What follows belongs to an exercise in optimizing a design on an open flow for small area; a production flow would make more cautious choices.
Where RTL was checked, it was by simulation tests only, not by an equivalence proof against the original.
The series may have gaps, and a smaller design here may also do less where the tests do not look.
No functional check of the RTL was part of runs 2, 8 and 10 to 12.

Figure 1. Signal wires on met3 (run 1).
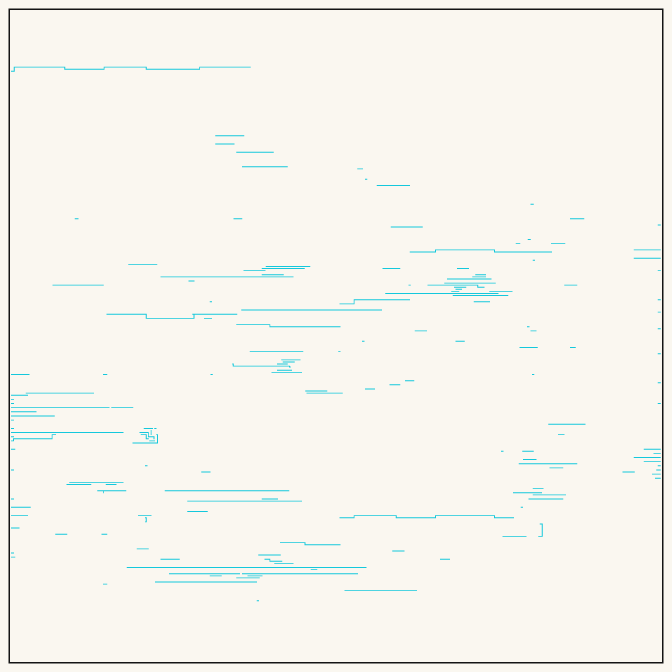
Figure 2. Signal routing as the flow saved it (run 1).
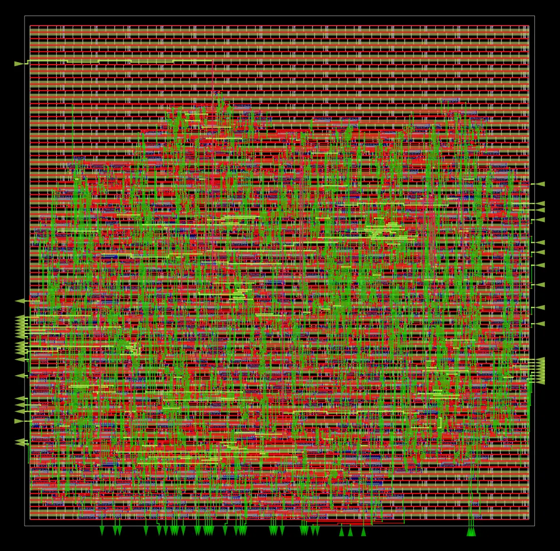
Figure 3. Signal wires on met4 (run 1).
The bar under the picture is 50 µm long.
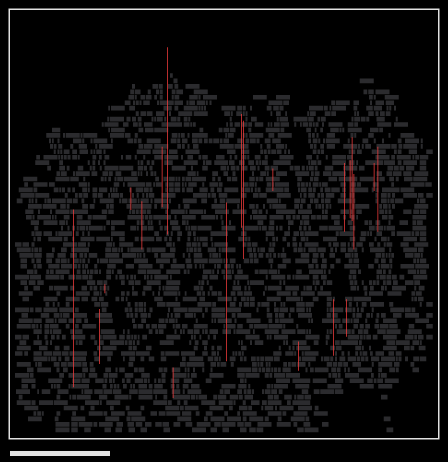
File: flow/config.mk
export PLATFORM = sky130hd
export DESIGN_NAME = blink
export DESIGN_NICKNAME = blink
export VERILOG_FILES = /design/flow/design.v
export SDC_FILE = /design/flow/constraint.sdc
export NUM_CORES = 4
export LEC_CHECK = 0
export CAP_MARGIN = 20
export CORE_MARGIN = 2
export CORE_UTILIZATION = 40
export SLEW_MARGIN = 20
File: flow/design.v
module rc(input signed [23:0] ins, output signed [23:0] outs, input clk, input rst);
   function signed [23:0] div2(input signed [23:0] ins);
      begin
         if(ins < 0)
            div2 = ins >>> 4;
         else
            div2 = (ins + ((1 << 4)-1)) >>> 4;
      end
   endfunction
   reg signed [23:0] out_prev;
   always @ (posedge clk)
      if(rst) out_prev <= 0;
      else    out_prev <= outs;
   assign outs = ins - div2(out_prev) + out_prev; 
endmodule
module cr(input signed [23:0] ins, output signed [23:0] outs, input clk, input rst);
   function signed [23:0] div2(input signed [23:0] ins);
      begin
         if(ins < 0)
            div2 = ins >>> 4;
         else
            div2 = (ins + ((1 << 4)-1)) >>> 4;
      end
   endfunction
   reg signed [23:0] out_prev, in_prev;
   always @ (posedge clk) begin
      if(rst) begin
         out_prev <= 0;
         in_prev <= 0;
      end else begin
         out_prev <= outs;
         in_prev <= ins;
      end
   end
   assign outs = ins - in_prev + out_prev - div2(out_prev);
endmodule
module pd2(input signed [23:0] ins, 
          input signed [23:0] threshold, 
          output signed [23:0] peak_out,
          output valid_out,
          input read_shift,
          input clk,
          input rst);
   reg state;
   reg signed [23:0] peak1, peak2, peak;
   reg valid1, valid2;
   wire below_threshold = (ins < threshold) ? 1 : 0;
   wire write_shift = (state == 1) & below_threshold;
   assign peak_out = peak2;
   assign valid_out = valid2;
   always @ (posedge clk) begin
      if(rst) begin
         valid1 <= 0;
         valid2 <= 0;
         peak1 <= 0;
         peak2 <= 0;
      end else if(read_shift | write_shift) begin
         valid1 <= write_shift ? 1 : 0;
         valid2 <= valid1;
         peak1 <= write_shift ? peak : 0;  
         peak2 <= peak1;
      end
   end
   always @ (posedge clk) begin
      if(rst) begin
         state <= 0;
         peak <= 0;
      end else if(state == 0) begin
         if(below_threshold) begin
            state <= 0;
         end else begin
            state <= 1;
            peak <= ins;
         end
      end else begin
         if(below_threshold) begin
            state <= 0;
         end else begin
            if(ins > peak) peak <= ins;
            state <= 1;
         end
      end
   end
endmodule
module blink(input signed [23:0] ins, output signed [23:0] outs,
             output signed [23:0] peak_out, output valid_out,
             input clk, input rst);
   function signed [23:0] div2(input signed [23:0] ins);
      begin
         if(ins < 0)
            div2 = ins >>> 4;
         else
            div2 = (ins + ((1 << 4)-1)) >>> 4;
      end
   endfunction
   wire signed [23:0] rc1_out, rc2_out, rc3_out, rc4_out, cr1_out;
   wire read_shift = 1;
   rc rc1(ins,rc1_out,clk,rst);
   rc rc2(div2(rc1_out), rc2_out, clk,rst);
   rc rc3(div2(rc2_out), rc3_out, clk,rst);
   rc rc4(rc3_out, rc4_out, clk,rst);
   cr cr1(rc4_out, outs, clk,rst);
   pd2 pd(outs, 500, peak_out, valid_out, read_shift, clk,rst);
endmodule
File: flow/constraint.sdc
create_clock -name core_clock -period 25.0 [get_ports {clk}]
set_input_delay 5.0000 -clock core_clock [delete_from_list [all_inputs] [get_ports {clk}]]
set_output_delay 5.0000 -clock core_clock [all_outputs]
set_load 0.01 [all_outputs]
File: flow/run.sh
#!/bin/bash
# synth_recipe.tcl (not shown) runs the flow's synth.tcl, then flattens the netlist and writes it again
# the make line also repeats each setting of config.mk as NAME=value (left out here)
make -C /OpenROAD-flow-scripts/flow DESIGN_CONFIG=/design/flow/config.mk WORK_HOME=/design/flow/orfs CLKGATE_MAP_FILE= SYNTH_SCRIPT=/design/flow/synth_recipe.tcl finish
==> summary.txt, run 1 <==
Worst hold path
  – Hold WC Path Type: flip-flop to flip-flop

Synth
  – Top_reg_cell synth: dfxtp_1
  – Warnings, synthesis: 5
  – Flops & latches, synth: 195
  – Count leader, synth: inv_1
  – Most common library cells after synthesis: 244 x inv_1, 195 x dfxtp_1, 145 x xnor2_1
  – Ys async rst share: 0
  – Cell variety after synth: between 80 and 90
  – Cell taking the most area after synthesis: dfxtp_1

Final layout
  – Design area: 0.0197 mm²
  – P&R area growth vs syn: 12.1%

Place
  – DP Area: 0.0189 mm²
  – Global placement routability congestion: 0.885

GRT
  – Initial antenna violation count: 2
  – Global-route track usage on met1: 0.262
  – GRT overflow: 0
  – Met2 GRT Util: 0.344

Critical path
  – Crit. Startpoint: ins[1]
  – Crit Path Max Fanout: 9
  – Worst Setup EP: outs[23]
  – CP Launch Type: primary input
  – Slowest cell delay on critical path: around 0.62 ns

Route
  – Antenna Violating Nets Remaining: 0
  – Top sig layer: met4

Clocking
  – Clock root buffer: clkbuf_16
  – Post-CTS sizing: 2
  – Setup Buffers After CTS: 0
  – CTS Buf Count: 17
  – TritonCTS clock tree: done

STA
  – Final Hold Fails: 0
  – F_max: 41.5 MHz
  – RSZ-0062 raised after global routing: yes
  – Relative slew margins: 0.319

Run status
  – Result of the run: complete, no violations
## Picture notes: Figure 1
wire length on this layer = 1540 µm
share of all routed wire = 3.5%
main direction = horizontal
nets with wire on the layer = 123
met3 global-route usage: 0.0283
final wirelength: 43800 µm

## Picture notes: Figure 2
GRT Total Usage: 0.200
drt wl/cell: 16.4 µm
met2 WL: 21200 µm

## Picture notes: Figure 3
nets with wire on the layer = 14
main direction = vertical
wire length on this layer = 765 µm
longest straight run = 93.2 µm
share of all routed wire = 1.8%
DR vias: 14.0k

## run 1: cells in the final DEF, fill, tap and decap left out, types with 19 or more instances in the layout
master	instances
and3_1	26
o31ai_2	19
o2111ai_1	23
clkdlybuf4s50_1	73
xor2_1	85
buf_4	20
a21o_1	42
ha_1	143
a21oi_1	109
nor3_1	42
fa_1	138
xnor2_1	143
nand4_1	28
and2_1	31
inv_1	244
nand2_1	109
dfxtp_1	195
o21ai_0	62
nor2b_1	92
nor2_1	135
nand3_1	58
## run 1: cell type report
type / count / area share
Clock inverter: 13 / 0.00820
Timing Repair Buffer: 94 / 0.0453
Tap cell: 585 / 0.0372
Multi-Input combinational cell: 1519 / 0.642
Clock buffer: 19 / 0.0225
Inverter: 245 / 0.0468
Sequential cell: 195 / 0.198
## run 1: cell families (layout without fill, tap and decap cells)
group                      count (synthesis)  after routing  synth area share
and+or+nand+nor                          600            600             0.176
muxes                                      5              5           0.00313
adders and majority gates                282            282             0.260
DFF                                      195            195             0.222
buffers and inverters                    294            371            0.0640
xor gates and xnor gates                 233            233             0.118
AOI/OAI and AO/OA                        399            399             0.157
==> run 2: changes to the inputs <==
==> flow/design.v (replaced) <==
module rca24(input [23:0] a, input [23:0] b, input ci, output [23:0] s);
   wire [24:0] c;
   assign c[0] = ci;
   genvar i;
   generate
      for (i = 0; i < 24; i = i + 1) begin : bit_
         assign s[i]   = a[i] ^ b[i] ^ c[i];
         assign c[i+1] = (a[i] & b[i]) | (a[i] & c[i]) | (b[i] & c[i]);
      end
   endgenerate
endmodule
module rbit(input [23:0] x, output r);
   assign r = ~x[23] & (|x[3:0]);
endmodule
module blink(input signed [23:0] ins, output signed [23:0] outs,
             output signed [23:0] peak_out, output valid_out,
             input clk, input rst);
   reg [23:0] h1, h2, h3, h4, e;
   wire [23:0] y1, y2, y3, y4, o;
   wire r1, r2, r3, r4, ro;
   rca24 a_y1(ins, h1, 1'b0, y1);
   rbit  b_1(y1, r1);
   rca24 a_y2({{4{y1[23]}}, y1[23:4]}, h2, r1, y2);
   rbit  b_2(y2, r2);
   rca24 a_y3({{4{y2[23]}}, y2[23:4]}, h3, r2, y3);
   rbit  b_3(y3, r3);
   rca24 a_y4(y3, h4, 1'b0, y4);
   rbit  b_4(y4, r4);
   rca24 a_o(y4, e, 1'b0, o);
   rbit  b_o(o, ro);
   assign outs = o;
   wire [23:0] n1, n2, n3, n4, ne;
   rca24 a_n1(y1, ~{{4{y1[23]}}, y1[23:4]}, ~r1, n1);
   rca24 a_n2(y2, ~{{4{y2[23]}}, y2[23:4]}, ~r2, n2);
   rca24 a_n3(y3, ~{{4{y3[23]}}, y3[23:4]}, ~r3, n3);
   rca24 a_n4(y4, ~{{4{y4[23]}}, y4[23:4]}, ~r4, n4);
   rca24 a_ne(e, ~{{4{o[23]}}, o[23:4]}, ~ro, ne);
   always @(posedge clk) begin
      if (rst) begin
         h1 <= 24'd0; h2 <= 24'd0; h3 <= 24'd0; h4 <= 24'd0; e <= 24'd0;
      end else begin
         h1 <= n1; h2 <= n2; h3 <= n3; h4 <= n4; e <= ne;
      end
   end
   reg state, valid1, valid2;
   reg signed [23:0] peak, hold;
   wire below = $signed(o) < 24'sd500;
   wire ws = state & below;
   wire load = ~below & (~state | ($signed(o) > peak));
   always @(posedge clk) begin
      if (rst) begin
         state <= 1'b0; valid1 <= 1'b0; valid2 <= 1'b0;
      end else begin
         state <= ~below;
         valid1 <= ws;
         valid2 <= valid1;
      end
   end
   always @(posedge clk) begin
      if (load) peak <= o;
      hold <= peak;
   end
   assign peak_out = valid2 ? hold : 24'd0;
   assign valid_out = valid2;
endmodule
Figure 4. Met2 routing (run 2).
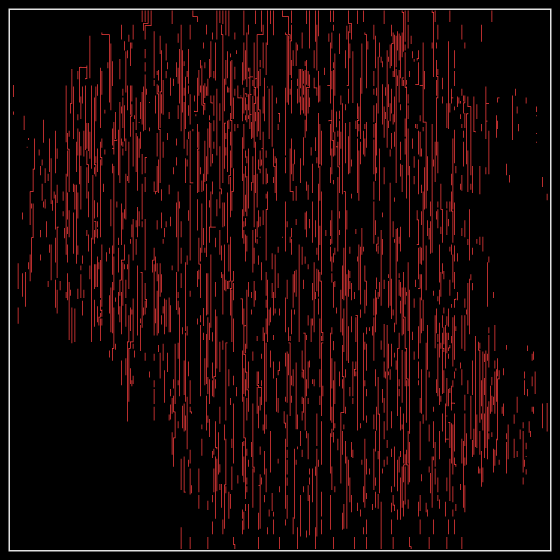
longest straight run = 45.6 µm
wire length on this layer = 10900 µm
nets with wire on the layer = 1238
main direction = vertical
final wirelength: 20200 µm
met2 GRT Util: 0.287
DR vias: 6358

Figure 5. Signal wires on met4 (run 2).
The bar under the picture is 50 µm long.
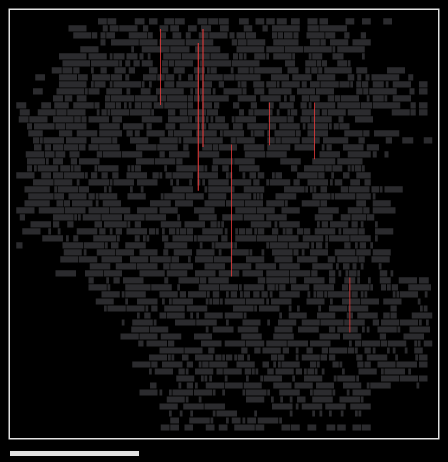
nets with wire on the layer = 5
longest straight run = 57.1 µm

==> run 2 against run 1 <==
Against the previous run: the layout now fails its checks (negative setup slack); global-route usage shrank 3.9 points; count of clock-buffer cells in the layout is the same; area after synthesis shrank 40%; fmax shrank 40%; first-iteration DRC count shrank 71%; critical endpoint is now e[23]; core utilization grew 11 points.
==> summary.txt, run 2 <==
Run status
  – Result of the run: failed layout checks
  – Layout check failures: negative setup slack

STA
  – Post-layout worst setup margin: -15.04 ns
  – Relative slew margins: 0.493 (+0.174)
  – Final Setup Violations: 155
  – F_max: 25.0 MHz (-40%)

Final layout
  – Design area: 0.0148 mm² (-25%)
  – P&R area growth vs syn: 40.0%
  – Commonest non-fill, non-tap cell in the layout: fa_2
  – Most frequent cells in the layout: 194 x fa_2, 176 x inv_1, 147 x dfxtp_1

Route
  – Drt wl/cell: 13.8 µm (-16%)
  – Met2 WL: 10900 µm (-49%)
  – Top sig layer: met4

Synth
  – Count leader, synth: fa_1
  – Most common library cells after synthesis: 221 x fa_1, 181 x inv_1, 147 x dfxtp_1
  – Warnings, synthesis: 1 (-4)
  – Cell variety after synth: 39 (-52%)
  – Top_reg_cell synth: dfxtp_1
  – Flops & latches, synth: 171 (-12%)
  – Ys async rst share: 0 (unchanged)

Clocking
  – CTS Buf Count: 17 (unchanged)

GRT
  – Grt peak-use layer: met2
  – GRT Total Usage: 0.161 (-0.0388)
  – GRT overflow: 0 (unchanged)
  – Met3 global-route usage: 0.0296 (+0.00129)

Critical path
  – CP Launch Type: primary input
  – Crit. Startpoint: ins[0]
  – Worst Setup EP: e[23]
  – Slowest cell delay on critical path: 0.49 ns (-0.13 ns)
  – Crit Path Max Fanout: 2 (-7)

Place
  – DP Area: 0.0135 mm² (-29%)

Die
  – Die ar.: 0.0276 mm²

Worst hold path
  – Hold WC Path Type: flip-flop to flip-flop
Figure 6. Signal wires on met1 (run 2).
The bar under the picture is 50 µm long.
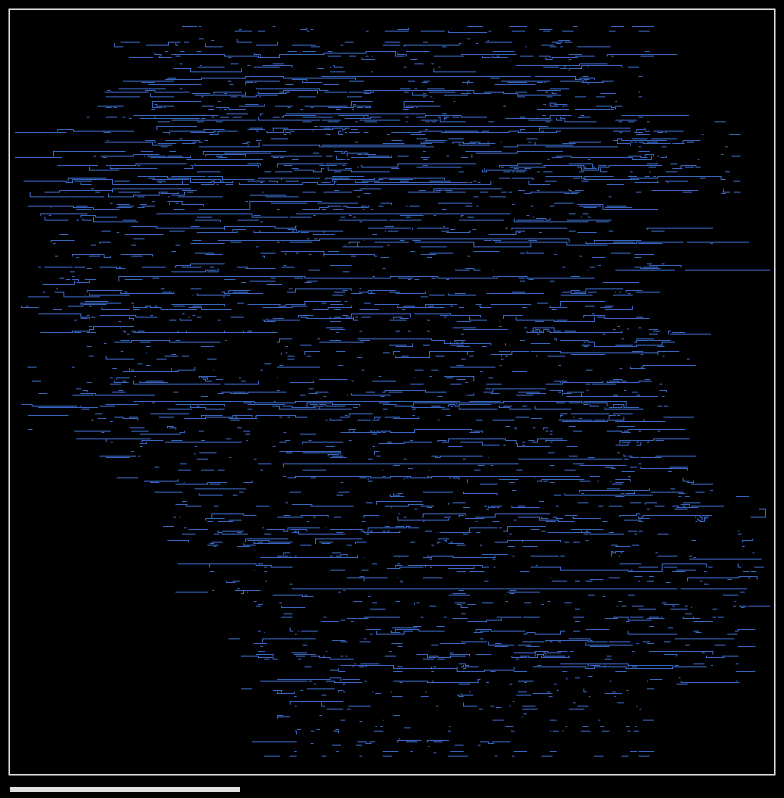
main direction = horizontal
longest straight run = 83.7 µm
share of all routed wire = 42%
nets with wire on the layer = 1294
global-route track usage on met1: 0.204

## run 2: repair_timing
action,4_1_cts,5_1_grt
setup buffers,14,22
resized for setup,179,38
endpoints found under the setup margin,159,158
cloned,3,0
pin swaps,39,41
## run 2: worst max-delay path, delay by kind of cell
| kind | cells | cell delay [ns] |
|---|---|---|
| adders and majority gates | 94 | 33.10 |
| xor gates and xnor gates | 7 | 1.31 |
| and+or+nand+nor | 1 | 0.05 |
| AOI/OAI and AO/OA | 3 | 0.41 |
| buffers and inverters | 6 | 0.34 |
## run 2: final cells by class
cell class,count,area [µm²]
inverters,182,686
well taps,335,419
flip-flops and latches,171,3660
fillers,2198,11200
repair buffers,264,2440
clock buffers,19,433
clock inverters,13,105
multi-input cells,480,7000
## run 2: cell families after synthesis
kind of cell	Yosys count	share of synthesized area
adder cells (fa/ha/maj)	253	0.458
buffers and inverters	198	0.0706
AND/OR/NAND/NOR	174	0.0790
flip-flops	171	0.348
AO/OA/AOI/OAI	32	0.0202
XOR/XNOR	21	0.0249
==> run 3: changes to the inputs <==
==> flow/design.v (replaced) <==
module fa(input a, input b, input c, output s, output co);
   assign s = a ^ b ^ c;
   assign co = (a & b) | (a & c) | (b & c);
endmodule
module rca24(input [23:0] a, input [23:0] b, input ci, output [23:0] s);
   wire [24:0] c;
   assign c[0] = ci;
   genvar i;
   generate
      for (i = 0; i < 24; i = i + 1) begin : bit_
         fa f(a[i], b[i], c[i], s[i], c[i+1]);
      end
   endgenerate
endmodule
module rnd(input [23:0] w, input c, output v);
   wire lo15 = &w[3:0];
   wire lo0 = ~|w[3:0];
   wire s = w[23] ^ (c & (&w[22:0]));           
   wire nz = ~((lo0 & ~c) | (lo15 & c));         
   assign v = (c & lo15) | (~s & nz);
endmodule
module blink(input signed [23:0] ins, output signed [23:0] outs,
             output signed [23:0] peak_out, output valid_out,
             input clk, input rst);
   reg [23:0] h1, a2, z3, z4, qq;
   reg b1, r1d, ud;
   wire [23:0] g2;
   rca24 a_g2(a2, ~{{4{a2[23]}}, a2[23:4]}, r1d, g2);
   wire v3, v4;
   rnd n_3(z3, ud, v3);
   rnd n_4(z4, ud, v4);
   wire [23:0] g3;
   rca24 a_g3(z3, ~{{4{z3[23]}}, z3[23:4]}, ud, g3);
   wire [23:0] g4;
   rca24 a_g4(z4, ~{{4{z4[23]}}, z4[23:4]}, ud, g4);
   wire rq = ~qq[23] & (|qq[3:0]);
   wire [23:0] fx = ~{{4{qq[23]}}, qq[23:4]};
   wire [23:0] fy = ~{{4{z4[23]}}, z4[23:4]};
   wire [23:0] fs, fc;
   genvar k;
   generate
      for (k = 0; k < 24; k = k + 1) begin : csa_
         fa f(qq[k], fx[k], fy[k], fs[k], fc[k]);
      end
   endgenerate
   wire [23:0] f;
   rca24 a_f(fs, {fc[22:0], ~rq}, ~v4, f);
   wire [23:0] y1;
   rca24 a_y1(ins, h1, b1, y1);
   wire r1 = ~y1[23] & (|y1[3:0]);
   wire [23:0] q1 = {{4{y1[23]}}, y1[23:4]};
   wire [23:0] m1;
   rca24 a_m1(y1, ~q1, 1'b0, m1);
   wire [23:0] a;
   rca24 a_a(q1, g2, ~ud, a);
   wire u;
   rnd n_2(a, r1, u);
   wire [23:0] z;
   rca24 a_z({{4{a[23]}}, a[23:4]}, g3, ~v3, z);
   wire [23:0] z4n;
   rca24 a_z4(z, g4, ~v4, z4n);
   wire [23:0] w;
   rca24 a_w(z, f, 1'b0, w);
   wire [23:0] all1;
   assign all1[0] = 1'b1;
   genvar j;
   generate
      for (j = 1; j < 24; j = j + 1) begin : inc_
         assign all1[j] = all1[j-1] & w[j-1];
      end
   endgenerate
   wire [23:0] o = w ^ ({24{u}} & all1);
   assign outs = o;
   always @(posedge clk) begin
      if (rst) begin
         h1 <= 24'd0; b1 <= 1'b0;
         a2 <= 24'd0; r1d <= 1'b0;
         z3 <= 24'd0; z4 <= 24'd0; ud <= 1'b0;
         qq <= 24'd0;
      end else begin
         h1 <= m1; b1 <= ~r1;
         a2 <= a; r1d <= r1;
         z3 <= z; z4 <= z4n; ud <= u;
         qq <= o;
      end
   end
   reg sd, vd;
   reg signed [23:0] pk;
   wire signed [23:0] qs = qq;
   wire below = qs < 24'sd500;
   wire load = ~below & (~sd | (qs > pk));
   always @(posedge clk) begin
      if (rst) begin
         sd <= 1'b0; vd <= 1'b0;
      end else begin
         sd <= ~below;
         vd <= sd & below;
      end
   end
   always @(posedge clk)
      if (load) pk <= qq;
   assign peak_out = vd ? pk : 24'd0;
   assign valid_out = vd;
endmodule
--- a/flow/config.mk
+++ b/flow/config.mk
@@ -7,5 +7,8 @@
 export LEC_CHECK = 0
 export CAP_MARGIN = 20
 export CORE_MARGIN = 2
-export CORE_UTILIZATION = 40
+export CORE_UTILIZATION = 65
+export CTS_BUF_LIST = sky130_fd_sc_hd__clkbuf_4 sky130_fd_sc_hd__clkbuf_8
 export SLEW_MARGIN = 20
+export SYNTH_HIERARCHICAL = 1
+export SYNTH_MINIMUM_KEEP_SIZE = 0
Figure 7. Signal wires on met3 (run 3).
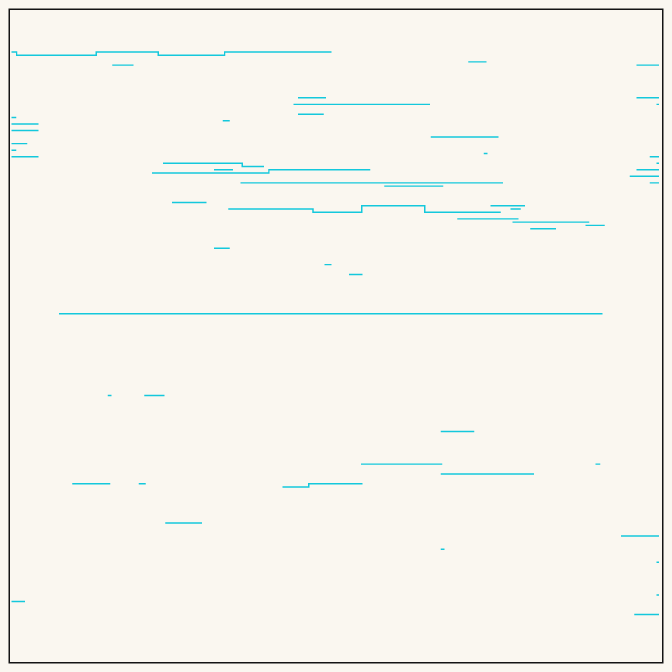
main direction = horizontal
nets with wire on the layer = 40
longest straight run = 113 µm
met3 global-route usage: 0.0412
final wirelength: 21400 µm
DR vias: 6279

Figure 8. Signal routing as the flow saved it (run 3).
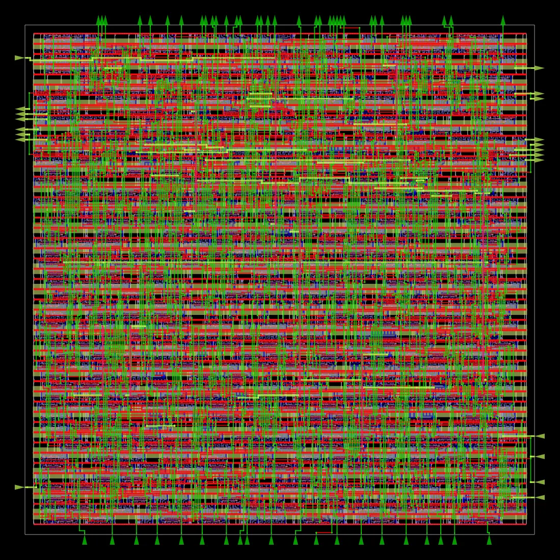
GRT Total Usage: 0.267
WL met1: 8610 µm

==> run 3 against run 2 <==
Against the previous run: sequential share of layout area fell by 0.26 points; register-to-register slack better by 21 ns; critical path type is now primary input to primary output; global-route usage is 11 points higher; hold slack improved by 0.19 ns; now clean on timing, DRC and antenna; clock skew rose by 0.0032 ns; sequential cell count decreased by 22; final cell count decreased by 16%.
==> summary.txt, run 3 <==
Die
  – Tapcell Cnt: 225 (-33%)
  – Die ar.: 0.0184 mm² (-34%)

Synth
  – Warnings, synthesis: 7 (+6)
  – Count leader, synth: fa_1
  – Cell variety after synth: 46 (+18%)
  – Most common library cells after synthesis: 264 x fa_1, 129 x inv_1, 125 x dfxtp_1
  – Flops & latches, synth: 149 (-13%)

Final layout
  – Seq/total area: 0.246 (-0.00261)
  – Sequential cell area: 0.00322 mm² (-12%)
  – Multi-input gates: 565 (+18%)
  – Inverters: 129 (-29%)
  – Filler instances: 1108 (-50%)
  – Multi-input logic area: 0.00763 mm² (+9.0%)
  – Commonest non-fill, non-tap cell in the layout: fa_1
  – CLK BUF: 20 (+1)
  – Clk tree area frac: 0.0300 (-0.00652)
  – Data buffer area share: 0.0841 (-0.0815)
  – Most frequent cells in the layout: 205 x fa_1, 129 x inv_1, 125 x dfxtp_1
  – Fraction of area in multi-input gates: 0.582 (+0.107)
  – Largest class: multi-input combinational cells

GRT
  – Grt peak-use layer: met2
  – Met2 GRT Util: 0.471 (+0.184)
  – GRT overflow: 0 (unchanged)

Critical path
  – Worst Setup EP: outs[23]
  – CP Launch Type: primary input

Route
  – Drt wl/cell: 17.5 µm (+27%)
  – Met2 WL: 11900 µm (+8.7%)
  – Top sig layer: met4

STA
  – Final Setup Violations: 0 (-100%)

Clocking
  – Post-CTS sizing: 52 (-71%)
  – Setup Buffers After CTS: 1 (-13)
  – CTS Buf Count: 17 (unchanged)

Run status
  – Result of the run: complete, no violations
Figure 9. Signal wires on met1 (run 3).
The bar under the picture is 50 µm long.
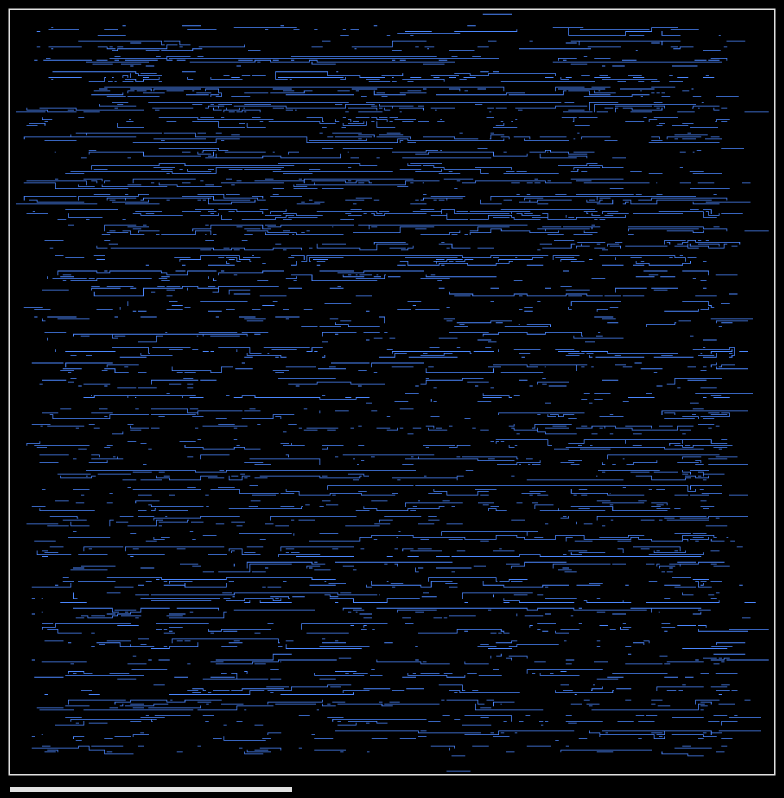
wire length on this layer = 8610 µm
longest straight run = 70.8 µm
main direction = horizontal
share of all routed wire = 40%
global-route track usage on met1: 0.354

-- run 3: critical path: cells and delay by family --
kind	cells	cell delay (ns)
xor gates and xnor gates	1	0.18
adders and majority gates	35	13.88
buffers and inverters	2	0.61
-- run 3: cell families after synthesis --
logic type	count (synthesis)	synth area share
and+or+nand+nor	225	0.130
adders and majority gates	289	0.498
DFF	149	0.286
other	1	0.000333
buffers and inverters	146	0.0492
AOI/OAI and AO/OA	26	0.0163
xor gates and xnor gates	23	0.0206
-- run 3: per-stage QoR --
| step | hold slack (ns) | util | area (µm²) | worst slack (ns) | std cells |
|---|---|---|---|---|---|
| CTS | 0.566 | 0.764 | 13100 | 0.00591 | 1222 |
| global placement | 0.551 | 0.734 | 12600 | -0.463 | 1189 |
| finish | 0.560 | 0.766 | 13100 | 0.323 | 1223 |
| floorplan | 0.495 | - | 11300 | 0.319 | 860 |
| global route | 0.567 | 0.766 | 13100 | -0.0374 | 1223 |
| detailed placement | 0.556 | 0.734 | 12600 | -0.782 | 1189 |
==> run 4: changes to the inputs <==
--- a/flow/config.mk
+++ b/flow/config.mk
@@ -7,8 +7,7 @@
 export LEC_CHECK = 0
 export CAP_MARGIN = 20
 export CORE_MARGIN = 2
-export CORE_UTILIZATION = 65
-export CTS_BUF_LIST = sky130_fd_sc_hd__clkbuf_4 sky130_fd_sc_hd__clkbuf_8
+export CORE_UTILIZATION = 40
 export SLEW_MARGIN = 20
 export SYNTH_HIERARCHICAL = 1
 export SYNTH_MINIMUM_KEEP_SIZE = 0
Figure 10. Signal wires on met3 (run 4).
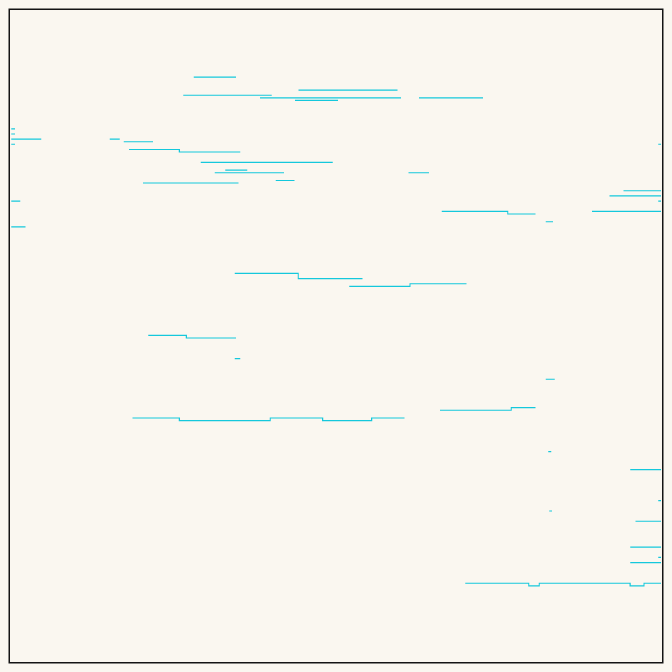
share of all routed wire = 2.9%
longest straight run = 36.8 µm
wire length on this layer = 617 µm
DR vias: 6104
met3 global-route usage: 0.0345
final wirelength: 21200 µm

Figure 11. Signal wires on met1 (run 4).
The bar under the picture is 50 µm long.
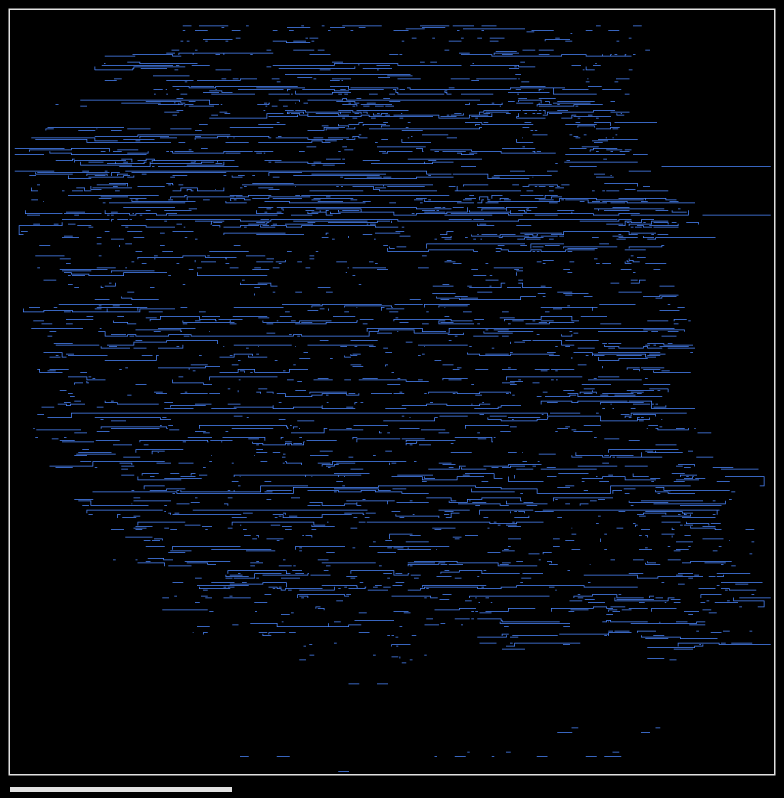
wire length on this layer = 9200 µm
share of all routed wire = 43%
main direction = horizontal
global-route track usage on met1: 0.213

==> run 4 against run 3 <==
Against the previous run: first-iteration DRC count grew 12%; sequential cell count is the same; via count shrank 2.8%; setup slack gained 0.072 ns; fmax grew 0.29%; wire length shrank 0.96%; count of clock-buffer cells in the layout is the same; highest routed layer unchanged; still clean; hold slack lost 0.020 ns; global-route usage shrank 10 points.
==> summary.txt, run 4 <==
STA
  – Hold Slack: 0.539 ns (-0.0202 ns)
  – Post-layout worst setup margin: 0.394 ns (+0.0716 ns)
  – Final Setup Violations: 0 (unchanged)

Synth
  – Cell variety after synth: 46 (unchanged)
  – Largest family of logic cells by synthesized area: adder cells
  – Flops & latches, synth: 149 (unchanged)
  – Warnings, synthesis: 7 (unchanged)
  – Synth Area in XOR/XNOR: 0.0206 (unchanged)
  – Compound-Gate Fraction of Synth Area: 0.0163 (unchanged)
  – Most common library cells after synthesis: 264 x fa_1, 129 x inv_1, 125 x dfxtp_1
  – Synth Area in Simple Gates: 0.130 (unchanged)
  – Fraction of the mapped netlist area in adder cells: 0.498 (unchanged)
  – Mux cell area share after synthesis: 0 (unchanged)
  – Count leader, synth: fa_1

GRT
  – GRT overflow: 0 (unchanged)
  – GRT Total Usage: 0.164 (-0.103)

Final layout
  – Most frequent cells in the layout: 199 x fa_1, 129 x inv_1, 125 x dfxtp_1
  – Commonest non-fill, non-tap cell in the layout: fa_1
  – Post-Layout Cell Count: 1373 (+12%)
  – Final core occ: 0.488 (-0.278)
  – Filler instances: 2438 (+120%)

Clocking
  – Setup Buffers After CTS: 0 (-1)

Place
  – DP Area: 0.0127 mm² (+1.3%)
  – Setup WS pre-CTS: -0.646 ns (+0.135 ns)
  – DP Cell Count: 1337 (+12%)

Critical path
  – Crit path buffers/inverters: 2 (unchanged)
  – Crit-path leading delay family: adder cells
  – CP Launch Type: primary input

Route
  – Met2 WL: 11100 µm (-6.3%)
  – WL met1: 9200 µm (+6.9%)
  – Drt wl/cell: 15.4 µm (-12%)

Die
  – Die ar.: 0.0295 mm² (+60%)

Run status
  – Result of the run: complete, no violations
Figure 12. Met2 routing (run 4).
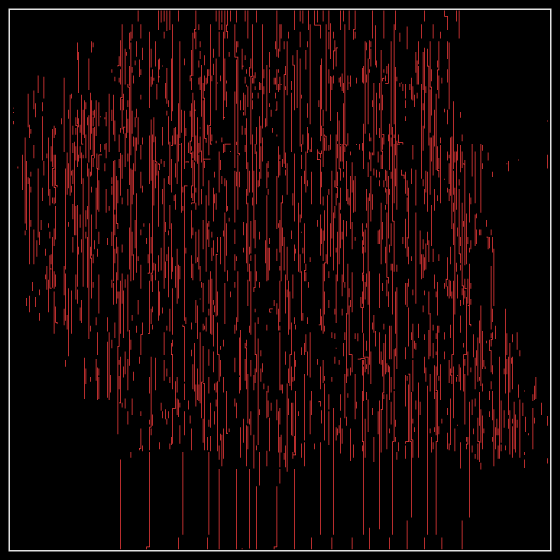
share of all routed wire = 53%
wire length on this layer = 11100 µm
main direction = vertical
longest straight run = 54.1 µm
nets with wire on the layer = 1113
met2 GRT Util: 0.281

==> run 4: worst max-delay path by stage <==
stage	endpoint	slack (ns)	cells after the start	startpoint
detailed placement	outs[23]	-0.65	38	ins[0]
finish	outs[23]	0.39	38	ins[0]
global route	outs[23]	0.0005	38	ins[0]
CTS	outs[23]	0.01	38	ins[0]
floorplan	outs[23]	0.32	36	ins[0]
global placement	outs[23]	-0.46	38	ins[0]
==> run 4: area by class of cell <==
type / count / area (µm²) / area share
repair buffers: 120 / 1100 / 0.0812
inverters: 129 / 484 / 0.0358
multi-input cells: 565 / 7650 / 0.566
flip-flops and latches: 149 / 3220 / 0.238
well taps: 378 / 473 / 0.0350
clock inverters: 12 / 126 / 0.00935
clock buffers: 20 / 458 / 0.0339
==> run 4: metal layers <==
metal | vias to the layer above | track usage
met2 | 61 | 0.281
met3 | 12 | 0.0345
li1 | 2867 | -
met4 | 0 | 0.0387
met5 | - | 0
met1 | 3164 | 0.213
==> run 5: changes to the inputs <==
==> flow/design.v (replaced) <==
module fa(input a, input b, input c, output s, output co);
   assign s = a ^ b ^ c;
   assign co = (a & b) | (a & c) | (b & c);
endmodule
module rca24(input [23:0] a, input [23:0] b, input ci, output [23:0] s);
   wire [24:0] c;
   assign c[0] = ci;
   genvar i;
   generate
      for (i = 0; i < 24; i = i + 1) begin : bit_
         fa f(a[i], b[i], c[i], s[i], c[i+1]);
      end
   endgenerate
endmodule
module inv1(input a, output y);
   assign y = ~a;
endmodule
module maj(input a, input b, input c, output y);
   assign y = (a & b) | (a & c) | (b & c);
endmodule
module rnd(input [23:0] w, input c, output v);
   wire lo15 = &w[3:0];
   wire lo0 = ~|w[3:0];
   wire s = w[23] ^ (c & (&w[22:0]));           
   wire nz = ~((lo0 & ~c) | (lo15 & c));         
   assign v = (c & lo15) | (~s & nz);
endmodule
module blink(input signed [23:0] ins, output signed [23:0] outs,
             output signed [23:0] peak_out, output valid_out,
             input clk, input rst);
   reg [23:0] h1, a2n, z3n, z4n, qq;
   reg b1, r1d, ud;
   function [23:0] sh;
      input [23:0] x;
      sh = {{4{x[23]}}, x[23:4]};
   endfunction
   wire [23:0] a2 = ~a2n;
   wire [23:0] z3 = ~z3n;
   wire [23:0] z4 = ~z4n;
   wire [23:0] g2;
   rca24 a_g2(a2, sh(a2n), r1d, g2);
   wire v3, v4;
   rnd n_3(z3, ud, v3);
   rnd n_4(z4, ud, v4);
   wire [23:0] g3;
   rca24 a_g3(z3, sh(z3n), ud, g3);
   wire [23:0] g4;
   rca24 a_g4(z4, sh(z4n), ud, g4);
   wire rq = ~qq[23] & (|qq[3:0]);
   wire [23:0] fx = sh(~qq);
   wire [23:0] fy = sh(z4n);
   wire [23:0] fs, fc;
   genvar k;
   generate
      for (k = 0; k < 24; k = k + 1) begin : csa_
         fa f(qq[k], fx[k], fy[k], fs[k], fc[k]);
      end
   endgenerate
   wire [23:0] f;
   rca24 a_f(fs, {fc[22:0], ~rq}, ~v4, f);
   wire [23:0] y1;
   rca24 a_y1(ins, h1, b1, y1);
   wire r1 = ~y1[23] & (|y1[3:0]);
   wire [23:0] m1n;
   rca24 a_m1(~y1, sh(y1), 1'b1, m1n);
   wire [23:0] a;
   rca24 a_a(sh(y1), g2, ~ud, a);
   wire u;
   rnd n_2(a, r1, u);
   wire [23:0] z;
   rca24 a_z(sh(a), g3, ~v3, z);
   wire [23:0] z4x;
   rca24 a_z4(z, g4, ~v4, z4x);
   wire [23:0] w;
   rca24 a_w(z, f, 1'b0, w);
   wire [23:0] all1;
   assign all1[0] = 1'b1;
   genvar j;
   generate
      for (j = 1; j < 24; j = j + 1) begin : inc_
         assign all1[j] = all1[j-1] & w[j-1];
      end
   endgenerate
   wire [23:0] o = w ^ ({24{u}} & all1);
   assign outs = o;
   wire rstn;
   inv1 i_rstn(rst, rstn);
   always @(posedge clk) begin
      if (~rstn) begin
         h1 <= 24'd0; b1 <= 1'b0;
         a2n <= 24'hffffff; r1d <= 1'b0;
         z3n <= 24'hffffff; z4n <= 24'hffffff; ud <= 1'b0;
         qq <= 24'd0;
      end else begin
         h1 <= ~m1n; b1 <= ~r1;
         a2n <= ~a; r1d <= r1;
         z3n <= ~z; z4n <= ~z4x; ud <= u;
         qq <= o;
      end
   end
   reg sd, vd;
   reg [23:0] pkn;
   wire signed [23:0] qs = qq;
   wire below = qs < 24'sd500;
   wire [24:0] gc;
   assign gc[0] = 1'b0;
   genvar m;
   generate
      for (m = 0; m < 24; m = m + 1) begin : cmp_
         if (m == 23)
            maj c(~qq[m], ~pkn[m], gc[m], gc[m+1]);
         else
            maj c(qq[m], pkn[m], gc[m], gc[m+1]);
      end
   endgenerate
   wire load = ~below & (~sd | gc[24]);
   always @(posedge clk) begin
      if (rst) begin
         sd <= 1'b0; vd <= 1'b0;
      end else begin
         sd <= ~below;
         vd <= sd & below;
      end
   end
   always @(posedge clk)
      if (load) pkn <= ~qq;
   assign peak_out = vd ? ~pkn : 24'd0;
   assign valid_out = vd;
endmodule
--- a/flow/config.mk
+++ b/flow/config.mk
@@ -7,7 +7,10 @@
 export LEC_CHECK = 0
 export CAP_MARGIN = 20
 export CORE_MARGIN = 2
-export CORE_UTILIZATION = 40
+export CORE_UTILIZATION = 70
+export CTS_BUF_LIST = sky130_fd_sc_hd__clkbuf_8
+export CTS_CLUSTER_DIAMETER = 200
+export CTS_CLUSTER_SIZE = 40
 export SLEW_MARGIN = 20
 export SYNTH_HIERARCHICAL = 1
 export SYNTH_MINIMUM_KEEP_SIZE = 0
Figure 13. Met2 routing (run 5).
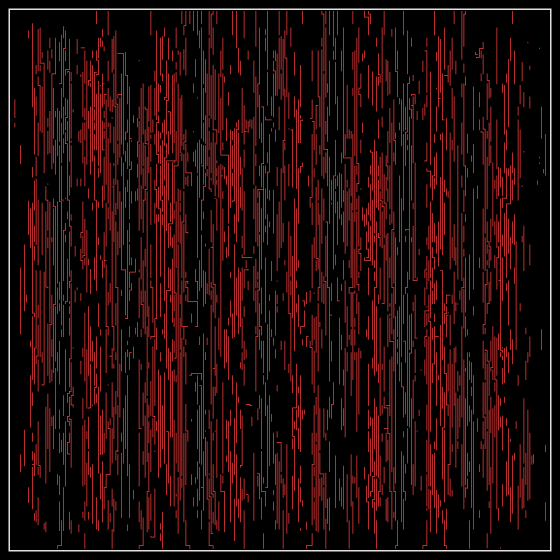
wire length on this layer = 12500 µm
share of all routed wire = 57%
nets with wire on the layer = 1142
final wirelength: 21900 µm
met2 GRT Util: 0.541

Figure 14. Signal wires on met3 (run 5).
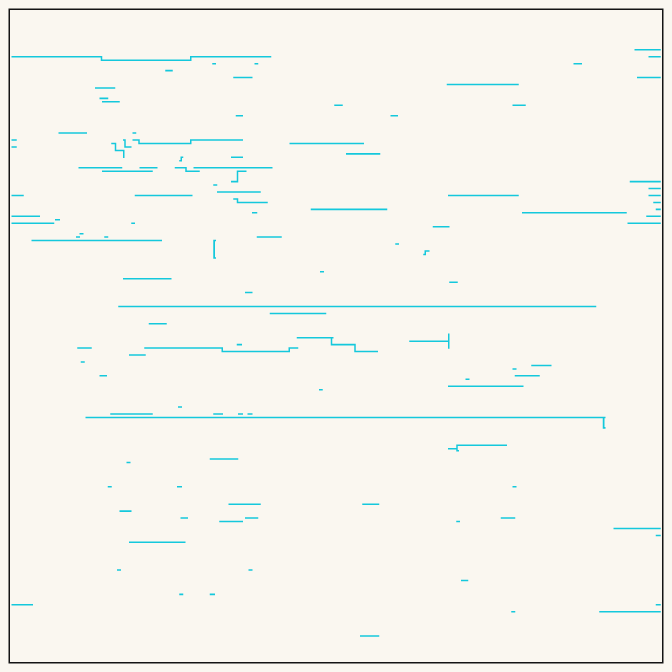
main direction = horizontal
share of all routed wire = 3.5%
longest straight run = 102 µm
met3 global-route usage: 0.0580
DR vias: 6363

==> run 5 against run 4 <==
Against the previous run: area after synthesis is 4.6% lower; critical path depth is 1 lower; fmax is 0.43% lower; die area is 45% lower; register-to-register slack worse by 0.06 ns; sequential share of layout area is 1.6 points higher; hold slack worse by 0.012 ns; critical endpoint is now outs[21]; final cell count is 15% lower; still clean on timing, DRC and antenna.
==> summary.txt, run 5 <==
Critical path
  – Crit path buffers/inverters: 2 (unchanged)
  – CP Launch Type: primary input
  – Worst Setup EP: outs[21]
  – CP Depth: 37 (-2.6%)
  – Crit. Startpoint: ins[0]

Final layout
  – Multi-input logic area: 0.00712 mm² (-6.9%)
  – Non-CTS buffers: 127 (+5.8%)
  – Most frequent cells in the layout: 196 x fa_1, 133 x inv_1, 125 x dfxtp_1
  – Clk tree area frac: 0.0331 (-0.0101)
  – Commonest non-fill, non-tap cell in the layout: fa_1
  – Inverters: 130 (+0.78%)
  – Sequential cell area: 0.00322 mm² (unchanged)
  – Sequential cell count: 149 (unchanged)
  – Data buffer area share: 0.0919 (+0.0107)
  – Multi-input gates: 541 (-4.2%)
  – CLK BUF: 18 (-10%)
  – Filler instances: 811 (-67%)
  – Seq/total area: 0.255 (+0.0163)
  – Fraction of area in multi-input gates: 0.563 (-0.00319)

Synth
  – Warnings, synthesis: 7 (unchanged)
  – Synth Area in XOR/XNOR: 0.0122 (-0.00833)
  – Cell variety after synth: 41 (-11%)
  – Most common library cells after synthesis: 264 x fa_1, 129 x inv_1, 125 x dfxtp_1
  – Fraction of the mapped netlist area in adder cells: 0.519 (+0.0212)
  – Compound-Gate Fraction of Synth Area: 0.0131 (-0.00329)
  – Count leader, synth: fa_1
  – Mux cell area share after synthesis: 0.00373 (+0.00373)
  – Flops & latches, synth: 149 (unchanged)

GRT
  – Grt peak-use layer: met2
  – GRT overflow: 0 (unchanged)
  – GRT Total Usage: 0.302 (+0.138)
  – Global-route track usage on met1: 0.357 (+0.144)

Die
  – Die ar.: 0.0163 mm² (-45%)
  – Die H: approximately 130 µm
  – Tapcell Cnt: 188 (-50%)

Route
  – WL met1: 7920 µm (-14%)
  – Drt wl/cell: 18.7 µm (+22%)
  – Met2 WL: 12500 µm (+12%)

Clocking
  – Clock slew at reported path FFs: ~0.080 ns

Place
  – Setup WS pre-CTS: -1.04 ns (-0.390 ns)
  – DP Area: 0.0120 mm² (-5.6%)

STA
  – Final Setup Violations: 0 (unchanged)
  – Post-layout worst setup margin: 0.289 ns (-0.105 ns)

Run status
  – Result of the run: complete, no violations
Figure 15. The worst timing path (run 5).
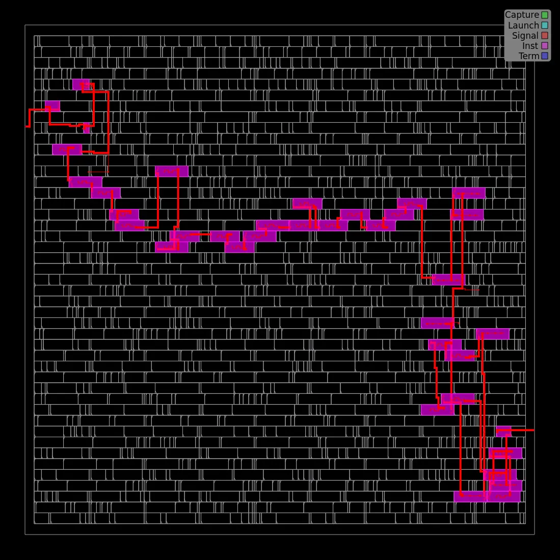
Post-Layout Cell Count: 1167
final core occ: 0.838

run 5: stage by stage:
stage	std cells	utilization	setup TNS [ns]	hold slack, ns
after floorplan	838	-	0	0.470
after global placement	1132	0.796	-0.860	0.501
after detailed placement	1132	0.796	-2.60	0.509
after CTS	1166	0.834	0	0.533
after global routing	1167	0.838	0	0.542
final	1167	0.838	0	0.528
run 5: worst min-delay path by stage:
| stage | from | endpoint | slack (ns) | cells past startpoint |
|---|---|---|---|---|
| global placement | sd | vd | 0.50 | 1 |
| detailed placement | qq[1] | pkn[1] | 0.51 | 1 |
| CTS | sd | vd | 0.53 | 1 |
| global route | sd | vd | 0.54 | 1 |
| finish | qq[0] | pkn[0] | 0.53 | 1 |
| floorplan | sd | vd | 0.47 | 1 |
run 5: repair_timing:
item                                    CTS  global route
endpoints found under the setup margin    5             3
resized for setup                        58            16
pin swaps                                22            13
setup buffers                             2             0
run 5: worst register-to-register path: cells and delay by family, from the launching register on:
kind,cells,cell delay [ns]
DFF,1,0.33
and+or+nand+nor,1,0.05
adders and majority gates,35,14.04
buffers and inverters,1,0.17
==> run 6: changes to the inputs <==
==> flow/config.mk (replaced) <==
export PLATFORM = sky130hd
export DESIGN_NAME = blink
export DESIGN_NICKNAME = blink
export VERILOG_FILES = /design/flow/design.v
export SDC_FILE = /design/flow/constraint.sdc
export NUM_CORES = 4
export LEC_CHECK = 0
export CAP_MARGIN = 20
export CORE_MARGIN = 2
export CORE_UTILIZATION = 65
export CTS_BUF_LIST = sky130_fd_sc_hd__clkbuf_4 sky130_fd_sc_hd__clkbuf_8
export SLEW_MARGIN = 20
export SYNTH_HIERARCHICAL = 1
export SYNTH_MINIMUM_KEEP_SIZE = 0
Figure 16. The worst timing path (run 6).
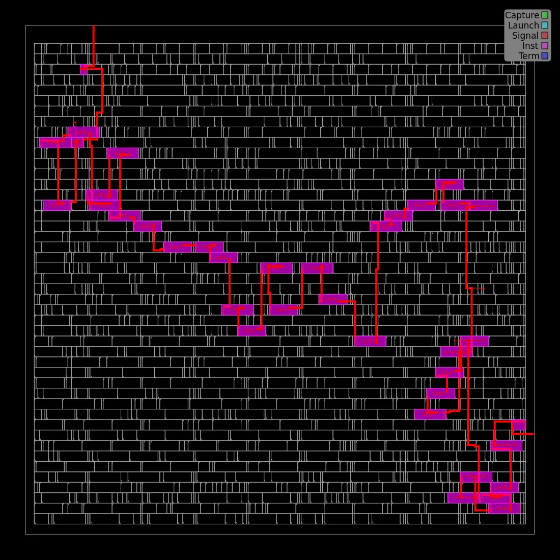
post-layout worst setup margin: 0.348 ns
Setup TNS Final: 0 ns
final core occ: 0.793
crit path time final: 24.65 ns

Figure 17. Met2 routing (run 6).
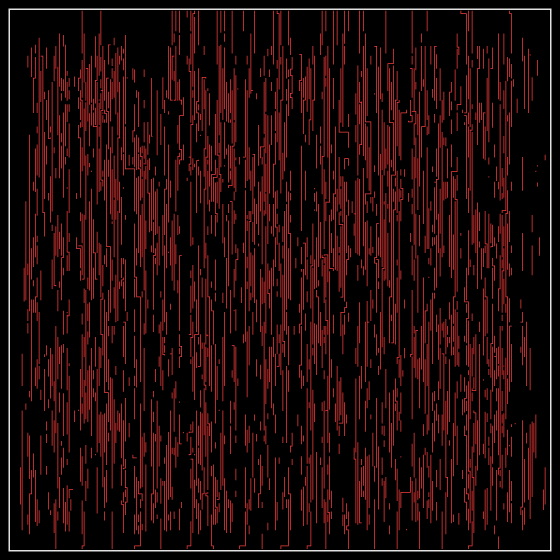
share of all routed wire = 57%
longest straight run = 43.2 µm
wire length on this layer = 12200 µm
final wirelength: 21400 µm
met2 GRT Util: 0.507

==> run 6 against run 5 <==
Against the previous run: clock skew decreased by 0.0016 ns; non-clock buffer count up 1; sequential share of layout area decreased by 0.083 points; critical path depth increased by 1; setup slack improved by 0.059 ns; area after synthesis did not move; global-route usage fell by 2.6 points; core utilization fell by 4.5 points; wire length fell by 2.4%; register-to-register slack hardly changed; critical path type unchanged.
==> summary.txt, run 6 <==
Synth
  – Cell taking the most area after synthesis: fa_1
  – Post-synthesis cell area: 0.0107 mm²
  – Warnings, synthesis: 7 (unchanged)
  – Fraction of the mapped netlist area in adder cells: 0.519 (unchanged)
  – Count leader, synth: fa_1
  – Cell variety after synth: 41 (unchanged)
  – Mux cell area share after synthesis: 0.00373 (unchanged)
  – Most common library cells after synthesis: 264 x fa_1, 129 x inv_1, 125 x dfxtp_1
  – Seq/Total Area, Yosys: 0.300
  – Compound-Gate Fraction of Synth Area: 0.0131 (unchanged)
  – Synth Area in Simple Gates: 0.0979
  – Post-synth top area share: 0.492
  – Synth Area in XOR/XNOR: 0.0122 (unchanged)
  – Flops & latches, synth: 149 (unchanged)

Die
  – Die ar.: 0.0176 mm² (+7.4%)
  – Die H: 133 µm (+3.7%)
  – Tapcell Cnt: 216 (+15%)

Final layout
  – Filler instances: 1020 (+26%)
  – Clk tree area frac: 0.0356 (+0.00246)
  – Sequential cell count: 149 (unchanged)
  – Inverters: 130 (unchanged)
  – Data buffer area share: 0.0897 (-0.00217)
  – Multi-input gates: 541 (unchanged)
  – CLK BUF: 24 (+6)
  – Nets@finish: 1258
  – Commonest non-fill, non-tap cell in the layout: fa_1
  – Antenna cells: 0
  – Sequential cell area: 0.00322 mm² (unchanged)
  – Fraction of area in multi-input gates: 0.561 (-0.00203)
  – Seq/total area: 0.254 (-0.000829)
  – Non-CTS buffers: 128 (+0.79%)
  – Post-Layout Cell Count: 1196 (+2.5%)
  – Most frequent cells in the layout: 199 x fa_1, 128 x inv_1, 125 x dfxtp_1
  – Multi-input logic area: 0.00712 mm² (about the same)

Worst hold path
  – Worst hold endpoint: pkn[0]
  – Hold Crit Start: qq[0]
  – Hold Path Cell Cnt: 1 (unchanged)

Critical path
  – Critical-path top delay cell: fa_2
  – Crit Path Max Fanout: 2
  – R2R setup slack: 10.25 ns
  – Worst R2R End: z4n[23]
  – CP Launch Type: primary input

Place
  – DP Cell Count: 1161 (+2.6%)
  – Setup WS pre-CTS: -0.933 ns (+0.104 ns)
  – DP Area: 0.0121 mm² (+0.35%)

STA
  – Final Setup Violations: 0 (unchanged)
  – Hold Slack: 0.531 ns (+0.00292 ns)
  – RSZ-0062 raised after global routing: no
  – Relative slew margins: 0.337

Clocking
  – CTS Sinks: roughly 150
  – Clock slew at reported path FFs: 0.08 ns (about the same)
  – Later-pin clock latency in the skew report: roughly 0.47 ns

Run status
  – Result of the run: complete, no violations

GRT
  – Vias in the first global route: 7444
  – GRT overflow: 0 (unchanged)
  – GRT Total Usage: 0.276 (-0.0259)

Route
  – DR pass1 iterations: 5
  – Drt wl/cell: 17.9 µm (-4.8%)
  – Post-route DRC: 0
Figure 18. Signal wires on met4 (run 6).
The bar under the picture is 50 µm long.
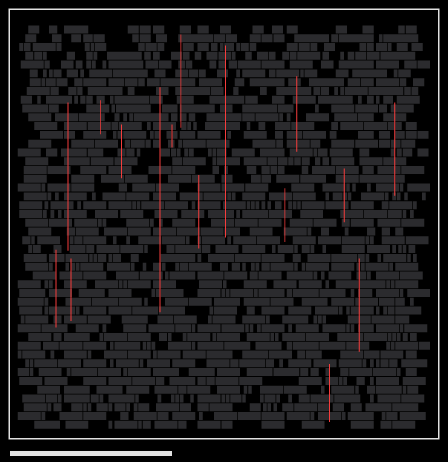
share of all routed wire = 2.0%
wire length on this layer = 432 µm
nets with wire on the layer = 13
DR vias: 6300

## run 6: metal layers
metal	GRT usage	share of wire
met1	0.318	0.36
met2	0.507	0.57
met3	0.0747	0.043
met4	0.0753	0.020
met5	0	0
## run 6: worst max-delay path, delay by kind of cell
kind       cells  cell delay [ns]
xor+xnor       1             0.21
buf+inv        2             0.62
fa+ha+maj     35            13.81
## run 6: timing repair
item                                    4_1_cts  5_1_grt
hold buffers                                  0        0
buffers inserted                              2        1
resized for setup                            59       14
endpoints found under the setup margin        4       11
pin swaps                                    28        8
## run 6: worst max-delay path by stage
| stage | startpoint | slack [ns] | endpoint | cells after the start |
|---|---|---|---|---|
| CTS | ins[0] | 0.01 | outs[23] | 38 |
| global route | ins[0] | 0.02 | outs[23] | 38 |
| floorplan | ins[0] | 0.11 | outs[23] | 37 |
| detailed placement | ins[0] | -0.93 | outs[23] | 39 |
| finish | ins[0] | 0.35 | outs[23] | 38 |
| global placement | ins[0] | -0.60 | outs[23] | 38 |
==> run 7: changes to the inputs <==
==> flow/flow/run.sh (new file) <==
#!/bin/bash
# The standard layout, with two changes to how it is made:
#  - every port still gets a buffer, but the smallest one (buf_1) instead of
#    the delay buffer buffer_ports picks by itself;
#  - clock tree synthesis adds no dummy loads to balance the tree.
set -euo pipefail
export BUFFER_PORTS_ARGS="-buffer_cell sky130_fd_sc_hd__buf_1"
export CTS_ARGS="-sink_clustering_enable -repair_clock_nets -dont_use_dummy_load -buf_list sky130_fd_sc_hd__clkbuf_8 -sink_clustering_size 40 -sink_clustering_max_diameter 200"
bash standard.sh > standard.log 2>&1
==> flow/standard.sh (new file) <==
#!/bin/bash
# synth_recipe.tcl (not shown) runs the flow's synth.tcl, then flattens the netlist and writes it again
# the make line also repeats each setting of config.mk as NAME=value (left out here)
make -C /OpenROAD-flow-scripts/flow DESIGN_CONFIG=/design/flow/config.mk WORK_HOME=/design/flow/orfs CLKGATE_MAP_FILE= SYNTH_SCRIPT=/design/flow/synth_recipe.tcl "${@:-finish}"
--- a/flow/config.mk
+++ b/flow/config.mk
@@ -7,8 +7,10 @@
 export LEC_CHECK = 0
 export CAP_MARGIN = 20
 export CORE_MARGIN = 2
-export CORE_UTILIZATION = 65
-export CTS_BUF_LIST = sky130_fd_sc_hd__clkbuf_4 sky130_fd_sc_hd__clkbuf_8
+export CORE_UTILIZATION = 70
+export CTS_BUF_LIST = sky130_fd_sc_hd__clkbuf_8
+export CTS_CLUSTER_DIAMETER = 200
+export CTS_CLUSTER_SIZE = 40
 export SLEW_MARGIN = 20
 export SYNTH_HIERARCHICAL = 1
 export SYNTH_MINIMUM_KEEP_SIZE = 0
removed: flow/run.sh
Figure 19. Met2 routing (run 7).
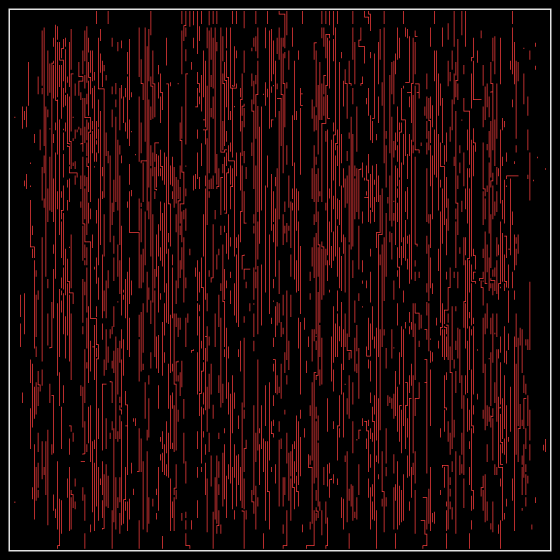
longest straight run = 45.9 µm
nets with wire on the layer = 1091
met2 GRT Util: 0.485
final wirelength: 19700 µm
DR vias: 6047

Figure 20. Signal wires on met1 (run 7).
The bar under the picture is 50 µm long.
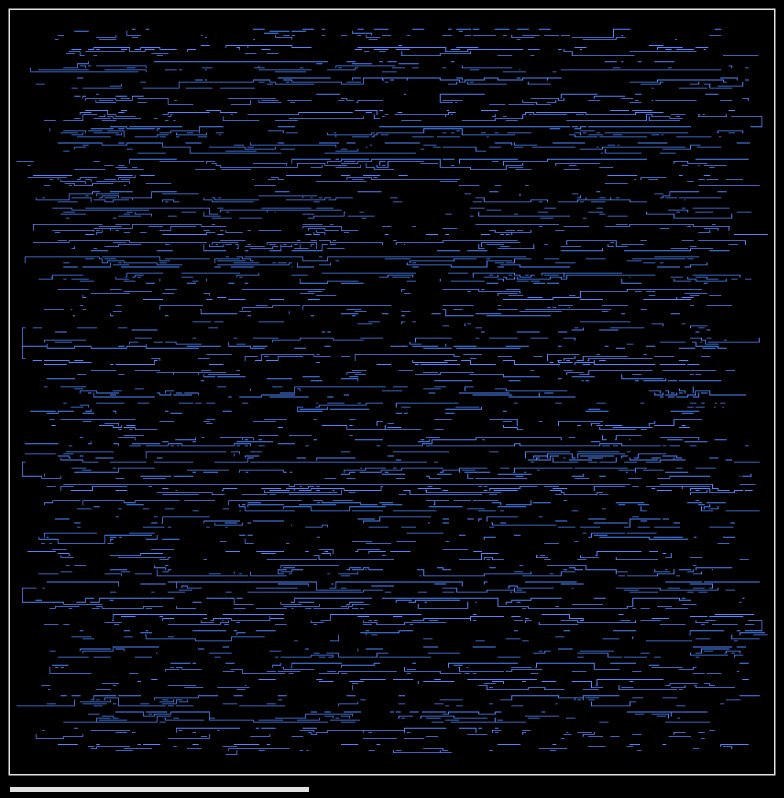
main direction = horizontal
nets with wire on the layer = 1110
share of all routed wire = 39%
global-route track usage on met1: 0.354

==> run 7 against run 6 <==
Against the previous run: final cell count is 7.1% lower; hold slack worse by 0.0059 ns; critical path type unchanged; still clean on timing, DRC and antenna; register-to-register slack worse by 0.12 ns; non-clock buffer count is 42 lower; fmax is 0.23% higher; wire length is 7.8% lower.
==> summary.txt, run 7 <==
Synth
  – Count leader, synth: fa_1
  – Mux cell area share after synthesis: 0.00373 (unchanged)
  – Cell variety after synth: 41 (unchanged)
  – Synth Area in Simple Gates: 0.0979 (unchanged)
  – Post-synth top area share: 0.492 (unchanged)
  – Synth Area in XOR/XNOR: 0.0122 (unchanged)
  – Post-synthesis cell area: 0.0107 mm² (unchanged)
  – Seq/Total Area, Yosys: 0.300 (unchanged)
  – Fraction of the mapped netlist area in adder cells: 0.519 (unchanged)
  – Flops & latches, synth: 149 (unchanged)
  – Cell taking the most area after synthesis: fa_1
  – Warnings, synthesis: 7 (unchanged)
  – Most common library cells after synthesis: 264 x fa_1, 129 x inv_1, 125 x dfxtp_1

GRT
  – Met3 global-route usage: 0.0518 (-0.0230)
  – Grt peak-use layer: met2
  – GRT overflow: 0 (unchanged)
  – GRT Total Usage: 0.277 (+0.00143)

Critical path
  – CP Launch Type: primary input
  – Crit Path Max Fanout: 3 (+1)

Clocking
  – Later-pin clock latency in the skew report: 0.46 ns (about the same)
  – CTS Sinks: 149 (unchanged)
  – Setup Buffers After CTS: 0 (-2)
  – Post-CTS sizing: 21 (-64%)
  – Clock slew at reported path FFs: 0.07 ns (about the same)
  – Hold Buf Count CTS: 0 (unchanged)

Route
  – Top sig layer: met4
  – WL met1: 7650 µm (-1.7%)
  – Drt wl/cell: 17.7 µm (-0.80%)
  – Post-route DRC: 0 (unchanged)
  – Met2 WL: 10900 µm (-11%)

Final layout
  – Final core occ: 0.770 (-0.0235)
  – Nets@finish: 1216 (-3.3%)
  – Antenna cells: 0 (unchanged)

STA
  – Final Setup Violations: 0 (unchanged)
  – RSZ-0062 raised after global routing: no
  – Hold Slack: 0.525 ns (-0.00590 ns)
  – Post-layout worst setup margin: 0.403 ns (+0.0558 ns)

Place
  – Setup WS pre-CTS: -0.189 ns (+0.744 ns)
  – DP Cell Count: 1090 (-6.1%)

Die
  – Die ar.: 0.0163 mm² (-6.9%)
  – Die H: 128 µm (-3.5%)

Run status
  – Result of the run: complete, no violations
Figure 21. The worst timing path (run 7).
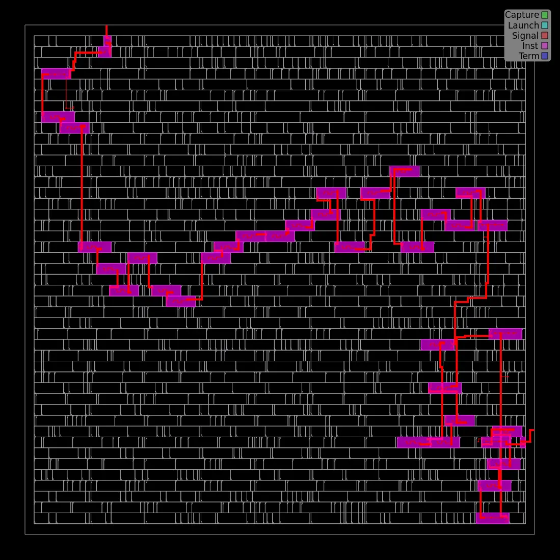
Post-Layout Cell Count: 1111
crit path time final: 24.60 ns

## run 7: final cells by class
class,count,area [µm²]
Sequential cell,149,3220
Fill cell,936,3470
Multi-Input combinational cell,541,7050
Inverter,130,488
Timing Repair Buffer,86,387
Clock buffer,17,234
Tap cell,188,235
## run 7: worst max-delay path: cells and delay by family
family	cells	cell delay [ns]
buffers and inverters	2	0.23
xor gates and xnor gates	1	0.15
adders and majority gates	35	14.18
## run 7: final timing paths
kind	start	endpoint	slack [ns]
setup / recovery	ins[0]	outs[23]	0.40
hold / removal	qq[0]	pkn[0]	0.52
setup reg to reg	h1[0]	z4n[23]	10.13
hold reg to reg	qq[0]	pkn[0]	0.52
## run 7: per-module statistics from Yosys (local to each module, per instance), excerpt
module	cells	copies in the design	flip-flops and latches
blink	536	1	149
fa	1	264	0
rnd	4	3	0
inv1	1	1	0
maj	1	24	0
==> run 8: changes to the inputs <==
--- a/flow/design.v
+++ b/flow/design.v
@@ -98,7 +98,7 @@
          qq <= o;
       end
    end
-   reg sd, vd;
+   reg sd, vdn;
    reg [23:0] pkn;
    wire signed [23:0] qs = qq;
    wire below = qs < 24'sd500;
@@ -116,14 +116,14 @@
    wire load = ~below & (~sd | gc[24]);
    always @(posedge clk) begin
       if (rst) begin
-         sd <= 1'b0; vd <= 1'b0;
+         sd <= 1'b0; vdn <= 1'b1;
       end else begin
          sd <= ~below;
-         vd <= sd & below;
+         vdn <= ~(sd & below);
       end
    end
    always @(posedge clk)
       if (load) pkn <= ~qq;
-   assign peak_out = vd ? ~pkn : 24'd0;
-   assign valid_out = vd;
+   assign peak_out = ~(pkn | {24{vdn}});
+   assign valid_out = ~vdn;
 endmodule
Figure 22. Signal wires on met3 (run 8).
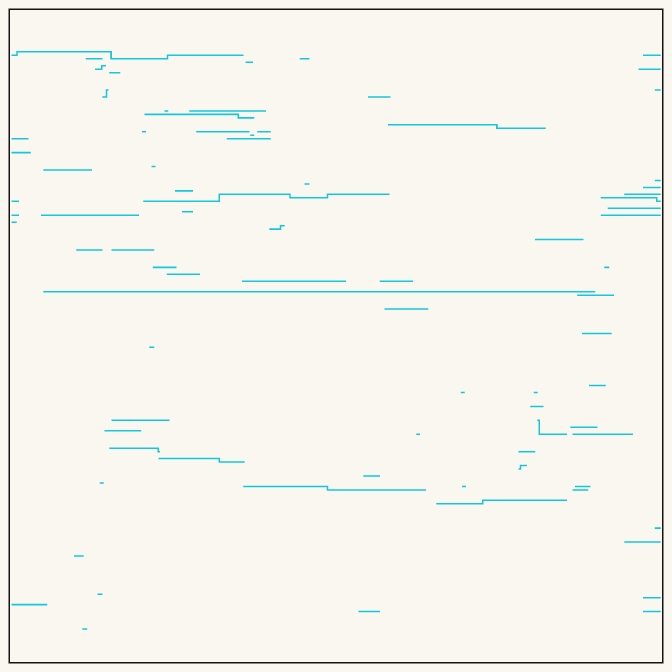
share of all routed wire = 3.3%
nets with wire on the layer = 59
DR vias: 6076
met3 global-route usage: 0.0603
final wirelength: 20500 µm

Figure 23. The worst timing path (run 8).
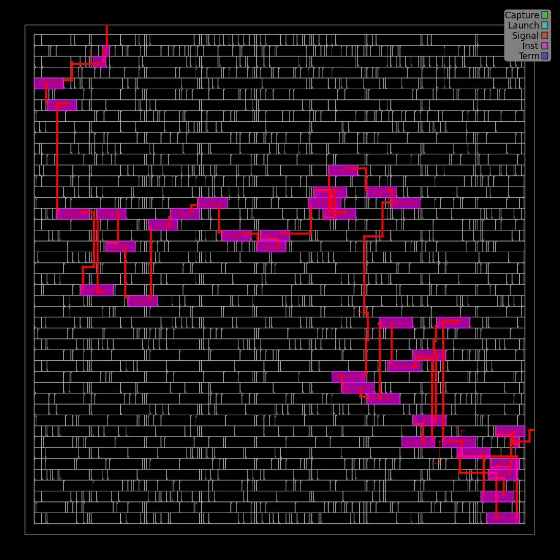
post-layout worst setup margin: 0.361 ns
Post-Layout Cell Count: 1120

==> run 8 against run 7 <==
Against the previous run: first-iteration DRC count down 4.9%; area after synthesis down 0.50%; via count up 0.48%; count of clock-buffer cells in the layout unchanged; still clean; wire length up 4.3%; final cell count up 0.81%; sequential cell count unchanged.
==> summary.txt, run 8 <==
Final layout
  – CLK BUF: 17 (unchanged)
  – P&R area growth vs syn: 9.13%
  – Sequential cell area: 0.00322 mm² (unchanged)
  – Nets@finish: 1225 (+0.74%)
  – Inverters: 131 (+0.77%)
  – Multi-input gates: 541 (unchanged)
  – Sequential cell count: 149 (unchanged)
  – Clk tree area frac: 0.0201 (-0.0000650)
  – Non-CTS buffers: 94 (+9.3%)
  – Multi-input logic area: 0.00702 mm² (-0.41%)
  – Fraction of area in multi-input gates: 0.602 (-0.00443)
  – Final core occ: 0.775 (+0.00538)

Critical path
  – CP Launch Type: primary input
  – Crit path buffers/inverters: 2 (unchanged)
  – Crit. Startpoint: ins[0]
  – Worst r2r src: h1[0]
  – Crit-path leading delay family: adder cells
  – Crit Path Max Fanout: 3 (unchanged)

Clocking
  – Hold Buf Count CTS: 0 (unchanged)
  – Clock slew at reported path FFs: 0.08 ns (about the same)
  – CTS Sinks: 149 (unchanged)
  – Later-pin clock latency in the skew report: 0.45 ns (about the same)
  – Post-CTS sizing: 22 (+4.8%)

Synth
  – Warnings, synthesis: 7 (unchanged)
  – Post-synthesis cell area: 0.0107 mm² (-0.50%)
  – Flops & latches, synth: 149 (unchanged)
  – Post-synth top area share: 0.495 (+0.00248)
  – Most common library cells after synthesis: 264 x fa_1, 130 x inv_1, 125 x dfxtp_1
  – Seq/Total Area, Yosys: 0.302 (+0.00151)
  – Cell variety after synth: 40 (-2.4%)

Die
  – Die ar.: 0.0163 mm² (-0.48%)
  – Tapcell Cnt: 188 (unchanged)
  – Die H: 128 µm (-0.24%)

Route
  – DR pass1 iterations: 4
  – Top sig layer: met4
  – Post-route DRC: 0 (unchanged)

STA
  – Final Setup Violations: 0 (unchanged)
  – Crit path time final: 24.64 ns (+0.0425 ns)
  – Hold Slack: 0.429 ns (-0.0962 ns)

GRT
  – Global-route track usage on met1: 0.356 (+0.00147)
  – Grt peak-use layer: met2
  – Met2 GRT Util: 0.511 (+0.0258)
  – GRT overflow: 0 (unchanged)

Run status
  – Result of the run: complete, no violations

Worst hold path
  – Hold Crit Start: sd

Place
  – DP Cell Count: 1094 (+0.37%)
Figure 24. Signal routing as the flow saved it (run 8).
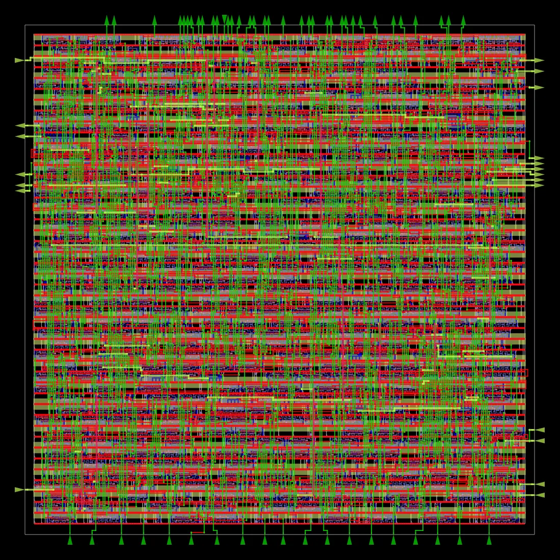
met2 WL: 11700 µm
drt wl/cell: 18.3 µm
WL met1: 7760 µm
GRT Total Usage: 0.285

-- run 8: cell count changes after synthesis, sizes merged --
cell	delta
clkbuf	+1
and3b	-1
nor2	+24
nand3b	+1
inv	+1
nor2b	-24
-- run 8: worst paths after layout --
kind / endpoint / slack (ns) / cells past startpoint
min: vdn / 0.43 / 1
min reg2reg: vdn / 0.43 / 1
max: outs[23] / 0.36 / 38
max reg2reg: z4n[23] / 10.11 / 37
-- run 8: logic make-up (layout without fill, tap and decap cells) --
| kind of cell | Yosys count | in the layout | share of synthesized area |
|---|---|---|---|
| flops | 149 | 149 | 0.302 |
| compound gates | 23 | 23 | 0.0131 |
| simple gates | 207 | 207 | 0.0927 |
| buf+inv | 150 | 242 | 0.0542 |
| fa+ha+maj | 289 | 289 | 0.521 |
| other cells | 2 | 3 | 0.000703 |
| mux | 4 | 4 | 0.00375 |
| xor+xnor | 15 | 15 | 0.0123 |
==> run 9: changes to the inputs <==
--- a/flow/design.v
+++ b/flow/design.v
@@ -44,20 +44,9 @@
    rnd n_4(z4, ud, v4);
    wire [23:0] g3;
    rca24 a_g3(z3, sh(z3n), ud, g3);
-   wire [23:0] g4;
-   rca24 a_g4(z4, sh(z4n), ud, g4);
    wire rq = ~qq[23] & (|qq[3:0]);
-   wire [23:0] fx = sh(~qq);
-   wire [23:0] fy = sh(z4n);
-   wire [23:0] fs, fc;
-   genvar k;
-   generate
-      for (k = 0; k < 24; k = k + 1) begin : csa_
-         fa f(qq[k], fx[k], fy[k], fs[k], fc[k]);
-      end
-   endgenerate
-   wire [23:0] f;
-   rca24 a_f(fs, {fc[22:0], ~rq}, ~v4, f);
+   wire [23:0] gq;
+   rca24 a_gq(qq, sh(~qq), ~rq, gq);
    wire [23:0] y1;
    rca24 a_y1(ins, h1, b1, y1);
    wire r1 = ~y1[23] & (|y1[3:0]);
@@ -69,10 +58,12 @@
    rnd n_2(a, r1, u);
    wire [23:0] z;
    rca24 a_z(sh(a), g3, ~v3, z);
+   wire [23:0] t;
+   rca24 a_t(z, sh(z4n), ~v4, t);
    wire [23:0] z4x;
-   rca24 a_z4(z, g4, ~v4, z4x);
+   rca24 a_z4(t, z4, ud, z4x);
    wire [23:0] w;
-   rca24 a_w(z, f, 1'b0, w);
+   rca24 a_w(t, gq, 1'b0, w);
    wire [23:0] all1;
    assign all1[0] = 1'b1;
    genvar j;
Figure 25. Signal wires on met4 (run 9).
The bar under the picture is 20 µm long.
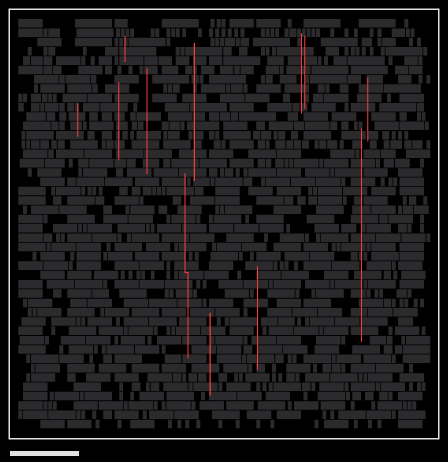
nets with wire on the layer = 10
longest straight run = 61.9 µm
share of all routed wire = 1.7%
wire length on this layer = 343 µm
main direction = vertical
final wirelength: 19700 µm
DR vias: 6008

Figure 26. Signal wires on met1 (run 9).
The bar under the picture is 20 µm long.
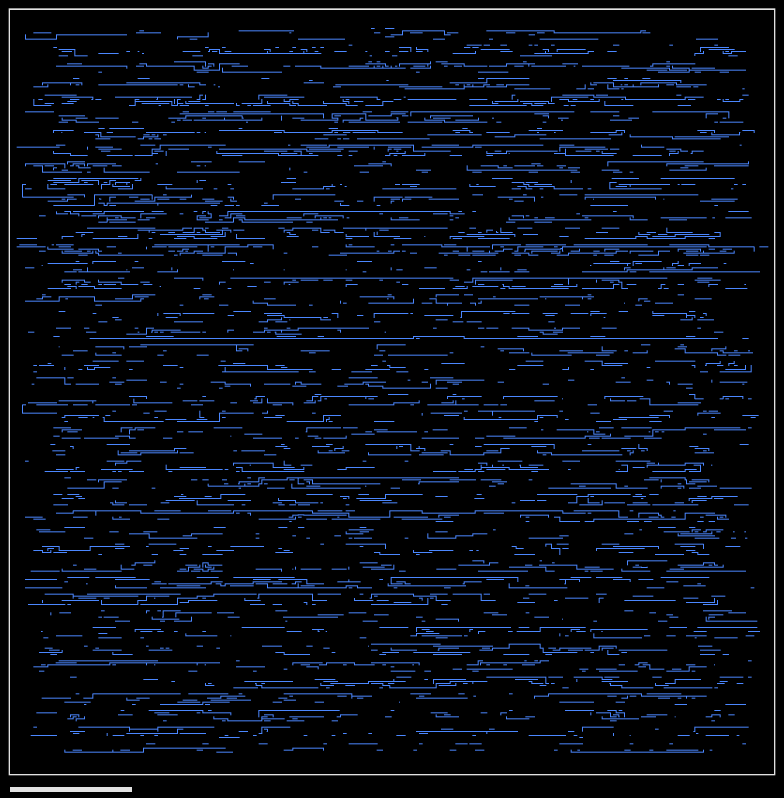
wire length on this layer = 7090 µm
share of all routed wire = 36%
longest straight run = 52.9 µm
global-route track usage on met1: 0.351

==> run 9 against run 8 <==
Against the previous run: global-route usage fell by 0.45 points; critical endpoint unchanged; design area fell by 0.73%; final cell count rose by 0.89%; non-clock buffer count rose by 32; core utilization rose by 2.7 points; die area fell by 4.0%; area after synthesis fell by 4.1%; still clean on timing, DRC and antenna.
==> summary.txt, run 9 <==
Worst hold path
  – Hold Crit Start: sd
  – Hold Path Cell Cnt: 1 (unchanged)
  – Worst hold endpoint: vdn

Synth
  – Synth Area in XOR/XNOR: 0.0163 (+0.00395)
  – Mux cell area share after synthesis: 0.00782 (+0.00407)
  – Largest family of logic cells by synthesized area: adder cells
  – Most common library cells after synthesis: 240 x fa_1, 128 x inv_1, 125 x dfxtp_1
  – Synth Area in Simple Gates: 0.0990 (+0.00631)
  – Seq/Total Area, Yosys: 0.315 (+0.0130)
  – Compound-Gate Fraction of Synth Area: 0.00929 (-0.00383)
  – Warnings, synthesis: 7 (unchanged)
  – Cell variety after synth: 36 (-10%)

Critical path
  – CP Depth: 39 (+2.6%)
  – Crit path buffers/inverters: 2 (unchanged)
  – Worst r2r src: b1
  – Crit Path Max Fanout: 2 (-1)
  – Crit. Startpoint: ins[0]
  – CP Launch Type: primary input
  – R2R setup slack: 9.80 ns (-0.31 ns)

Die
  – Die H: 125 µm (-2.0%)
  – Die ar.: 0.0156 mm² (-4.0%)

Clocking
  – Post-CTS sizing: 58 (+160%)
  – Later-pin clock latency in the skew report: 0.46 ns (about the same)
  – CTS Sinks: 149 (unchanged)

Run status
  – Result of the run: complete, no violations

Route
  – Drt wl/cell: 17.5 µm (-4.7%)
  – Post-route DRC: 0 (unchanged)
  – DR pass1 iterations: 4 (unchanged)
  – Top sig layer: met4
  – WL met1: 7090 µm (-8.6%)
  – Met2 WL: 11300 µm (-3.8%)

STA
  – Final Setup Violations: 0 (unchanged)
  – Crit path time final: 24.68 ns (+0.0437 ns)
  – Hold Slack: 0.436 ns (+0.00750 ns)
  – Post-layout worst setup margin: 0.317 ns (-0.0437 ns)

Final layout
  – Final core occ: 0.802 (+0.0268)
  – P&R area growth vs syn: 13.0%

GRT
  – Met2 GRT Util: 0.504 (-0.00651)
Figure 27. Signal wires on met3 (run 9).
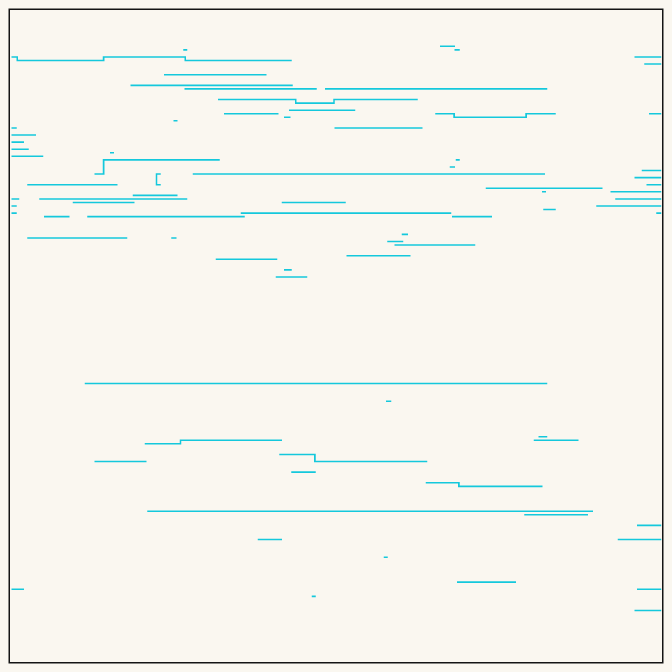
main direction = horizontal
longest straight run = 88.3 µm
wire length on this layer = 1030 µm
share of all routed wire = 5.2%
nets with wire on the layer = 56
met3 global-route usage: 0.0591

==> run 9: cell types whose count changed after synthesis, sizes merged, moves of 2 or more <==
cell / delta
or3: -2
o31ai: -2
mux2i: +4
fa: -24
inv: -2
o21ai: -2
nand3: +3
a21oi: -4
nand4: +2
clkbuf: +4
xnor2: +3
nand2b: +5
==> run 9: final cells by class <==
| class | count | area [µm²] |
|---|---|---|
| multi-input combinational | 526 | 6730 |
| sequential | 149 | 3220 |
| fill | 881 | 2860 |
| timing repair buffer | 126 | 669 |
| inverter | 128 | 480 |
| clock buffer | 17 | 234 |
| tap | 184 | 230 |
==> run 9: stage by stage <==
| stage | TNS, ns | std cells | cell area (µm²) |
|---|---|---|---|
| after floorplan | 0 | 825 | 10300 |
| after global placement | -0.449 | 1110 | 11100 |
| after detailed placement | -1.53 | 1110 | 11100 |
| after CTS | -0.0391 | 1128 | 11500 |
| after global routing | -0.0236 | 1130 | 11600 |
| final | 0 | 1130 | 11600 |
==> run 10: changes to the inputs <==
--- a/flow/design.v
+++ b/flow/design.v
@@ -17,6 +17,10 @@
 endmodule
 module maj(input a, input b, input c, output y);
    assign y = (a & b) | (a & c) | (b & c);
+endmodule
+module flipbit(input w, input p, input u, output o, output pn);
+   assign o = w ^ (u & p);
+   assign pn = p & w;
 endmodule
 module rnd(input [23:0] w, input c, output v);
    wire lo15 = &w[3:0];
@@ -64,15 +68,15 @@
    rca24 a_z4(t, z4, ud, z4x);
    wire [23:0] w;
    rca24 a_w(t, gq, 1'b0, w);
-   wire [23:0] all1;
+   wire [24:0] all1;
+   wire [23:0] o;
    assign all1[0] = 1'b1;
    genvar j;
    generate
-      for (j = 1; j < 24; j = j + 1) begin : inc_
-         assign all1[j] = all1[j-1] & w[j-1];
+      for (j = 0; j < 24; j = j + 1) begin : inc_
+         flipbit fb(w[j], all1[j], u, o[j], all1[j+1]);
       end
    endgenerate
-   wire [23:0] o = w ^ ({24{u}} & all1);
    assign outs = o;
    wire rstn;
    inv1 i_rstn(rst, rstn);
Figure 28. Signal routing as the flow saved it (run 10).
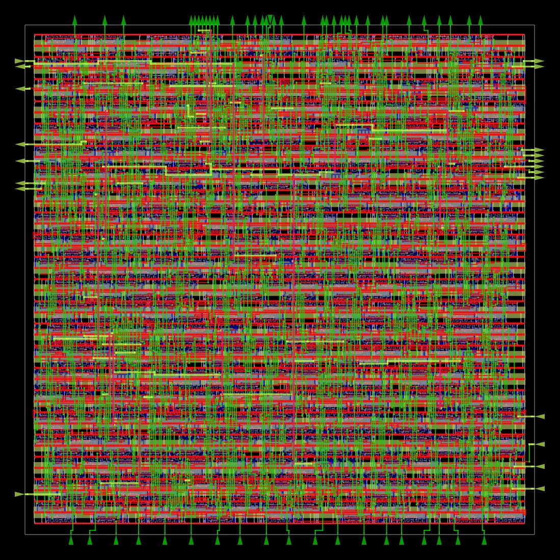
final wirelength: 18600 µm
met2 WL: 10500 µm

Figure 29. Signal wires on met3 (run 10).
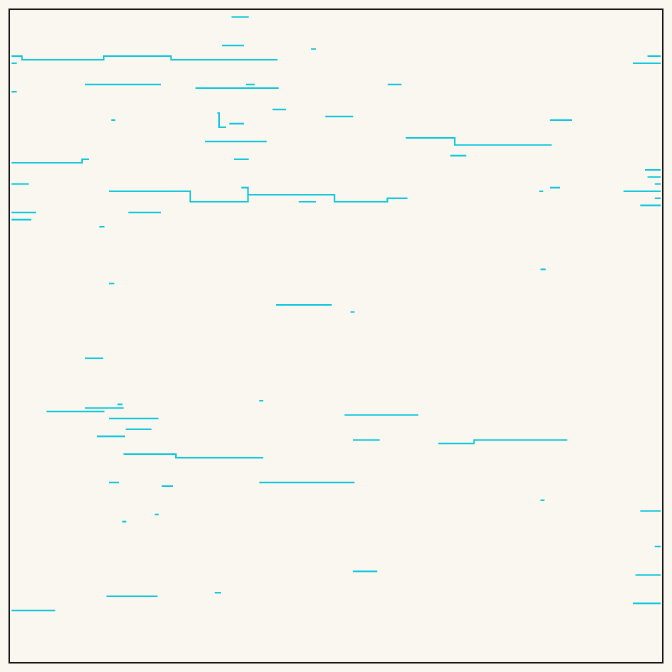
nets with wire on the layer = 45
main direction = horizontal
longest straight run = 20.2 µm
share of all routed wire = 2.5%
DR vias: 5763
met3 global-route usage: 0.0503

==> run 10 against run 9 <==
Against the previous run: synthesized cell count fell by 2.7%; critical path type unchanged; clock skew fell by 0.0073 ns; setup slack gained 0.064 ns; via count decreased by 4.1%; wire length is 5.7% lower; still clean on timing, DRC and antenna; first-iteration DRC count fell by 3.2%; largest cell class unchanged; critical endpoint unchanged.
==> summary.txt, run 10 <==
Run status
  – Result of the run: complete, no violations

STA
  – F_max: ~40 MHz
  – Relative slew margins: 0.429
  – Post-layout worst setup margin: 0.381 ns (+0.0644 ns)
  – Hold Slack: 0.526 ns (+0.0893 ns)
  – Worst-Margin Slew: ~0.86 ns
  – Crit path time final: 24.62 ns (-0.0644 ns)
  – Final Setup Violations: 0 (unchanged)

Clocking
  – CTS Sinks: 149 (unchanged)
  – CTS Buf Count: 17
  – Later-pin clock latency in the skew report: 0.45 ns (about the same)
  – Clock root buffer: clkbuf_8

Place
  – DP Area: 0.0111 mm² (-0.71%)

GRT
  – Vias in the first global route: slightly below 7k
  – GRT Total Usage: 0.272
  – Initial antenna violation count: 0
  – Met2 GRT Util: 0.493 (-0.0113)
  – Global-route track usage on met1: 0.334 (-0.0166)

Route
  – DR vias/cell: 5.17
  – Post-route DRC: 0 (unchanged)
  – Drt wl/cell: 16.7 µm (-4.4%)
  – DR pass1 iterations: 4 (unchanged)

Worst hold path
  – Hold Crit Start: sd
  – Hold WC Path Type: flip-flop to flip-flop
  – Hold Path Cell Cnt: 1 (unchanged)
  – Worst hold endpoint: vdn

Synth
  – Warnings, synthesis: 7 (unchanged)

Critical path
  – CP required: 20.00 ns
  – Worst r2r src: h1[0]
  – Crit. Startpoint: ins[0]
  – Worst Setup EP: outs[23]
  – Most used cell, CP: fa_2
  – Crit Path Max Fanout: 2 (unchanged)
  – R2R setup slack: 9.69 ns (-0.11 ns)
  – CP Launch Type: primary input

Final layout
  – P&R area growth vs syn: 13.0% (about the same)
  – Commonest non-fill, non-tap cell in the layout: fa_1
  – Design area: 0.0115 mm² (-0.31%)
  – Antenna cells: 0
  – Final core occ: 0.803 (about the same)

Die
  – I/O Pins: 75
  – Die W: 125 µm
  – Die ar.: 0.0156 mm² (-0.27%)
  – Die H: 125 µm (-0.14%)
Figure 30. Signal wires on met4 (run 10).
The bar under the picture is 20 µm long.
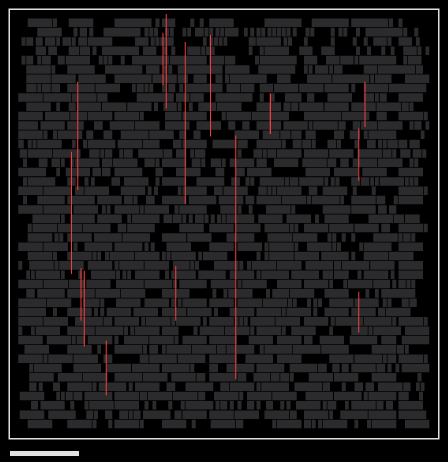
nets with wire on the layer = 11
wire length on this layer = 375 µm
main direction = vertical

[run 10: final cells by class]
class	instances	area, µm²
multi-input cells	512	6700
flip-flops and latches	149	3220
fillers	867	2840
repair buffers	125	666
inverters	128	480
clock buffers	17	234
well taps	184	230
[run 10: what timing repair did]
action | CTS | global route
hold endpoints to repair | 0 | 0
buffers inserted | 5 | 1
gates resized for setup | 51 | 24
endpoints found under the setup margin | 2 | 2
pin swaps | 41 | 36
[run 10: stage by stage]
step,setup TNS (ns),std cells
after global placement,-0.229,1092
after floorplan,0,805
after global routing,-0.0135,1115
after detailed placement,-0.940,1092
after CTS,0,1114
final,0,1115
[run 10: per-layer routing]
layer | wire length [µm] | share of wire
met1 | 7260 | 0.39
met2 | 10500 | 0.56
met3 | 468 | 0.025
met5 | 0 | 0
met4 | 374 | 0.020
[run 10: worst max-delay path, delay by kind of cell]
family                   cells  cell delay (ns)
buffers and inverters        2             0.25
XOR/XNOR                     1             0.18
adder cells (fa/ha/maj)     36            14.22
==> run 11: changes to the inputs <==
--- a/flow/design.v
+++ b/flow/design.v
@@ -32,7 +32,7 @@
 module blink(input signed [23:0] ins, output signed [23:0] outs,
              output signed [23:0] peak_out, output valid_out,
              input clk, input rst);
-   reg [23:0] h1, a2n, z3n, z4n, qq;
+   reg [23:0] h1, a2n, z3n, z4n, qqn;
    reg b1, r1d, ud;
    function [23:0] sh;
       input [23:0] x;
@@ -41,6 +41,7 @@
    wire [23:0] a2 = ~a2n;
    wire [23:0] z3 = ~z3n;
    wire [23:0] z4 = ~z4n;
+   wire [23:0] qq = ~qqn;
    wire [23:0] g2;
    rca24 a_g2(a2, sh(a2n), r1d, g2);
    wire v3, v4;
@@ -50,7 +51,7 @@
    rca24 a_g3(z3, sh(z3n), ud, g3);
    wire rq = ~qq[23] & (|qq[3:0]);
    wire [23:0] gq;
-   rca24 a_gq(qq, sh(~qq), ~rq, gq);
+   rca24 a_gq(qq, sh(qqn), ~rq, gq);
    wire [23:0] y1;
    rca24 a_y1(ins, h1, b1, y1);
    wire r1 = ~y1[23] & (|y1[3:0]);
@@ -81,16 +82,19 @@
    wire rstn;
    inv1 i_rstn(rst, rstn);
    always @(posedge clk) begin
+      if (rst) begin
+         h1 <= 24'd0; b1 <= 1'b0; r1d <= 1'b0; ud <= 1'b0;
+      end else begin
+         h1 <= ~m1n; b1 <= ~r1; r1d <= r1; ud <= u;
+      end
+   end
+   always @(posedge clk) begin
       if (~rstn) begin
-         h1 <= 24'd0; b1 <= 1'b0;
-         a2n <= 24'hffffff; r1d <= 1'b0;
-         z3n <= 24'hffffff; z4n <= 24'hffffff; ud <= 1'b0;
-         qq <= 24'd0;
+         a2n <= 24'hffffff; z3n <= 24'hffffff; z4n <= 24'hffffff;
+         qqn <= 24'hffffff;
       end else begin
-         h1 <= ~m1n; b1 <= ~r1;
-         a2n <= ~a; r1d <= r1;
-         z3n <= ~z; z4n <= ~z4x; ud <= u;
-         qq <= o;
+         a2n <= ~a; z3n <= ~z; z4n <= ~z4x;
+         qqn <= ~o;
       end
    end
    reg sd, vdn;
@@ -118,7 +122,7 @@
       end
    end
    always @(posedge clk)
-      if (load) pkn <= ~qq;
+      if (load) pkn <= qqn;
    assign peak_out = ~(pkn | {24{vdn}});
    assign valid_out = ~vdn;
 endmodule
--- a/flow/flow/run.sh
+++ b/flow/flow/run.sh
@@ -6,4 +6,5 @@
 set -euo pipefail
 export BUFFER_PORTS_ARGS="-buffer_cell sky130_fd_sc_hd__buf_1"
 export CTS_ARGS="-sink_clustering_enable -repair_clock_nets -dont_use_dummy_load -buf_list sky130_fd_sc_hd__clkbuf_8 -sink_clustering_size 40 -sink_clustering_max_diameter 200"
+export SETUP_MOVE_SEQUENCE="unbuffer,sizeup,swap"
 bash standard.sh > standard.log 2>&1
Figure 31. The worst timing path (run 11).
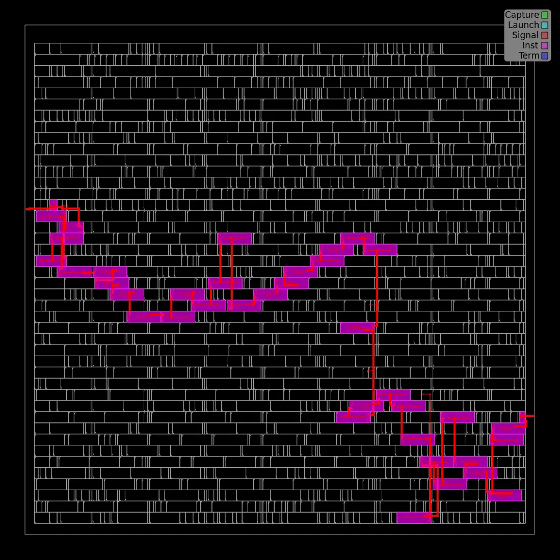
crit path time final: 24.65 ns
post-layout worst setup margin: 0.345 ns

Figure 32. Signal wires on met3 (run 11).
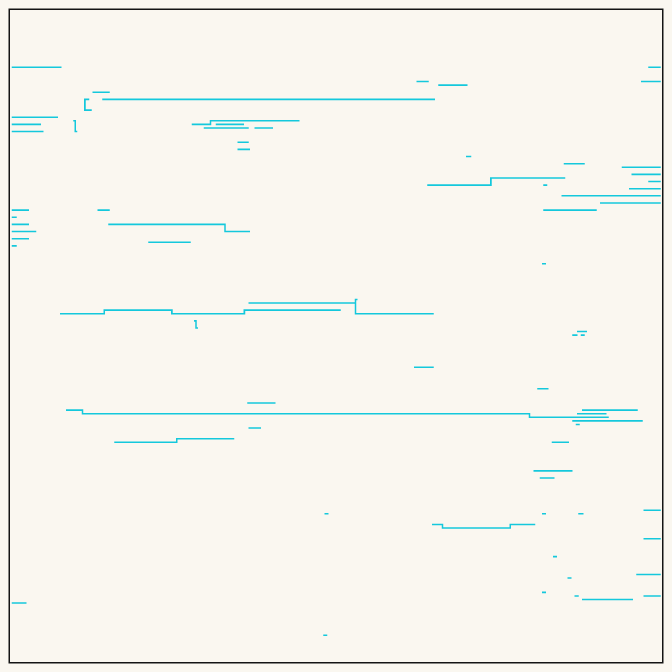
wire length on this layer = 628 µm
share of all routed wire = 3.4%
nets with wire on the layer = 48
main direction = horizontal
met3 global-route usage: 0.0545
final wirelength: 18500 µm
DR vias: 5812

==> run 11 against run 10 <==
Against the previous run: sequential cell count did not move; synthesized cell count rose by 0.37%; critical path type unchanged; still clean; first-iteration DRC count rose by 0.66%.
==> summary.txt, run 11 <==
Run status
  – Result of the run: complete, no violations

GRT
  – GRT Total Usage: 0.271 (-0.000697)
  – Global-route track usage on met1: 0.323 (-0.0110)
  – Initial antenna violation count: 0 (unchanged)
  – Vias in the first global route: 6734 (-2.7%)
  – Met2 GRT Util: 0.488 (-0.00504)

Critical path
  – CP Launch Type: primary input
  – Worst Setup EP: outs[23]
  – CP Depth: 39 (unchanged)
  – Crit-path leading delay family: adder cells
  – Worst r2r src: b1
  – Crit Path Max Fanout: 2 (unchanged)
  – Crit path arrival time: 19.65 ns
  – Crit path buffers/inverters: 2 (unchanged)
  – CP required: 20.00 ns (about the same)
  – Worst R2R End: z4n[23]
  – Most used cell, CP: fa_2
  – Crit. Startpoint: ins[0]
  – R2R setup slack: 9.75 ns (+0.06 ns)

Route
  – Drt wl/cell: 16.6 µm (-0.38%)
  – DR vias/cell: 5.23 (+1.1%)
  – Post-route DRC: 0 (unchanged)
  – DR pass1 iterations: 4 (unchanged)

Clocking
  – Clock slew at reported path FFs: 0.07 ns
  – CTS Buf Count: 17 (unchanged)
  – Later-pin clock latency in the skew report: 0.47 ns (+0.02 ns)
  – Clock root buffer: clkbuf_8
  – Setup Buffers After CTS: 0 (-5)

Final layout
  – P&R area growth vs syn: 13.0% (about the same)
  – Commonest non-fill, non-tap cell in the layout: fa_1
  – Filler instances: 838 (-3.3%)
  – Final core occ: 0.816 (+0.0132)
  – Design area: 0.0114 mm² (-1.0%)

Place
  – DP Area: 0.0110 mm² (-0.65%)
  – Global placement routability congestion: a little over 0.8

STA
  – Worst-Margin Slew: 1.07 ns (+0.213 ns)
  – Final Setup Violations: 0 (unchanged)
  – Relative slew margins: 0.283 (-0.146)
  – Setup TNS Final: 0 ns (unchanged)
  – F_max: 40.6 MHz (-0.15%)

Worst hold path
  – Hold Crit Start: qqn[0]
  – Worst hold endpoint: pkn[0]
  – Hold Path Cell Cnt: 0 (-1)
  – Hold WC Path Type: flip-flop to flip-flop

Die
  – Die H: 124 µm (-0.52%)
  – Die W: 124 µm (-0.52%)
  – Die ar.: 0.0154 mm² (-1.0%)
  – Starting Density: 0.722
  – Site Rows: 43
  – I/O Pins: 75 (unchanged)

Synth
  – Warnings, synthesis: 7 (unchanged)
Figure 33. Signal wires on met4 (run 11).
The bar under the picture is 20 µm long.
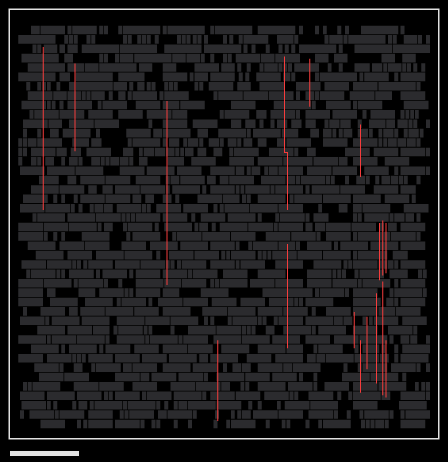
wire length on this layer = 413 µm
longest straight run = 53.0 µm
nets with wire on the layer = 13
main direction = vertical
share of all routed wire = 2.2%

run 11: timing repair:
action                                  CTS  global route
pin swaps                                36            55
cloned                                    0             0
endpoints found under the hold margin     0             0
endpoints found under the setup margin    2             2
resized for setup                        51            29
run 11: through the flow:
step,hold WS (ns),instances
5_1_grt,0.473,1112
3_5_place_dp,0.428,1095
4_1_cts,0.448,1112
3_3_place_gp,0.427,1095
6_report,0.439,1112
2_1_floorplan,0.408,808
run 11: worst reg2reg max path: cells and delay by family (launching register included):
| family | cells | cell delay (ns) |
|---|---|---|
| and+or+nand+nor | 1 | 0.05 |
| adders and majority gates | 36 | 14.59 |
| buffers and inverters | 1 | 0.16 |
| DFF | 1 | 0.32 |
run 11: final cells by class:
cell class / count / area, µm² / area share
repair buffers: 124 / 654 / 0.0573
well taps: 180 / 225 / 0.0197
inverters: 128 / 480 / 0.0421
multi-input cells: 514 / 6600 / 0.578
flip-flops and latches: 149 / 3220 / 0.282
clock buffers: 17 / 234 / 0.0205
run 11: routing by layer:
metal / share of wire / up-vias
met5: 0 / -
li1: - / 2622
met3: 0.034 / 39
met2: 0.57 / 94
met1: 0.38 / 3057
met4: 0.022 / 0
==> run 12: changes to the inputs <==
--- a/flow/flow/run.sh
+++ b/flow/flow/run.sh
@@ -6,5 +6,4 @@
 set -euo pipefail
 export BUFFER_PORTS_ARGS="-buffer_cell sky130_fd_sc_hd__buf_1"
 export CTS_ARGS="-sink_clustering_enable -repair_clock_nets -dont_use_dummy_load -buf_list sky130_fd_sc_hd__clkbuf_8 -sink_clustering_size 40 -sink_clustering_max_diameter 200"
-export SETUP_MOVE_SEQUENCE="unbuffer,sizeup,swap"
 bash standard.sh > standard.log 2>&1
Figure 34. The worst timing path (run 12).
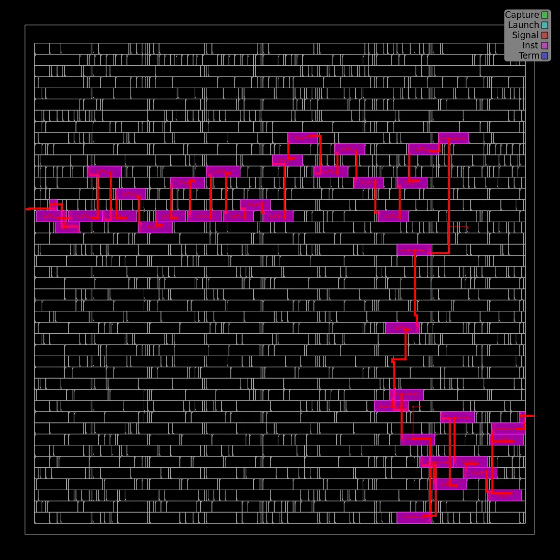
crit path time final: 24.65 ns
post-layout worst setup margin: 0.353 ns
final core occ: 0.817
Post-Layout Cell Count: 1116

Figure 35. Met2 routing (run 12).
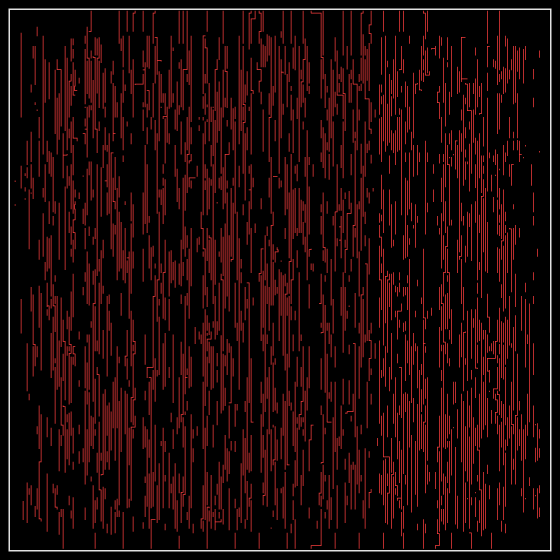
wire length on this layer = 10400 µm
share of all routed wire = 57%
longest straight run = 34.7 µm
main direction = vertical
met2 GRT Util: 0.490
DR vias: 5819

==> run 12 against run 11 <==
Against the previous run: still clean on timing, DRC and antenna; clock skew rose by 0.0010 ns; count of clock-buffer cells in the layout did not move; sequential cell count did not move; setup slack improved by 0.0081 ns; final cell count rose by 0.36%; hold slack barely moved; non-clock buffer count rose by 4; wire length fell by 0.65%; largest cell class unchanged.
==> summary.txt, run 12 <==
Route
  – DR vias/cell: 5.21 (-0.24%)
  – Drt wl/cell: 16.5 µm (-1.0%)
  – Post-route DRC: 0 (unchanged)

GRT
  – GRT Total Usage: 0.271 (-0.000783)
  – Initial antenna violation count: 0 (unchanged)

Die
  – Die ar.: 0.0154 mm² (unchanged)
  – Die W: 124 µm (unchanged)
  – Starting Density: 0.722 (unchanged)
  – Site Rows: 43 (unchanged)
  – Die H: 124 µm (unchanged)

STA
  – Final Setup Violations: 0 (unchanged)
  – Relative slew margins: 0.305 (+0.0213)
  – Worst-Margin Slew: 1.04 ns (-0.0318 ns)
  – F_max: 40.6 MHz (about the same)

Clocking
  – Clock slew at reported path FFs: 0.07 ns (about the same)
  – Later-pin clock latency in the skew report: 0.47 ns (about the same)

Worst hold path
  – Worst hold endpoint: pkn[0]
  – Hold Path Cell Cnt: 0 (unchanged)

Critical path
  – Worst R2R End: z4n[23]
  – R2R setup slack: 9.82 ns (+0.07 ns)
  – Crit path arrival time: 19.65 ns (about the same)
  – Worst r2r src: h1[0]
  – Worst Setup EP: outs[23]

Final layout
  – Commonest non-fill, non-tap cell in the layout: fa_1
  – P&R area growth vs syn: 13.2%

Place
  – Global placement routability congestion: 0.823 (unchanged)

Run status
  – Result of the run: complete, no violations
Figure 36. Signal wires on met1 (run 12).
The bar under the picture is 20 µm long.
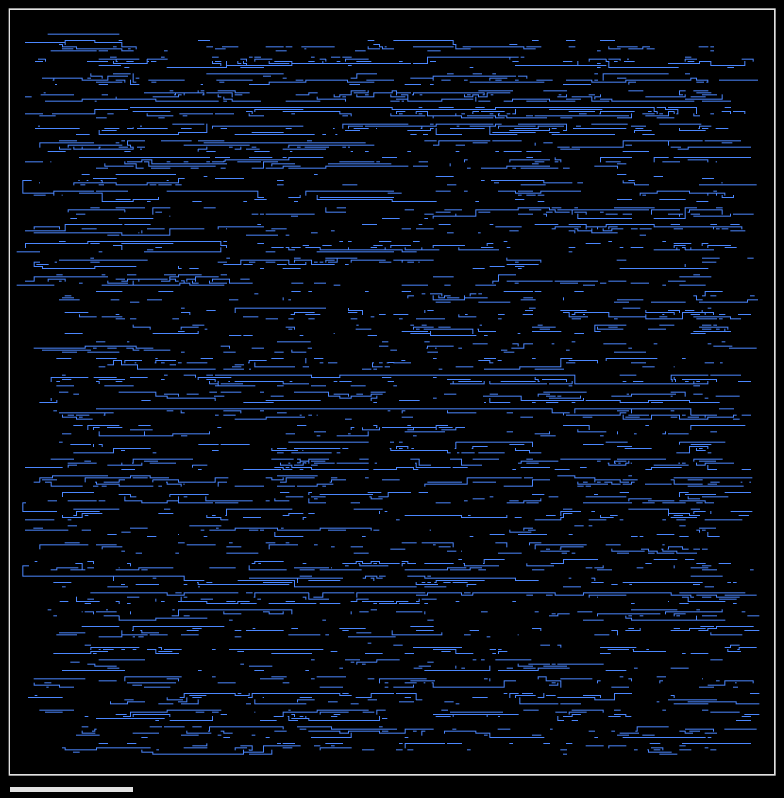
longest straight run = 74.1 µm
main direction = horizontal
global-route track usage on met1: 0.320
final wirelength: 18400 µm

## run 12: critical path, delay by kind of cell
family     cells  cell delay [ns]
buf+inv        2             0.24
xor+xnor       1             0.18
fa+ha+maj     36            14.20
## run 12: through the flow
step                 util  area, µm²  std cells   TNS (ns)  hold WS, ns
finish              0.817      11400       1116          0        0.439
global route        0.817      11400       1116  -0.000227        0.473
CTS                 0.812      11400       1115          0        0.448
detailed placement  0.785      11000       1095      -1.01        0.428
global placement    0.785      11000       1095     -0.247        0.427
floorplan               -      10200        808          0        0.408
## run 12: per-layer routing
metal,vias to the layer above,global-route usage,part of all wire
met4,0,0.100,0.023
met5,-,0,0
met1,3070,0.320,0.37
met2,84,0.490,0.57
li1,2632,-,-
met3,33,0.0545,0.035
## run 12: layout make-up
cell class | count | area (µm²) | share of cell area
Tap cell | 180 | 225 | 0.0197
Clock buffer | 17 | 234 | 0.0205
Multi-Input combinational cell | 514 | 6590 | 0.576
Timing Repair Buffer | 128 | 684 | 0.0599
Inverter | 128 | 480 | 0.0420
Sequential cell | 149 | 3220 | 0.282
## run 12: repair_timing
item,4_1_cts,5_1_grt
gates resized for setup,51,26
pin swaps,35,39
buffers inserted,3,1
endpoints found under the setup margin,2,2
==> run 13: changes to the inputs <==
--- a/flow/design.v
+++ b/flow/design.v
@@ -22,6 +22,36 @@
    assign o = w ^ (u & p);
    assign pn = p & w;
 endmodule
+module ha(input a, input b, output s, output co);
+   assign s = a ^ b;
+   assign co = a & b;
+endmodule
+module rca24h(input [19:0] a, input [23:0] b, input ci, output [23:0] s);
+   wire [24:0] c;
+   assign c[0] = ci;
+   genvar i;
+   generate
+      for (i = 0; i < 20; i = i + 1) begin : bit_
+         fa f(a[i], b[i], c[i], s[i], c[i+1]);
+      end
+      for (i = 20; i < 24; i = i + 1) begin : top_
+         ha h(b[i], c[i], s[i], c[i+1]);
+      end
+   endgenerate
+endmodule
+module rca24o(input [23:0] a, input [19:0] b, input ci, output [23:0] s);
+   wire [24:0] c;
+   assign c[0] = ci;
+   genvar i;
+   generate
+      for (i = 0; i < 20; i = i + 1) begin : bit_
+         fa f(a[i], b[i], c[i], s[i], c[i+1]);
+      end
+      for (i = 20; i < 24; i = i + 1) begin : top_
+         fa f(a[i], 1'b1, c[i], s[i], c[i+1]);
+      end
+   endgenerate
+endmodule
 module rnd(input [23:0] w, input c, output v);
    wire lo15 = &w[3:0];
    wire lo0 = ~|w[3:0];
@@ -33,7 +63,8 @@
              output signed [23:0] peak_out, output valid_out,
              input clk, input rst);
    reg [23:0] h1, a2n, z3n, z4n, qqn;
-   reg b1, r1d, ud;
+   reg r1d, ud;
+   wire b1 = ~r1d;
    function [23:0] sh;
       input [23:0] x;
       sh = {{4{x[23]}}, x[23:4]};
@@ -43,12 +74,12 @@
    wire [23:0] z4 = ~z4n;
    wire [23:0] qq = ~qqn;
    wire [23:0] g2;
-   rca24 a_g2(a2, sh(a2n), r1d, g2);
+   rca24o a_g2(a2, {a2[23], a2n[22:4]}, r1d, g2);
    wire v3, v4;
    rnd n_3(z3, ud, v3);
    rnd n_4(z4, ud, v4);
    wire [23:0] g3;
-   rca24 a_g3(z3, sh(z3n), ud, g3);
+   rca24o a_g3(z3, {z3[23], z3n[22:4]}, ud, g3);
    wire rq = ~qq[23] & (|qq[3:0]);
    wire [23:0] gq;
    rca24 a_gq(qq, sh(qqn), ~rq, gq);
@@ -56,13 +87,14 @@
    rca24 a_y1(ins, h1, b1, y1);
    wire r1 = ~y1[23] & (|y1[3:0]);
    wire [23:0] m1n;
-   rca24 a_m1(~y1, sh(y1), 1'b1, m1n);
+   wire [23:0] y1n = ~y1;
+   rca24 a_m1(y1n, sh(y1), 1'b1, m1n);
    wire [23:0] a;
-   rca24 a_a(sh(y1), g2, ~ud, a);
+   rca24h a_a({y1n[23], y1[22:4]}, g2, ~ud, a);
    wire u;
    rnd n_2(a, r1, u);
    wire [23:0] z;
-   rca24 a_z(sh(a), g3, ~v3, z);
+   rca24h a_z({~a[23], a[22:4]}, g3, ~v3, z);
    wire [23:0] t;
    rca24 a_t(z, sh(z4n), ~v4, t);
    wire [23:0] z4x;
@@ -83,16 +115,18 @@
    inv1 i_rstn(rst, rstn);
    always @(posedge clk) begin
       if (rst) begin
-         h1 <= 24'd0; b1 <= 1'b0; r1d <= 1'b0; ud <= 1'b0;
+         r1d <= 1'b0; ud <= 1'b0;
       end else begin
-         h1 <= ~m1n; b1 <= ~r1; r1d <= r1; ud <= u;
+         r1d <= r1; ud <= u;
       end
    end
    always @(posedge clk) begin
       if (~rstn) begin
+         h1 <= 24'hffffff;
          a2n <= 24'hffffff; z3n <= 24'hffffff; z4n <= 24'hffffff;
          qqn <= 24'hffffff;
       end else begin
+         h1 <= ~m1n;
          a2n <= ~a; z3n <= ~z; z4n <= ~z4x;
          qqn <= ~o;
       end
--- a/flow/flow/run.sh
+++ b/flow/flow/run.sh
@@ -6,4 +6,5 @@
 set -euo pipefail
 export BUFFER_PORTS_ARGS="-buffer_cell sky130_fd_sc_hd__buf_1"
 export CTS_ARGS="-sink_clustering_enable -repair_clock_nets -dont_use_dummy_load -buf_list sky130_fd_sc_hd__clkbuf_8 -sink_clustering_size 40 -sink_clustering_max_diameter 200"
+export SETUP_MOVE_SEQUENCE="unbuffer,sizeup,swap"
 bash standard.sh > standard.log 2>&1
--- a/flow/config.mk
+++ b/flow/config.mk
@@ -11,6 +11,7 @@
 export CTS_BUF_LIST = sky130_fd_sc_hd__clkbuf_8
 export CTS_CLUSTER_DIAMETER = 200
 export CTS_CLUSTER_SIZE = 40
+export GPL_TIMING_DRIVEN = 0
 export SLEW_MARGIN = 20
 export SYNTH_HIERARCHICAL = 1
 export SYNTH_MINIMUM_KEEP_SIZE = 0
Figure 37. Signal routing as the flow saved it (run 13).
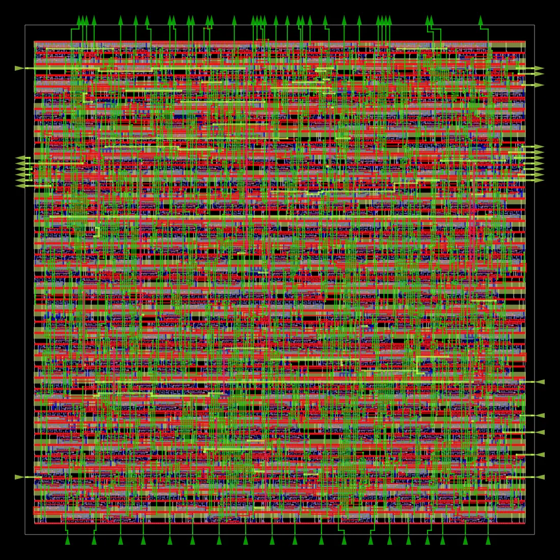
drt wl/cell: 17.2 µm
GRT Total Usage: 0.277

Figure 38. Signal wires on met3 (run 13).
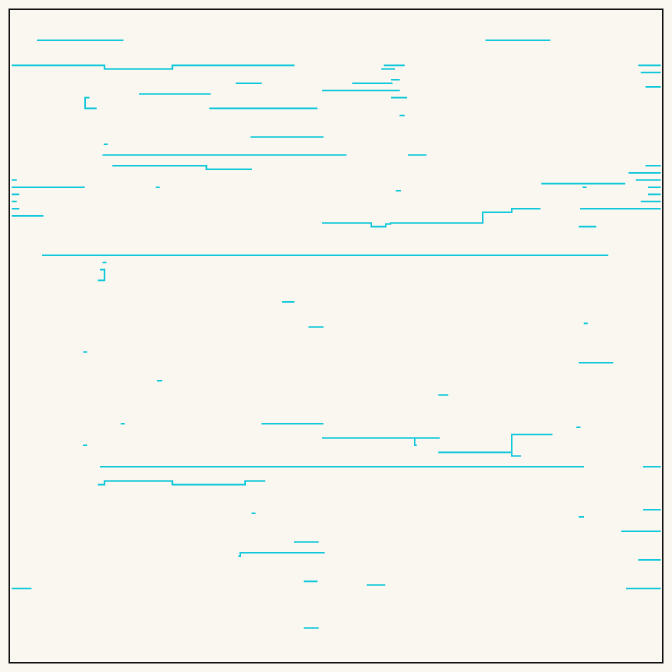
nets with wire on the layer = 48
share of all routed wire = 4.0%
wire length on this layer = 751 µm
met3 global-route usage: 0.0577
DR vias: 5665

==> run 13 against run 12 <==
Against the previous run: critical path depth is the same; design area shrank 3.1%; synthesized cell count grew 0.12%; count of clock-buffer cells in the layout is the same; fmax is essentially flat; core utilization shrank 2.3 points; setup slack lost 0.0019 ns; critical endpoint unchanged.
==> summary.txt, run 13 <==
Final layout
  – Seq/total area: 0.289 (+0.00733)
  – Clk tree area frac: 0.0211 (+0.000663)
  – Sequential cell count: 148 (-0.67%)
  – Commonest non-fill, non-tap cell in the layout: nand2_1
  – Largest class: multi-input combinational cells
  – P&R area growth vs syn: 10.4%
  – Non-CTS buffers: 91 (-29%)
  – CLK BUF: 17 (unchanged)
  – Multi-input gates: 521 (+1.4%)
  – Sequential cell area: 0.00320 mm² (-0.62%)

Place
  – Global placement routability congestion: 0.825 (+0.34%)
  – DP Cell Count: 1070 (-2.3%)

Die
  – Die W: 124 µm (-0.31%)
  – Die H: 124 µm (-0.31%)
  – Starting Density: 0.720 (-0.00188)
  – Site Rows: 43 (unchanged)

Critical path
  – Worst r2r src: r1d
  – R2R setup slack: 9.77 ns (-0.05 ns)

Run status
  – Result of the run: complete, no violations

STA
  – Relative slew margins: 0.444 (+0.140)
  – Crit path time final: 24.65 ns (+0.00188 ns)
  – Worst-Margin Slew: 0.831 ns (-0.205 ns)

Clocking
  – Clock slew at reported path FFs: 0.07 ns (about the same)
  – Later-pin clock latency in the skew report: 0.46 ns (about the same)
  – Setup Buffers After CTS: 0 (-3)

Route
  – Post-route DRC: 0 (unchanged)
  – DR vias/cell: 5.21 (about the same)
Figure 39. Met2 routing (run 13).
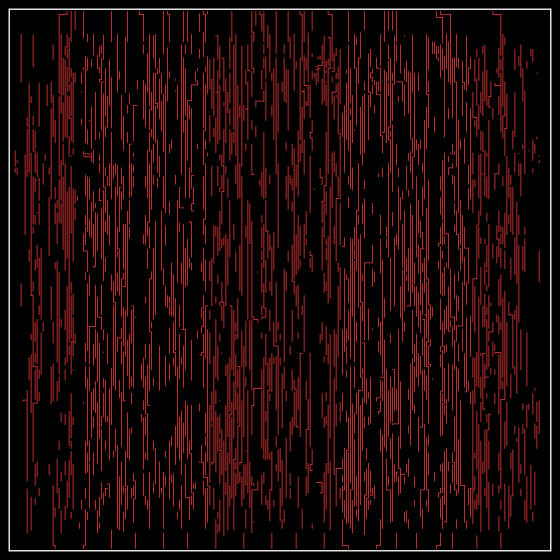
nets with wire on the layer = 1053
wire length on this layer = 10400 µm
longest straight run = 35.4 µm
main direction = vertical
met2 GRT Util: 0.484
final wirelength: 18700 µm

## run 13: layer usage
metal	track usage	wire, µm	up-vias
met3	0.0577	751	33
met2	0.484	10400	101
met5	0	0	-
met4	0.0852	327	0
li1	-	-	2571
met1	0.350	7170	2960
## run 13: how the worst min path moves through the flow
stage,startpoint,endpoint,slack [ns]
floorplan,qqn[0],pkn[0],0.41
global placement,qqn[0],pkn[0],0.43
detailed placement,qqn[0],pkn[0],0.42
CTS,qqn[1],pkn[1],0.45
global route,qqn[1],pkn[1],0.46
finish,qqn[0],pkn[0],0.46
## run 13: critical path, delay by kind of cell
family	cells	cell delay, ns
XOR/XNOR	1	0.13
adder cells (fa/ha/maj)	36	14.24
buffers and inverters	2	0.26
==> run 14: changes to the inputs <==
==> flow/flow/run.sh (replaced) <==
#!/bin/bash
# The standard layout (standard.sh, with the standard synthesis), with three
# changes to how it is made:
#  - every port still gets a buffer, but the smallest one (buf_1) instead of
#    the delay buffer buffer_ports picks by itself;
#  - clock tree synthesis adds no dummy loads to balance the tree;
#  - setup repair only resizes gates and swaps pins (no new buffers).
# ORFS's full output goes to standard.log here; each step's own log is kept
# under orfs/logs/.
set -euo pipefail
export BUFFER_PORTS_ARGS="-buffer_cell sky130_fd_sc_hd__buf_1"
export CTS_ARGS="-sink_clustering_enable -repair_clock_nets -dont_use_dummy_load -buf_list sky130_fd_sc_hd__clkbuf_8 -sink_clustering_size 40 -sink_clustering_max_diameter 200"
export SETUP_MOVE_SEQUENCE="unbuffer,sizeup,swap"
export MATCH_CELL_FOOTPRINT=0
bash standard.sh > standard.log 2>&1
Figure 40. The worst timing path (run 14).
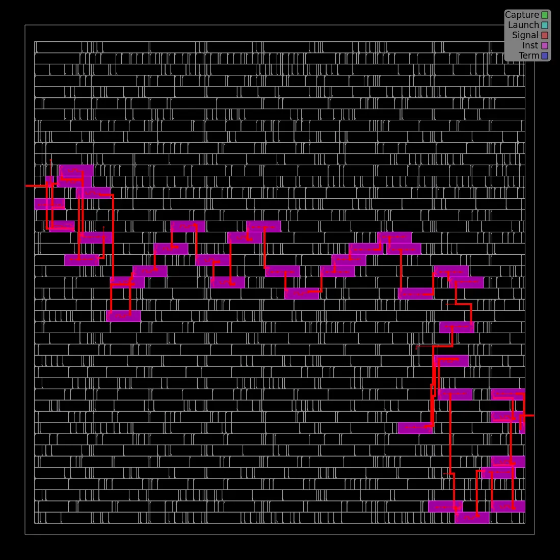
post-layout worst setup margin: 0.351 ns
final core occ: 0.795
crit path time final: 24.65 ns
Post-Layout Cell Count: 1087

Figure 41. Signal wires on met4 (run 14).
The bar under the picture is 20 µm long.
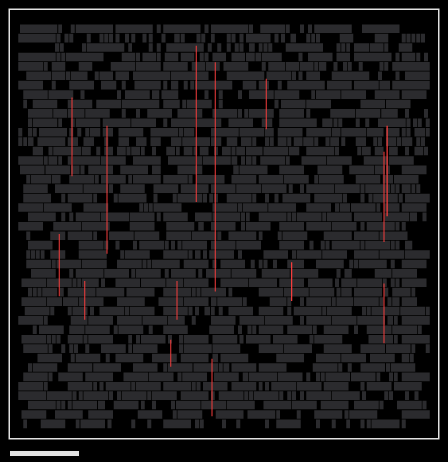
main direction = vertical
wire length on this layer = 327 µm
nets with wire on the layer = 10
share of all routed wire = 1.8%

==> run 14 against run 13 <==
Against the previous run: area after synthesis is the same; sequential cell count unchanged; critical endpoint unchanged; non-clock buffer count is the same; sequential share of layout area is the same; clock skew is the same; critical path type unchanged; largest cell class unchanged; count of clock-buffer cells in the layout unchanged; first-iteration DRC count did not move; via count did not move; fmax stayed put.
==> summary.txt, run 14 <==
Route
  – Post-route DRC: 0 (unchanged)
  – Drt wl/cell: 17.2 µm (unchanged)
  – Met2 WL: 10400 µm (unchanged)
  – Final wirelength: 18700 µm (unchanged)
  – DR vias/cell: 5.21 (unchanged)
  – Top sig layer: met4
  – WL met1: 7170 µm (unchanged)
  – DR vias: 5665 (unchanged)
  – Met3 wire length: 751 µm (unchanged)

Clocking
  – Clock slew at reported path FFs: 0.07 ns (about the same)
  – Setup Buffers After CTS: 0 (unchanged)
  – Later-pin clock latency in the skew report: 0.46 ns (about the same)
  – H-tree levels: 4
  – TritonCTS clock tree: done

Place
  – Global placement routability congestion: 0.825 (unchanged)
  – Setup WS pre-CTS: -0.950 ns
  – IO Port Bufs: 74

STA
  – Worst-Margin Slew: 0.831 ns (unchanged)
  – Relative slew margins: 0.444 (unchanged)
  – Final Hold Fails: 0

Critical path
  – Worst r2r src: r1d
  – Worst Setup EP: outs[23]
  – R2R setup slack: 9.77 ns (about the same)

GRT
  – Initial antenna violation count: 0
  – Grt peak-use layer: met2
  – Met3 global-route usage: 0.0577 (unchanged)
  – Met2 GRT Util: 0.484 (unchanged)
  – GRT Total Usage: 0.277 (unchanged)
  – GRT overflow: 0

Die
  – Starting Density: 0.720 (unchanged)
  – Die H: 124 µm (unchanged)
  – Die W: 124 µm (unchanged)
  – I/O Pins: 75
  – Site Rows: 43 (unchanged)

Run status
  – Result of the run: complete, no violations

Worst hold path
  – Hold Crit Start: qqn[0]

Final layout
  – Commonest non-fill, non-tap cell in the layout: nand2_1
Figure 42. Signal wires on met1 (run 14).
The bar under the picture is 20 µm long.
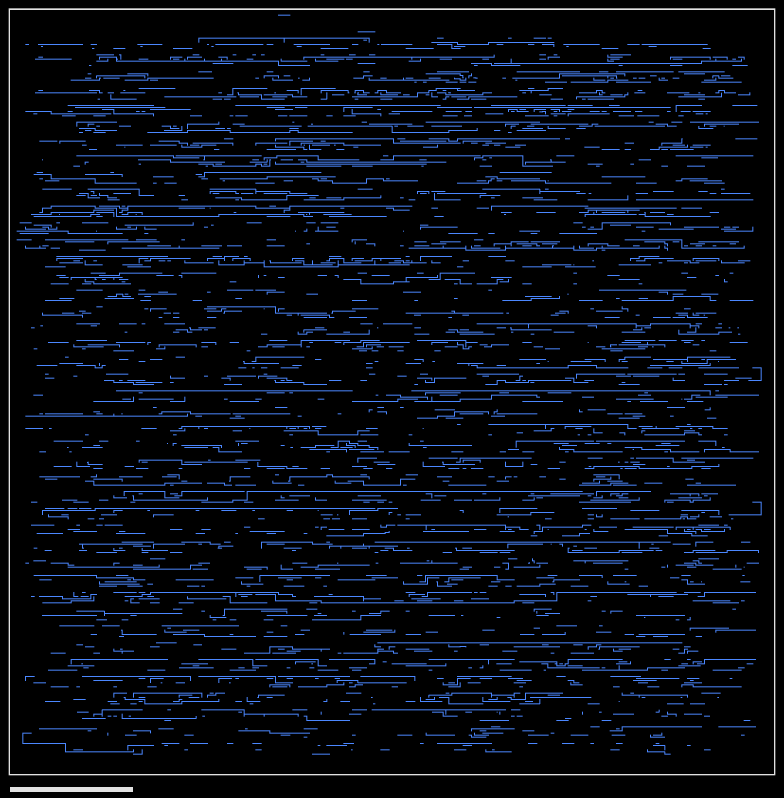
wire length on this layer = 7170 µm
main direction = horizontal
global-route track usage on met1: 0.350

## run 14: cell counts in the layout (fill, tap and decap cells not counted)
No cell type changed its count.
## run 14: through the flow
step	utilization	cells	cell area (µm²)
2_1_floorplan	-	815	10100
3_3_place_gp	0.761	1069	10600
3_5_place_dp	0.763	1070	10600
4_1_cts	0.790	1087	11000
5_1_grt	0.795	1087	11100
6_report	0.795	1087	11100
## run 14: worst min-delay path by stage
stage	slack, ns	cells after the start	end
after floorplan	0.41	0	pkn[0]
after global placement	0.43	0	pkn[0]
after detailed placement	0.42	0	pkn[0]
after CTS	0.45	0	pkn[1]
after global routing	0.46	0	pkn[1]
final	0.46	0	pkn[0]
## run 14: worst max-delay path, delay by kind of cell
family	cells	cell delay, ns
xor+xnor	1	0.13
buf+inv	2	0.26
fa+ha+maj	36	14.24
## run 14: final cells by class
class	instances	area, µm²
clock buffers	17	234
inverters	130	490
fillers	860	2860
multi-input cells	521	6560
repair buffers	75	290
plain buffers	16	76.3
flip-flops and latches	148	3200
well taps	180	225
## run 14: what timing repair did
| action | CTS | global route |
|---|---|---|
| resized for setup | 60 | 25 |
| pin swaps | 29 | 22 |
| hold endpoints to repair | 0 | 0 |
| endpoints found under the setup margin | 3 | 2 |

static timing again, ports no longer ideal:
No port has a modelled driver above. Below, the same layouts with a new extraction and two added sets of constraints.
Step 1 (the two cells are an assumption about what drives the block):
set clk [get_ports {clk}]
set_driving_cell -lib_cell sky130_fd_sc_hd__clkbuf_16 $clk
set_driving_cell -lib_cell sky130_fd_sc_hd__buf_2 [delete_from_list [all_inputs] $clk]
Step 2 adds t to the input delays and takes it off the output delays; t is the mean of the earliest and latest rising clock arrival at the registers after step 1. Input paths then give back, and output paths get back, about the clock's delay inside the block.
Slacks: ideal ports / drivers / drivers and shift; pairs: ideal ports / drivers.
run	t, ns	slack for setup (ns)	latest minus earliest clock arrival (ns)
run 1	0.518	0.910 / 0.886 / 0.886	0.014 / 0.014
run 2	0.475	-15.035 / -15.027 / -15.502	0.014 / 0.014
run 3	0.502	0.323 / 0.298 / 0.298	0.016 / 0.017
run 4	0.488	0.394 / 0.371 / 0.371	0.018 / 0.018
run 5	0.506	0.289 / 0.265 / 0.265	0.014 / 0.014
run 6	0.502	0.348 / 0.323 / 0.323	0.012 / 0.011
run 7	0.487	0.403 / 0.382 / 0.382	0.024 / 0.024
run 8	0.481	0.361 / 0.339 / 0.339	0.022 / 0.022
run 9	0.477	0.317 / 0.295 / 0.295	0.026 / 0.026
run 10	0.482	0.381 / 0.358 / 0.358	0.018 / 0.019
run 11	0.495	0.345 / 0.326 / 0.326	0.019 / 0.018
run 12	0.494	0.353 / 0.334 / 0.334	0.019 / 0.019
run 13	0.485	0.351 / 0.330 / 0.330	0.025 / 0.024
run 14	0.485	0.351 / 0.330 / 0.330	0.025 / 0.024
The setup slack of run 2, which loses most, moves by +0.008 ns with the drivers and by -0.467 ns with both steps.
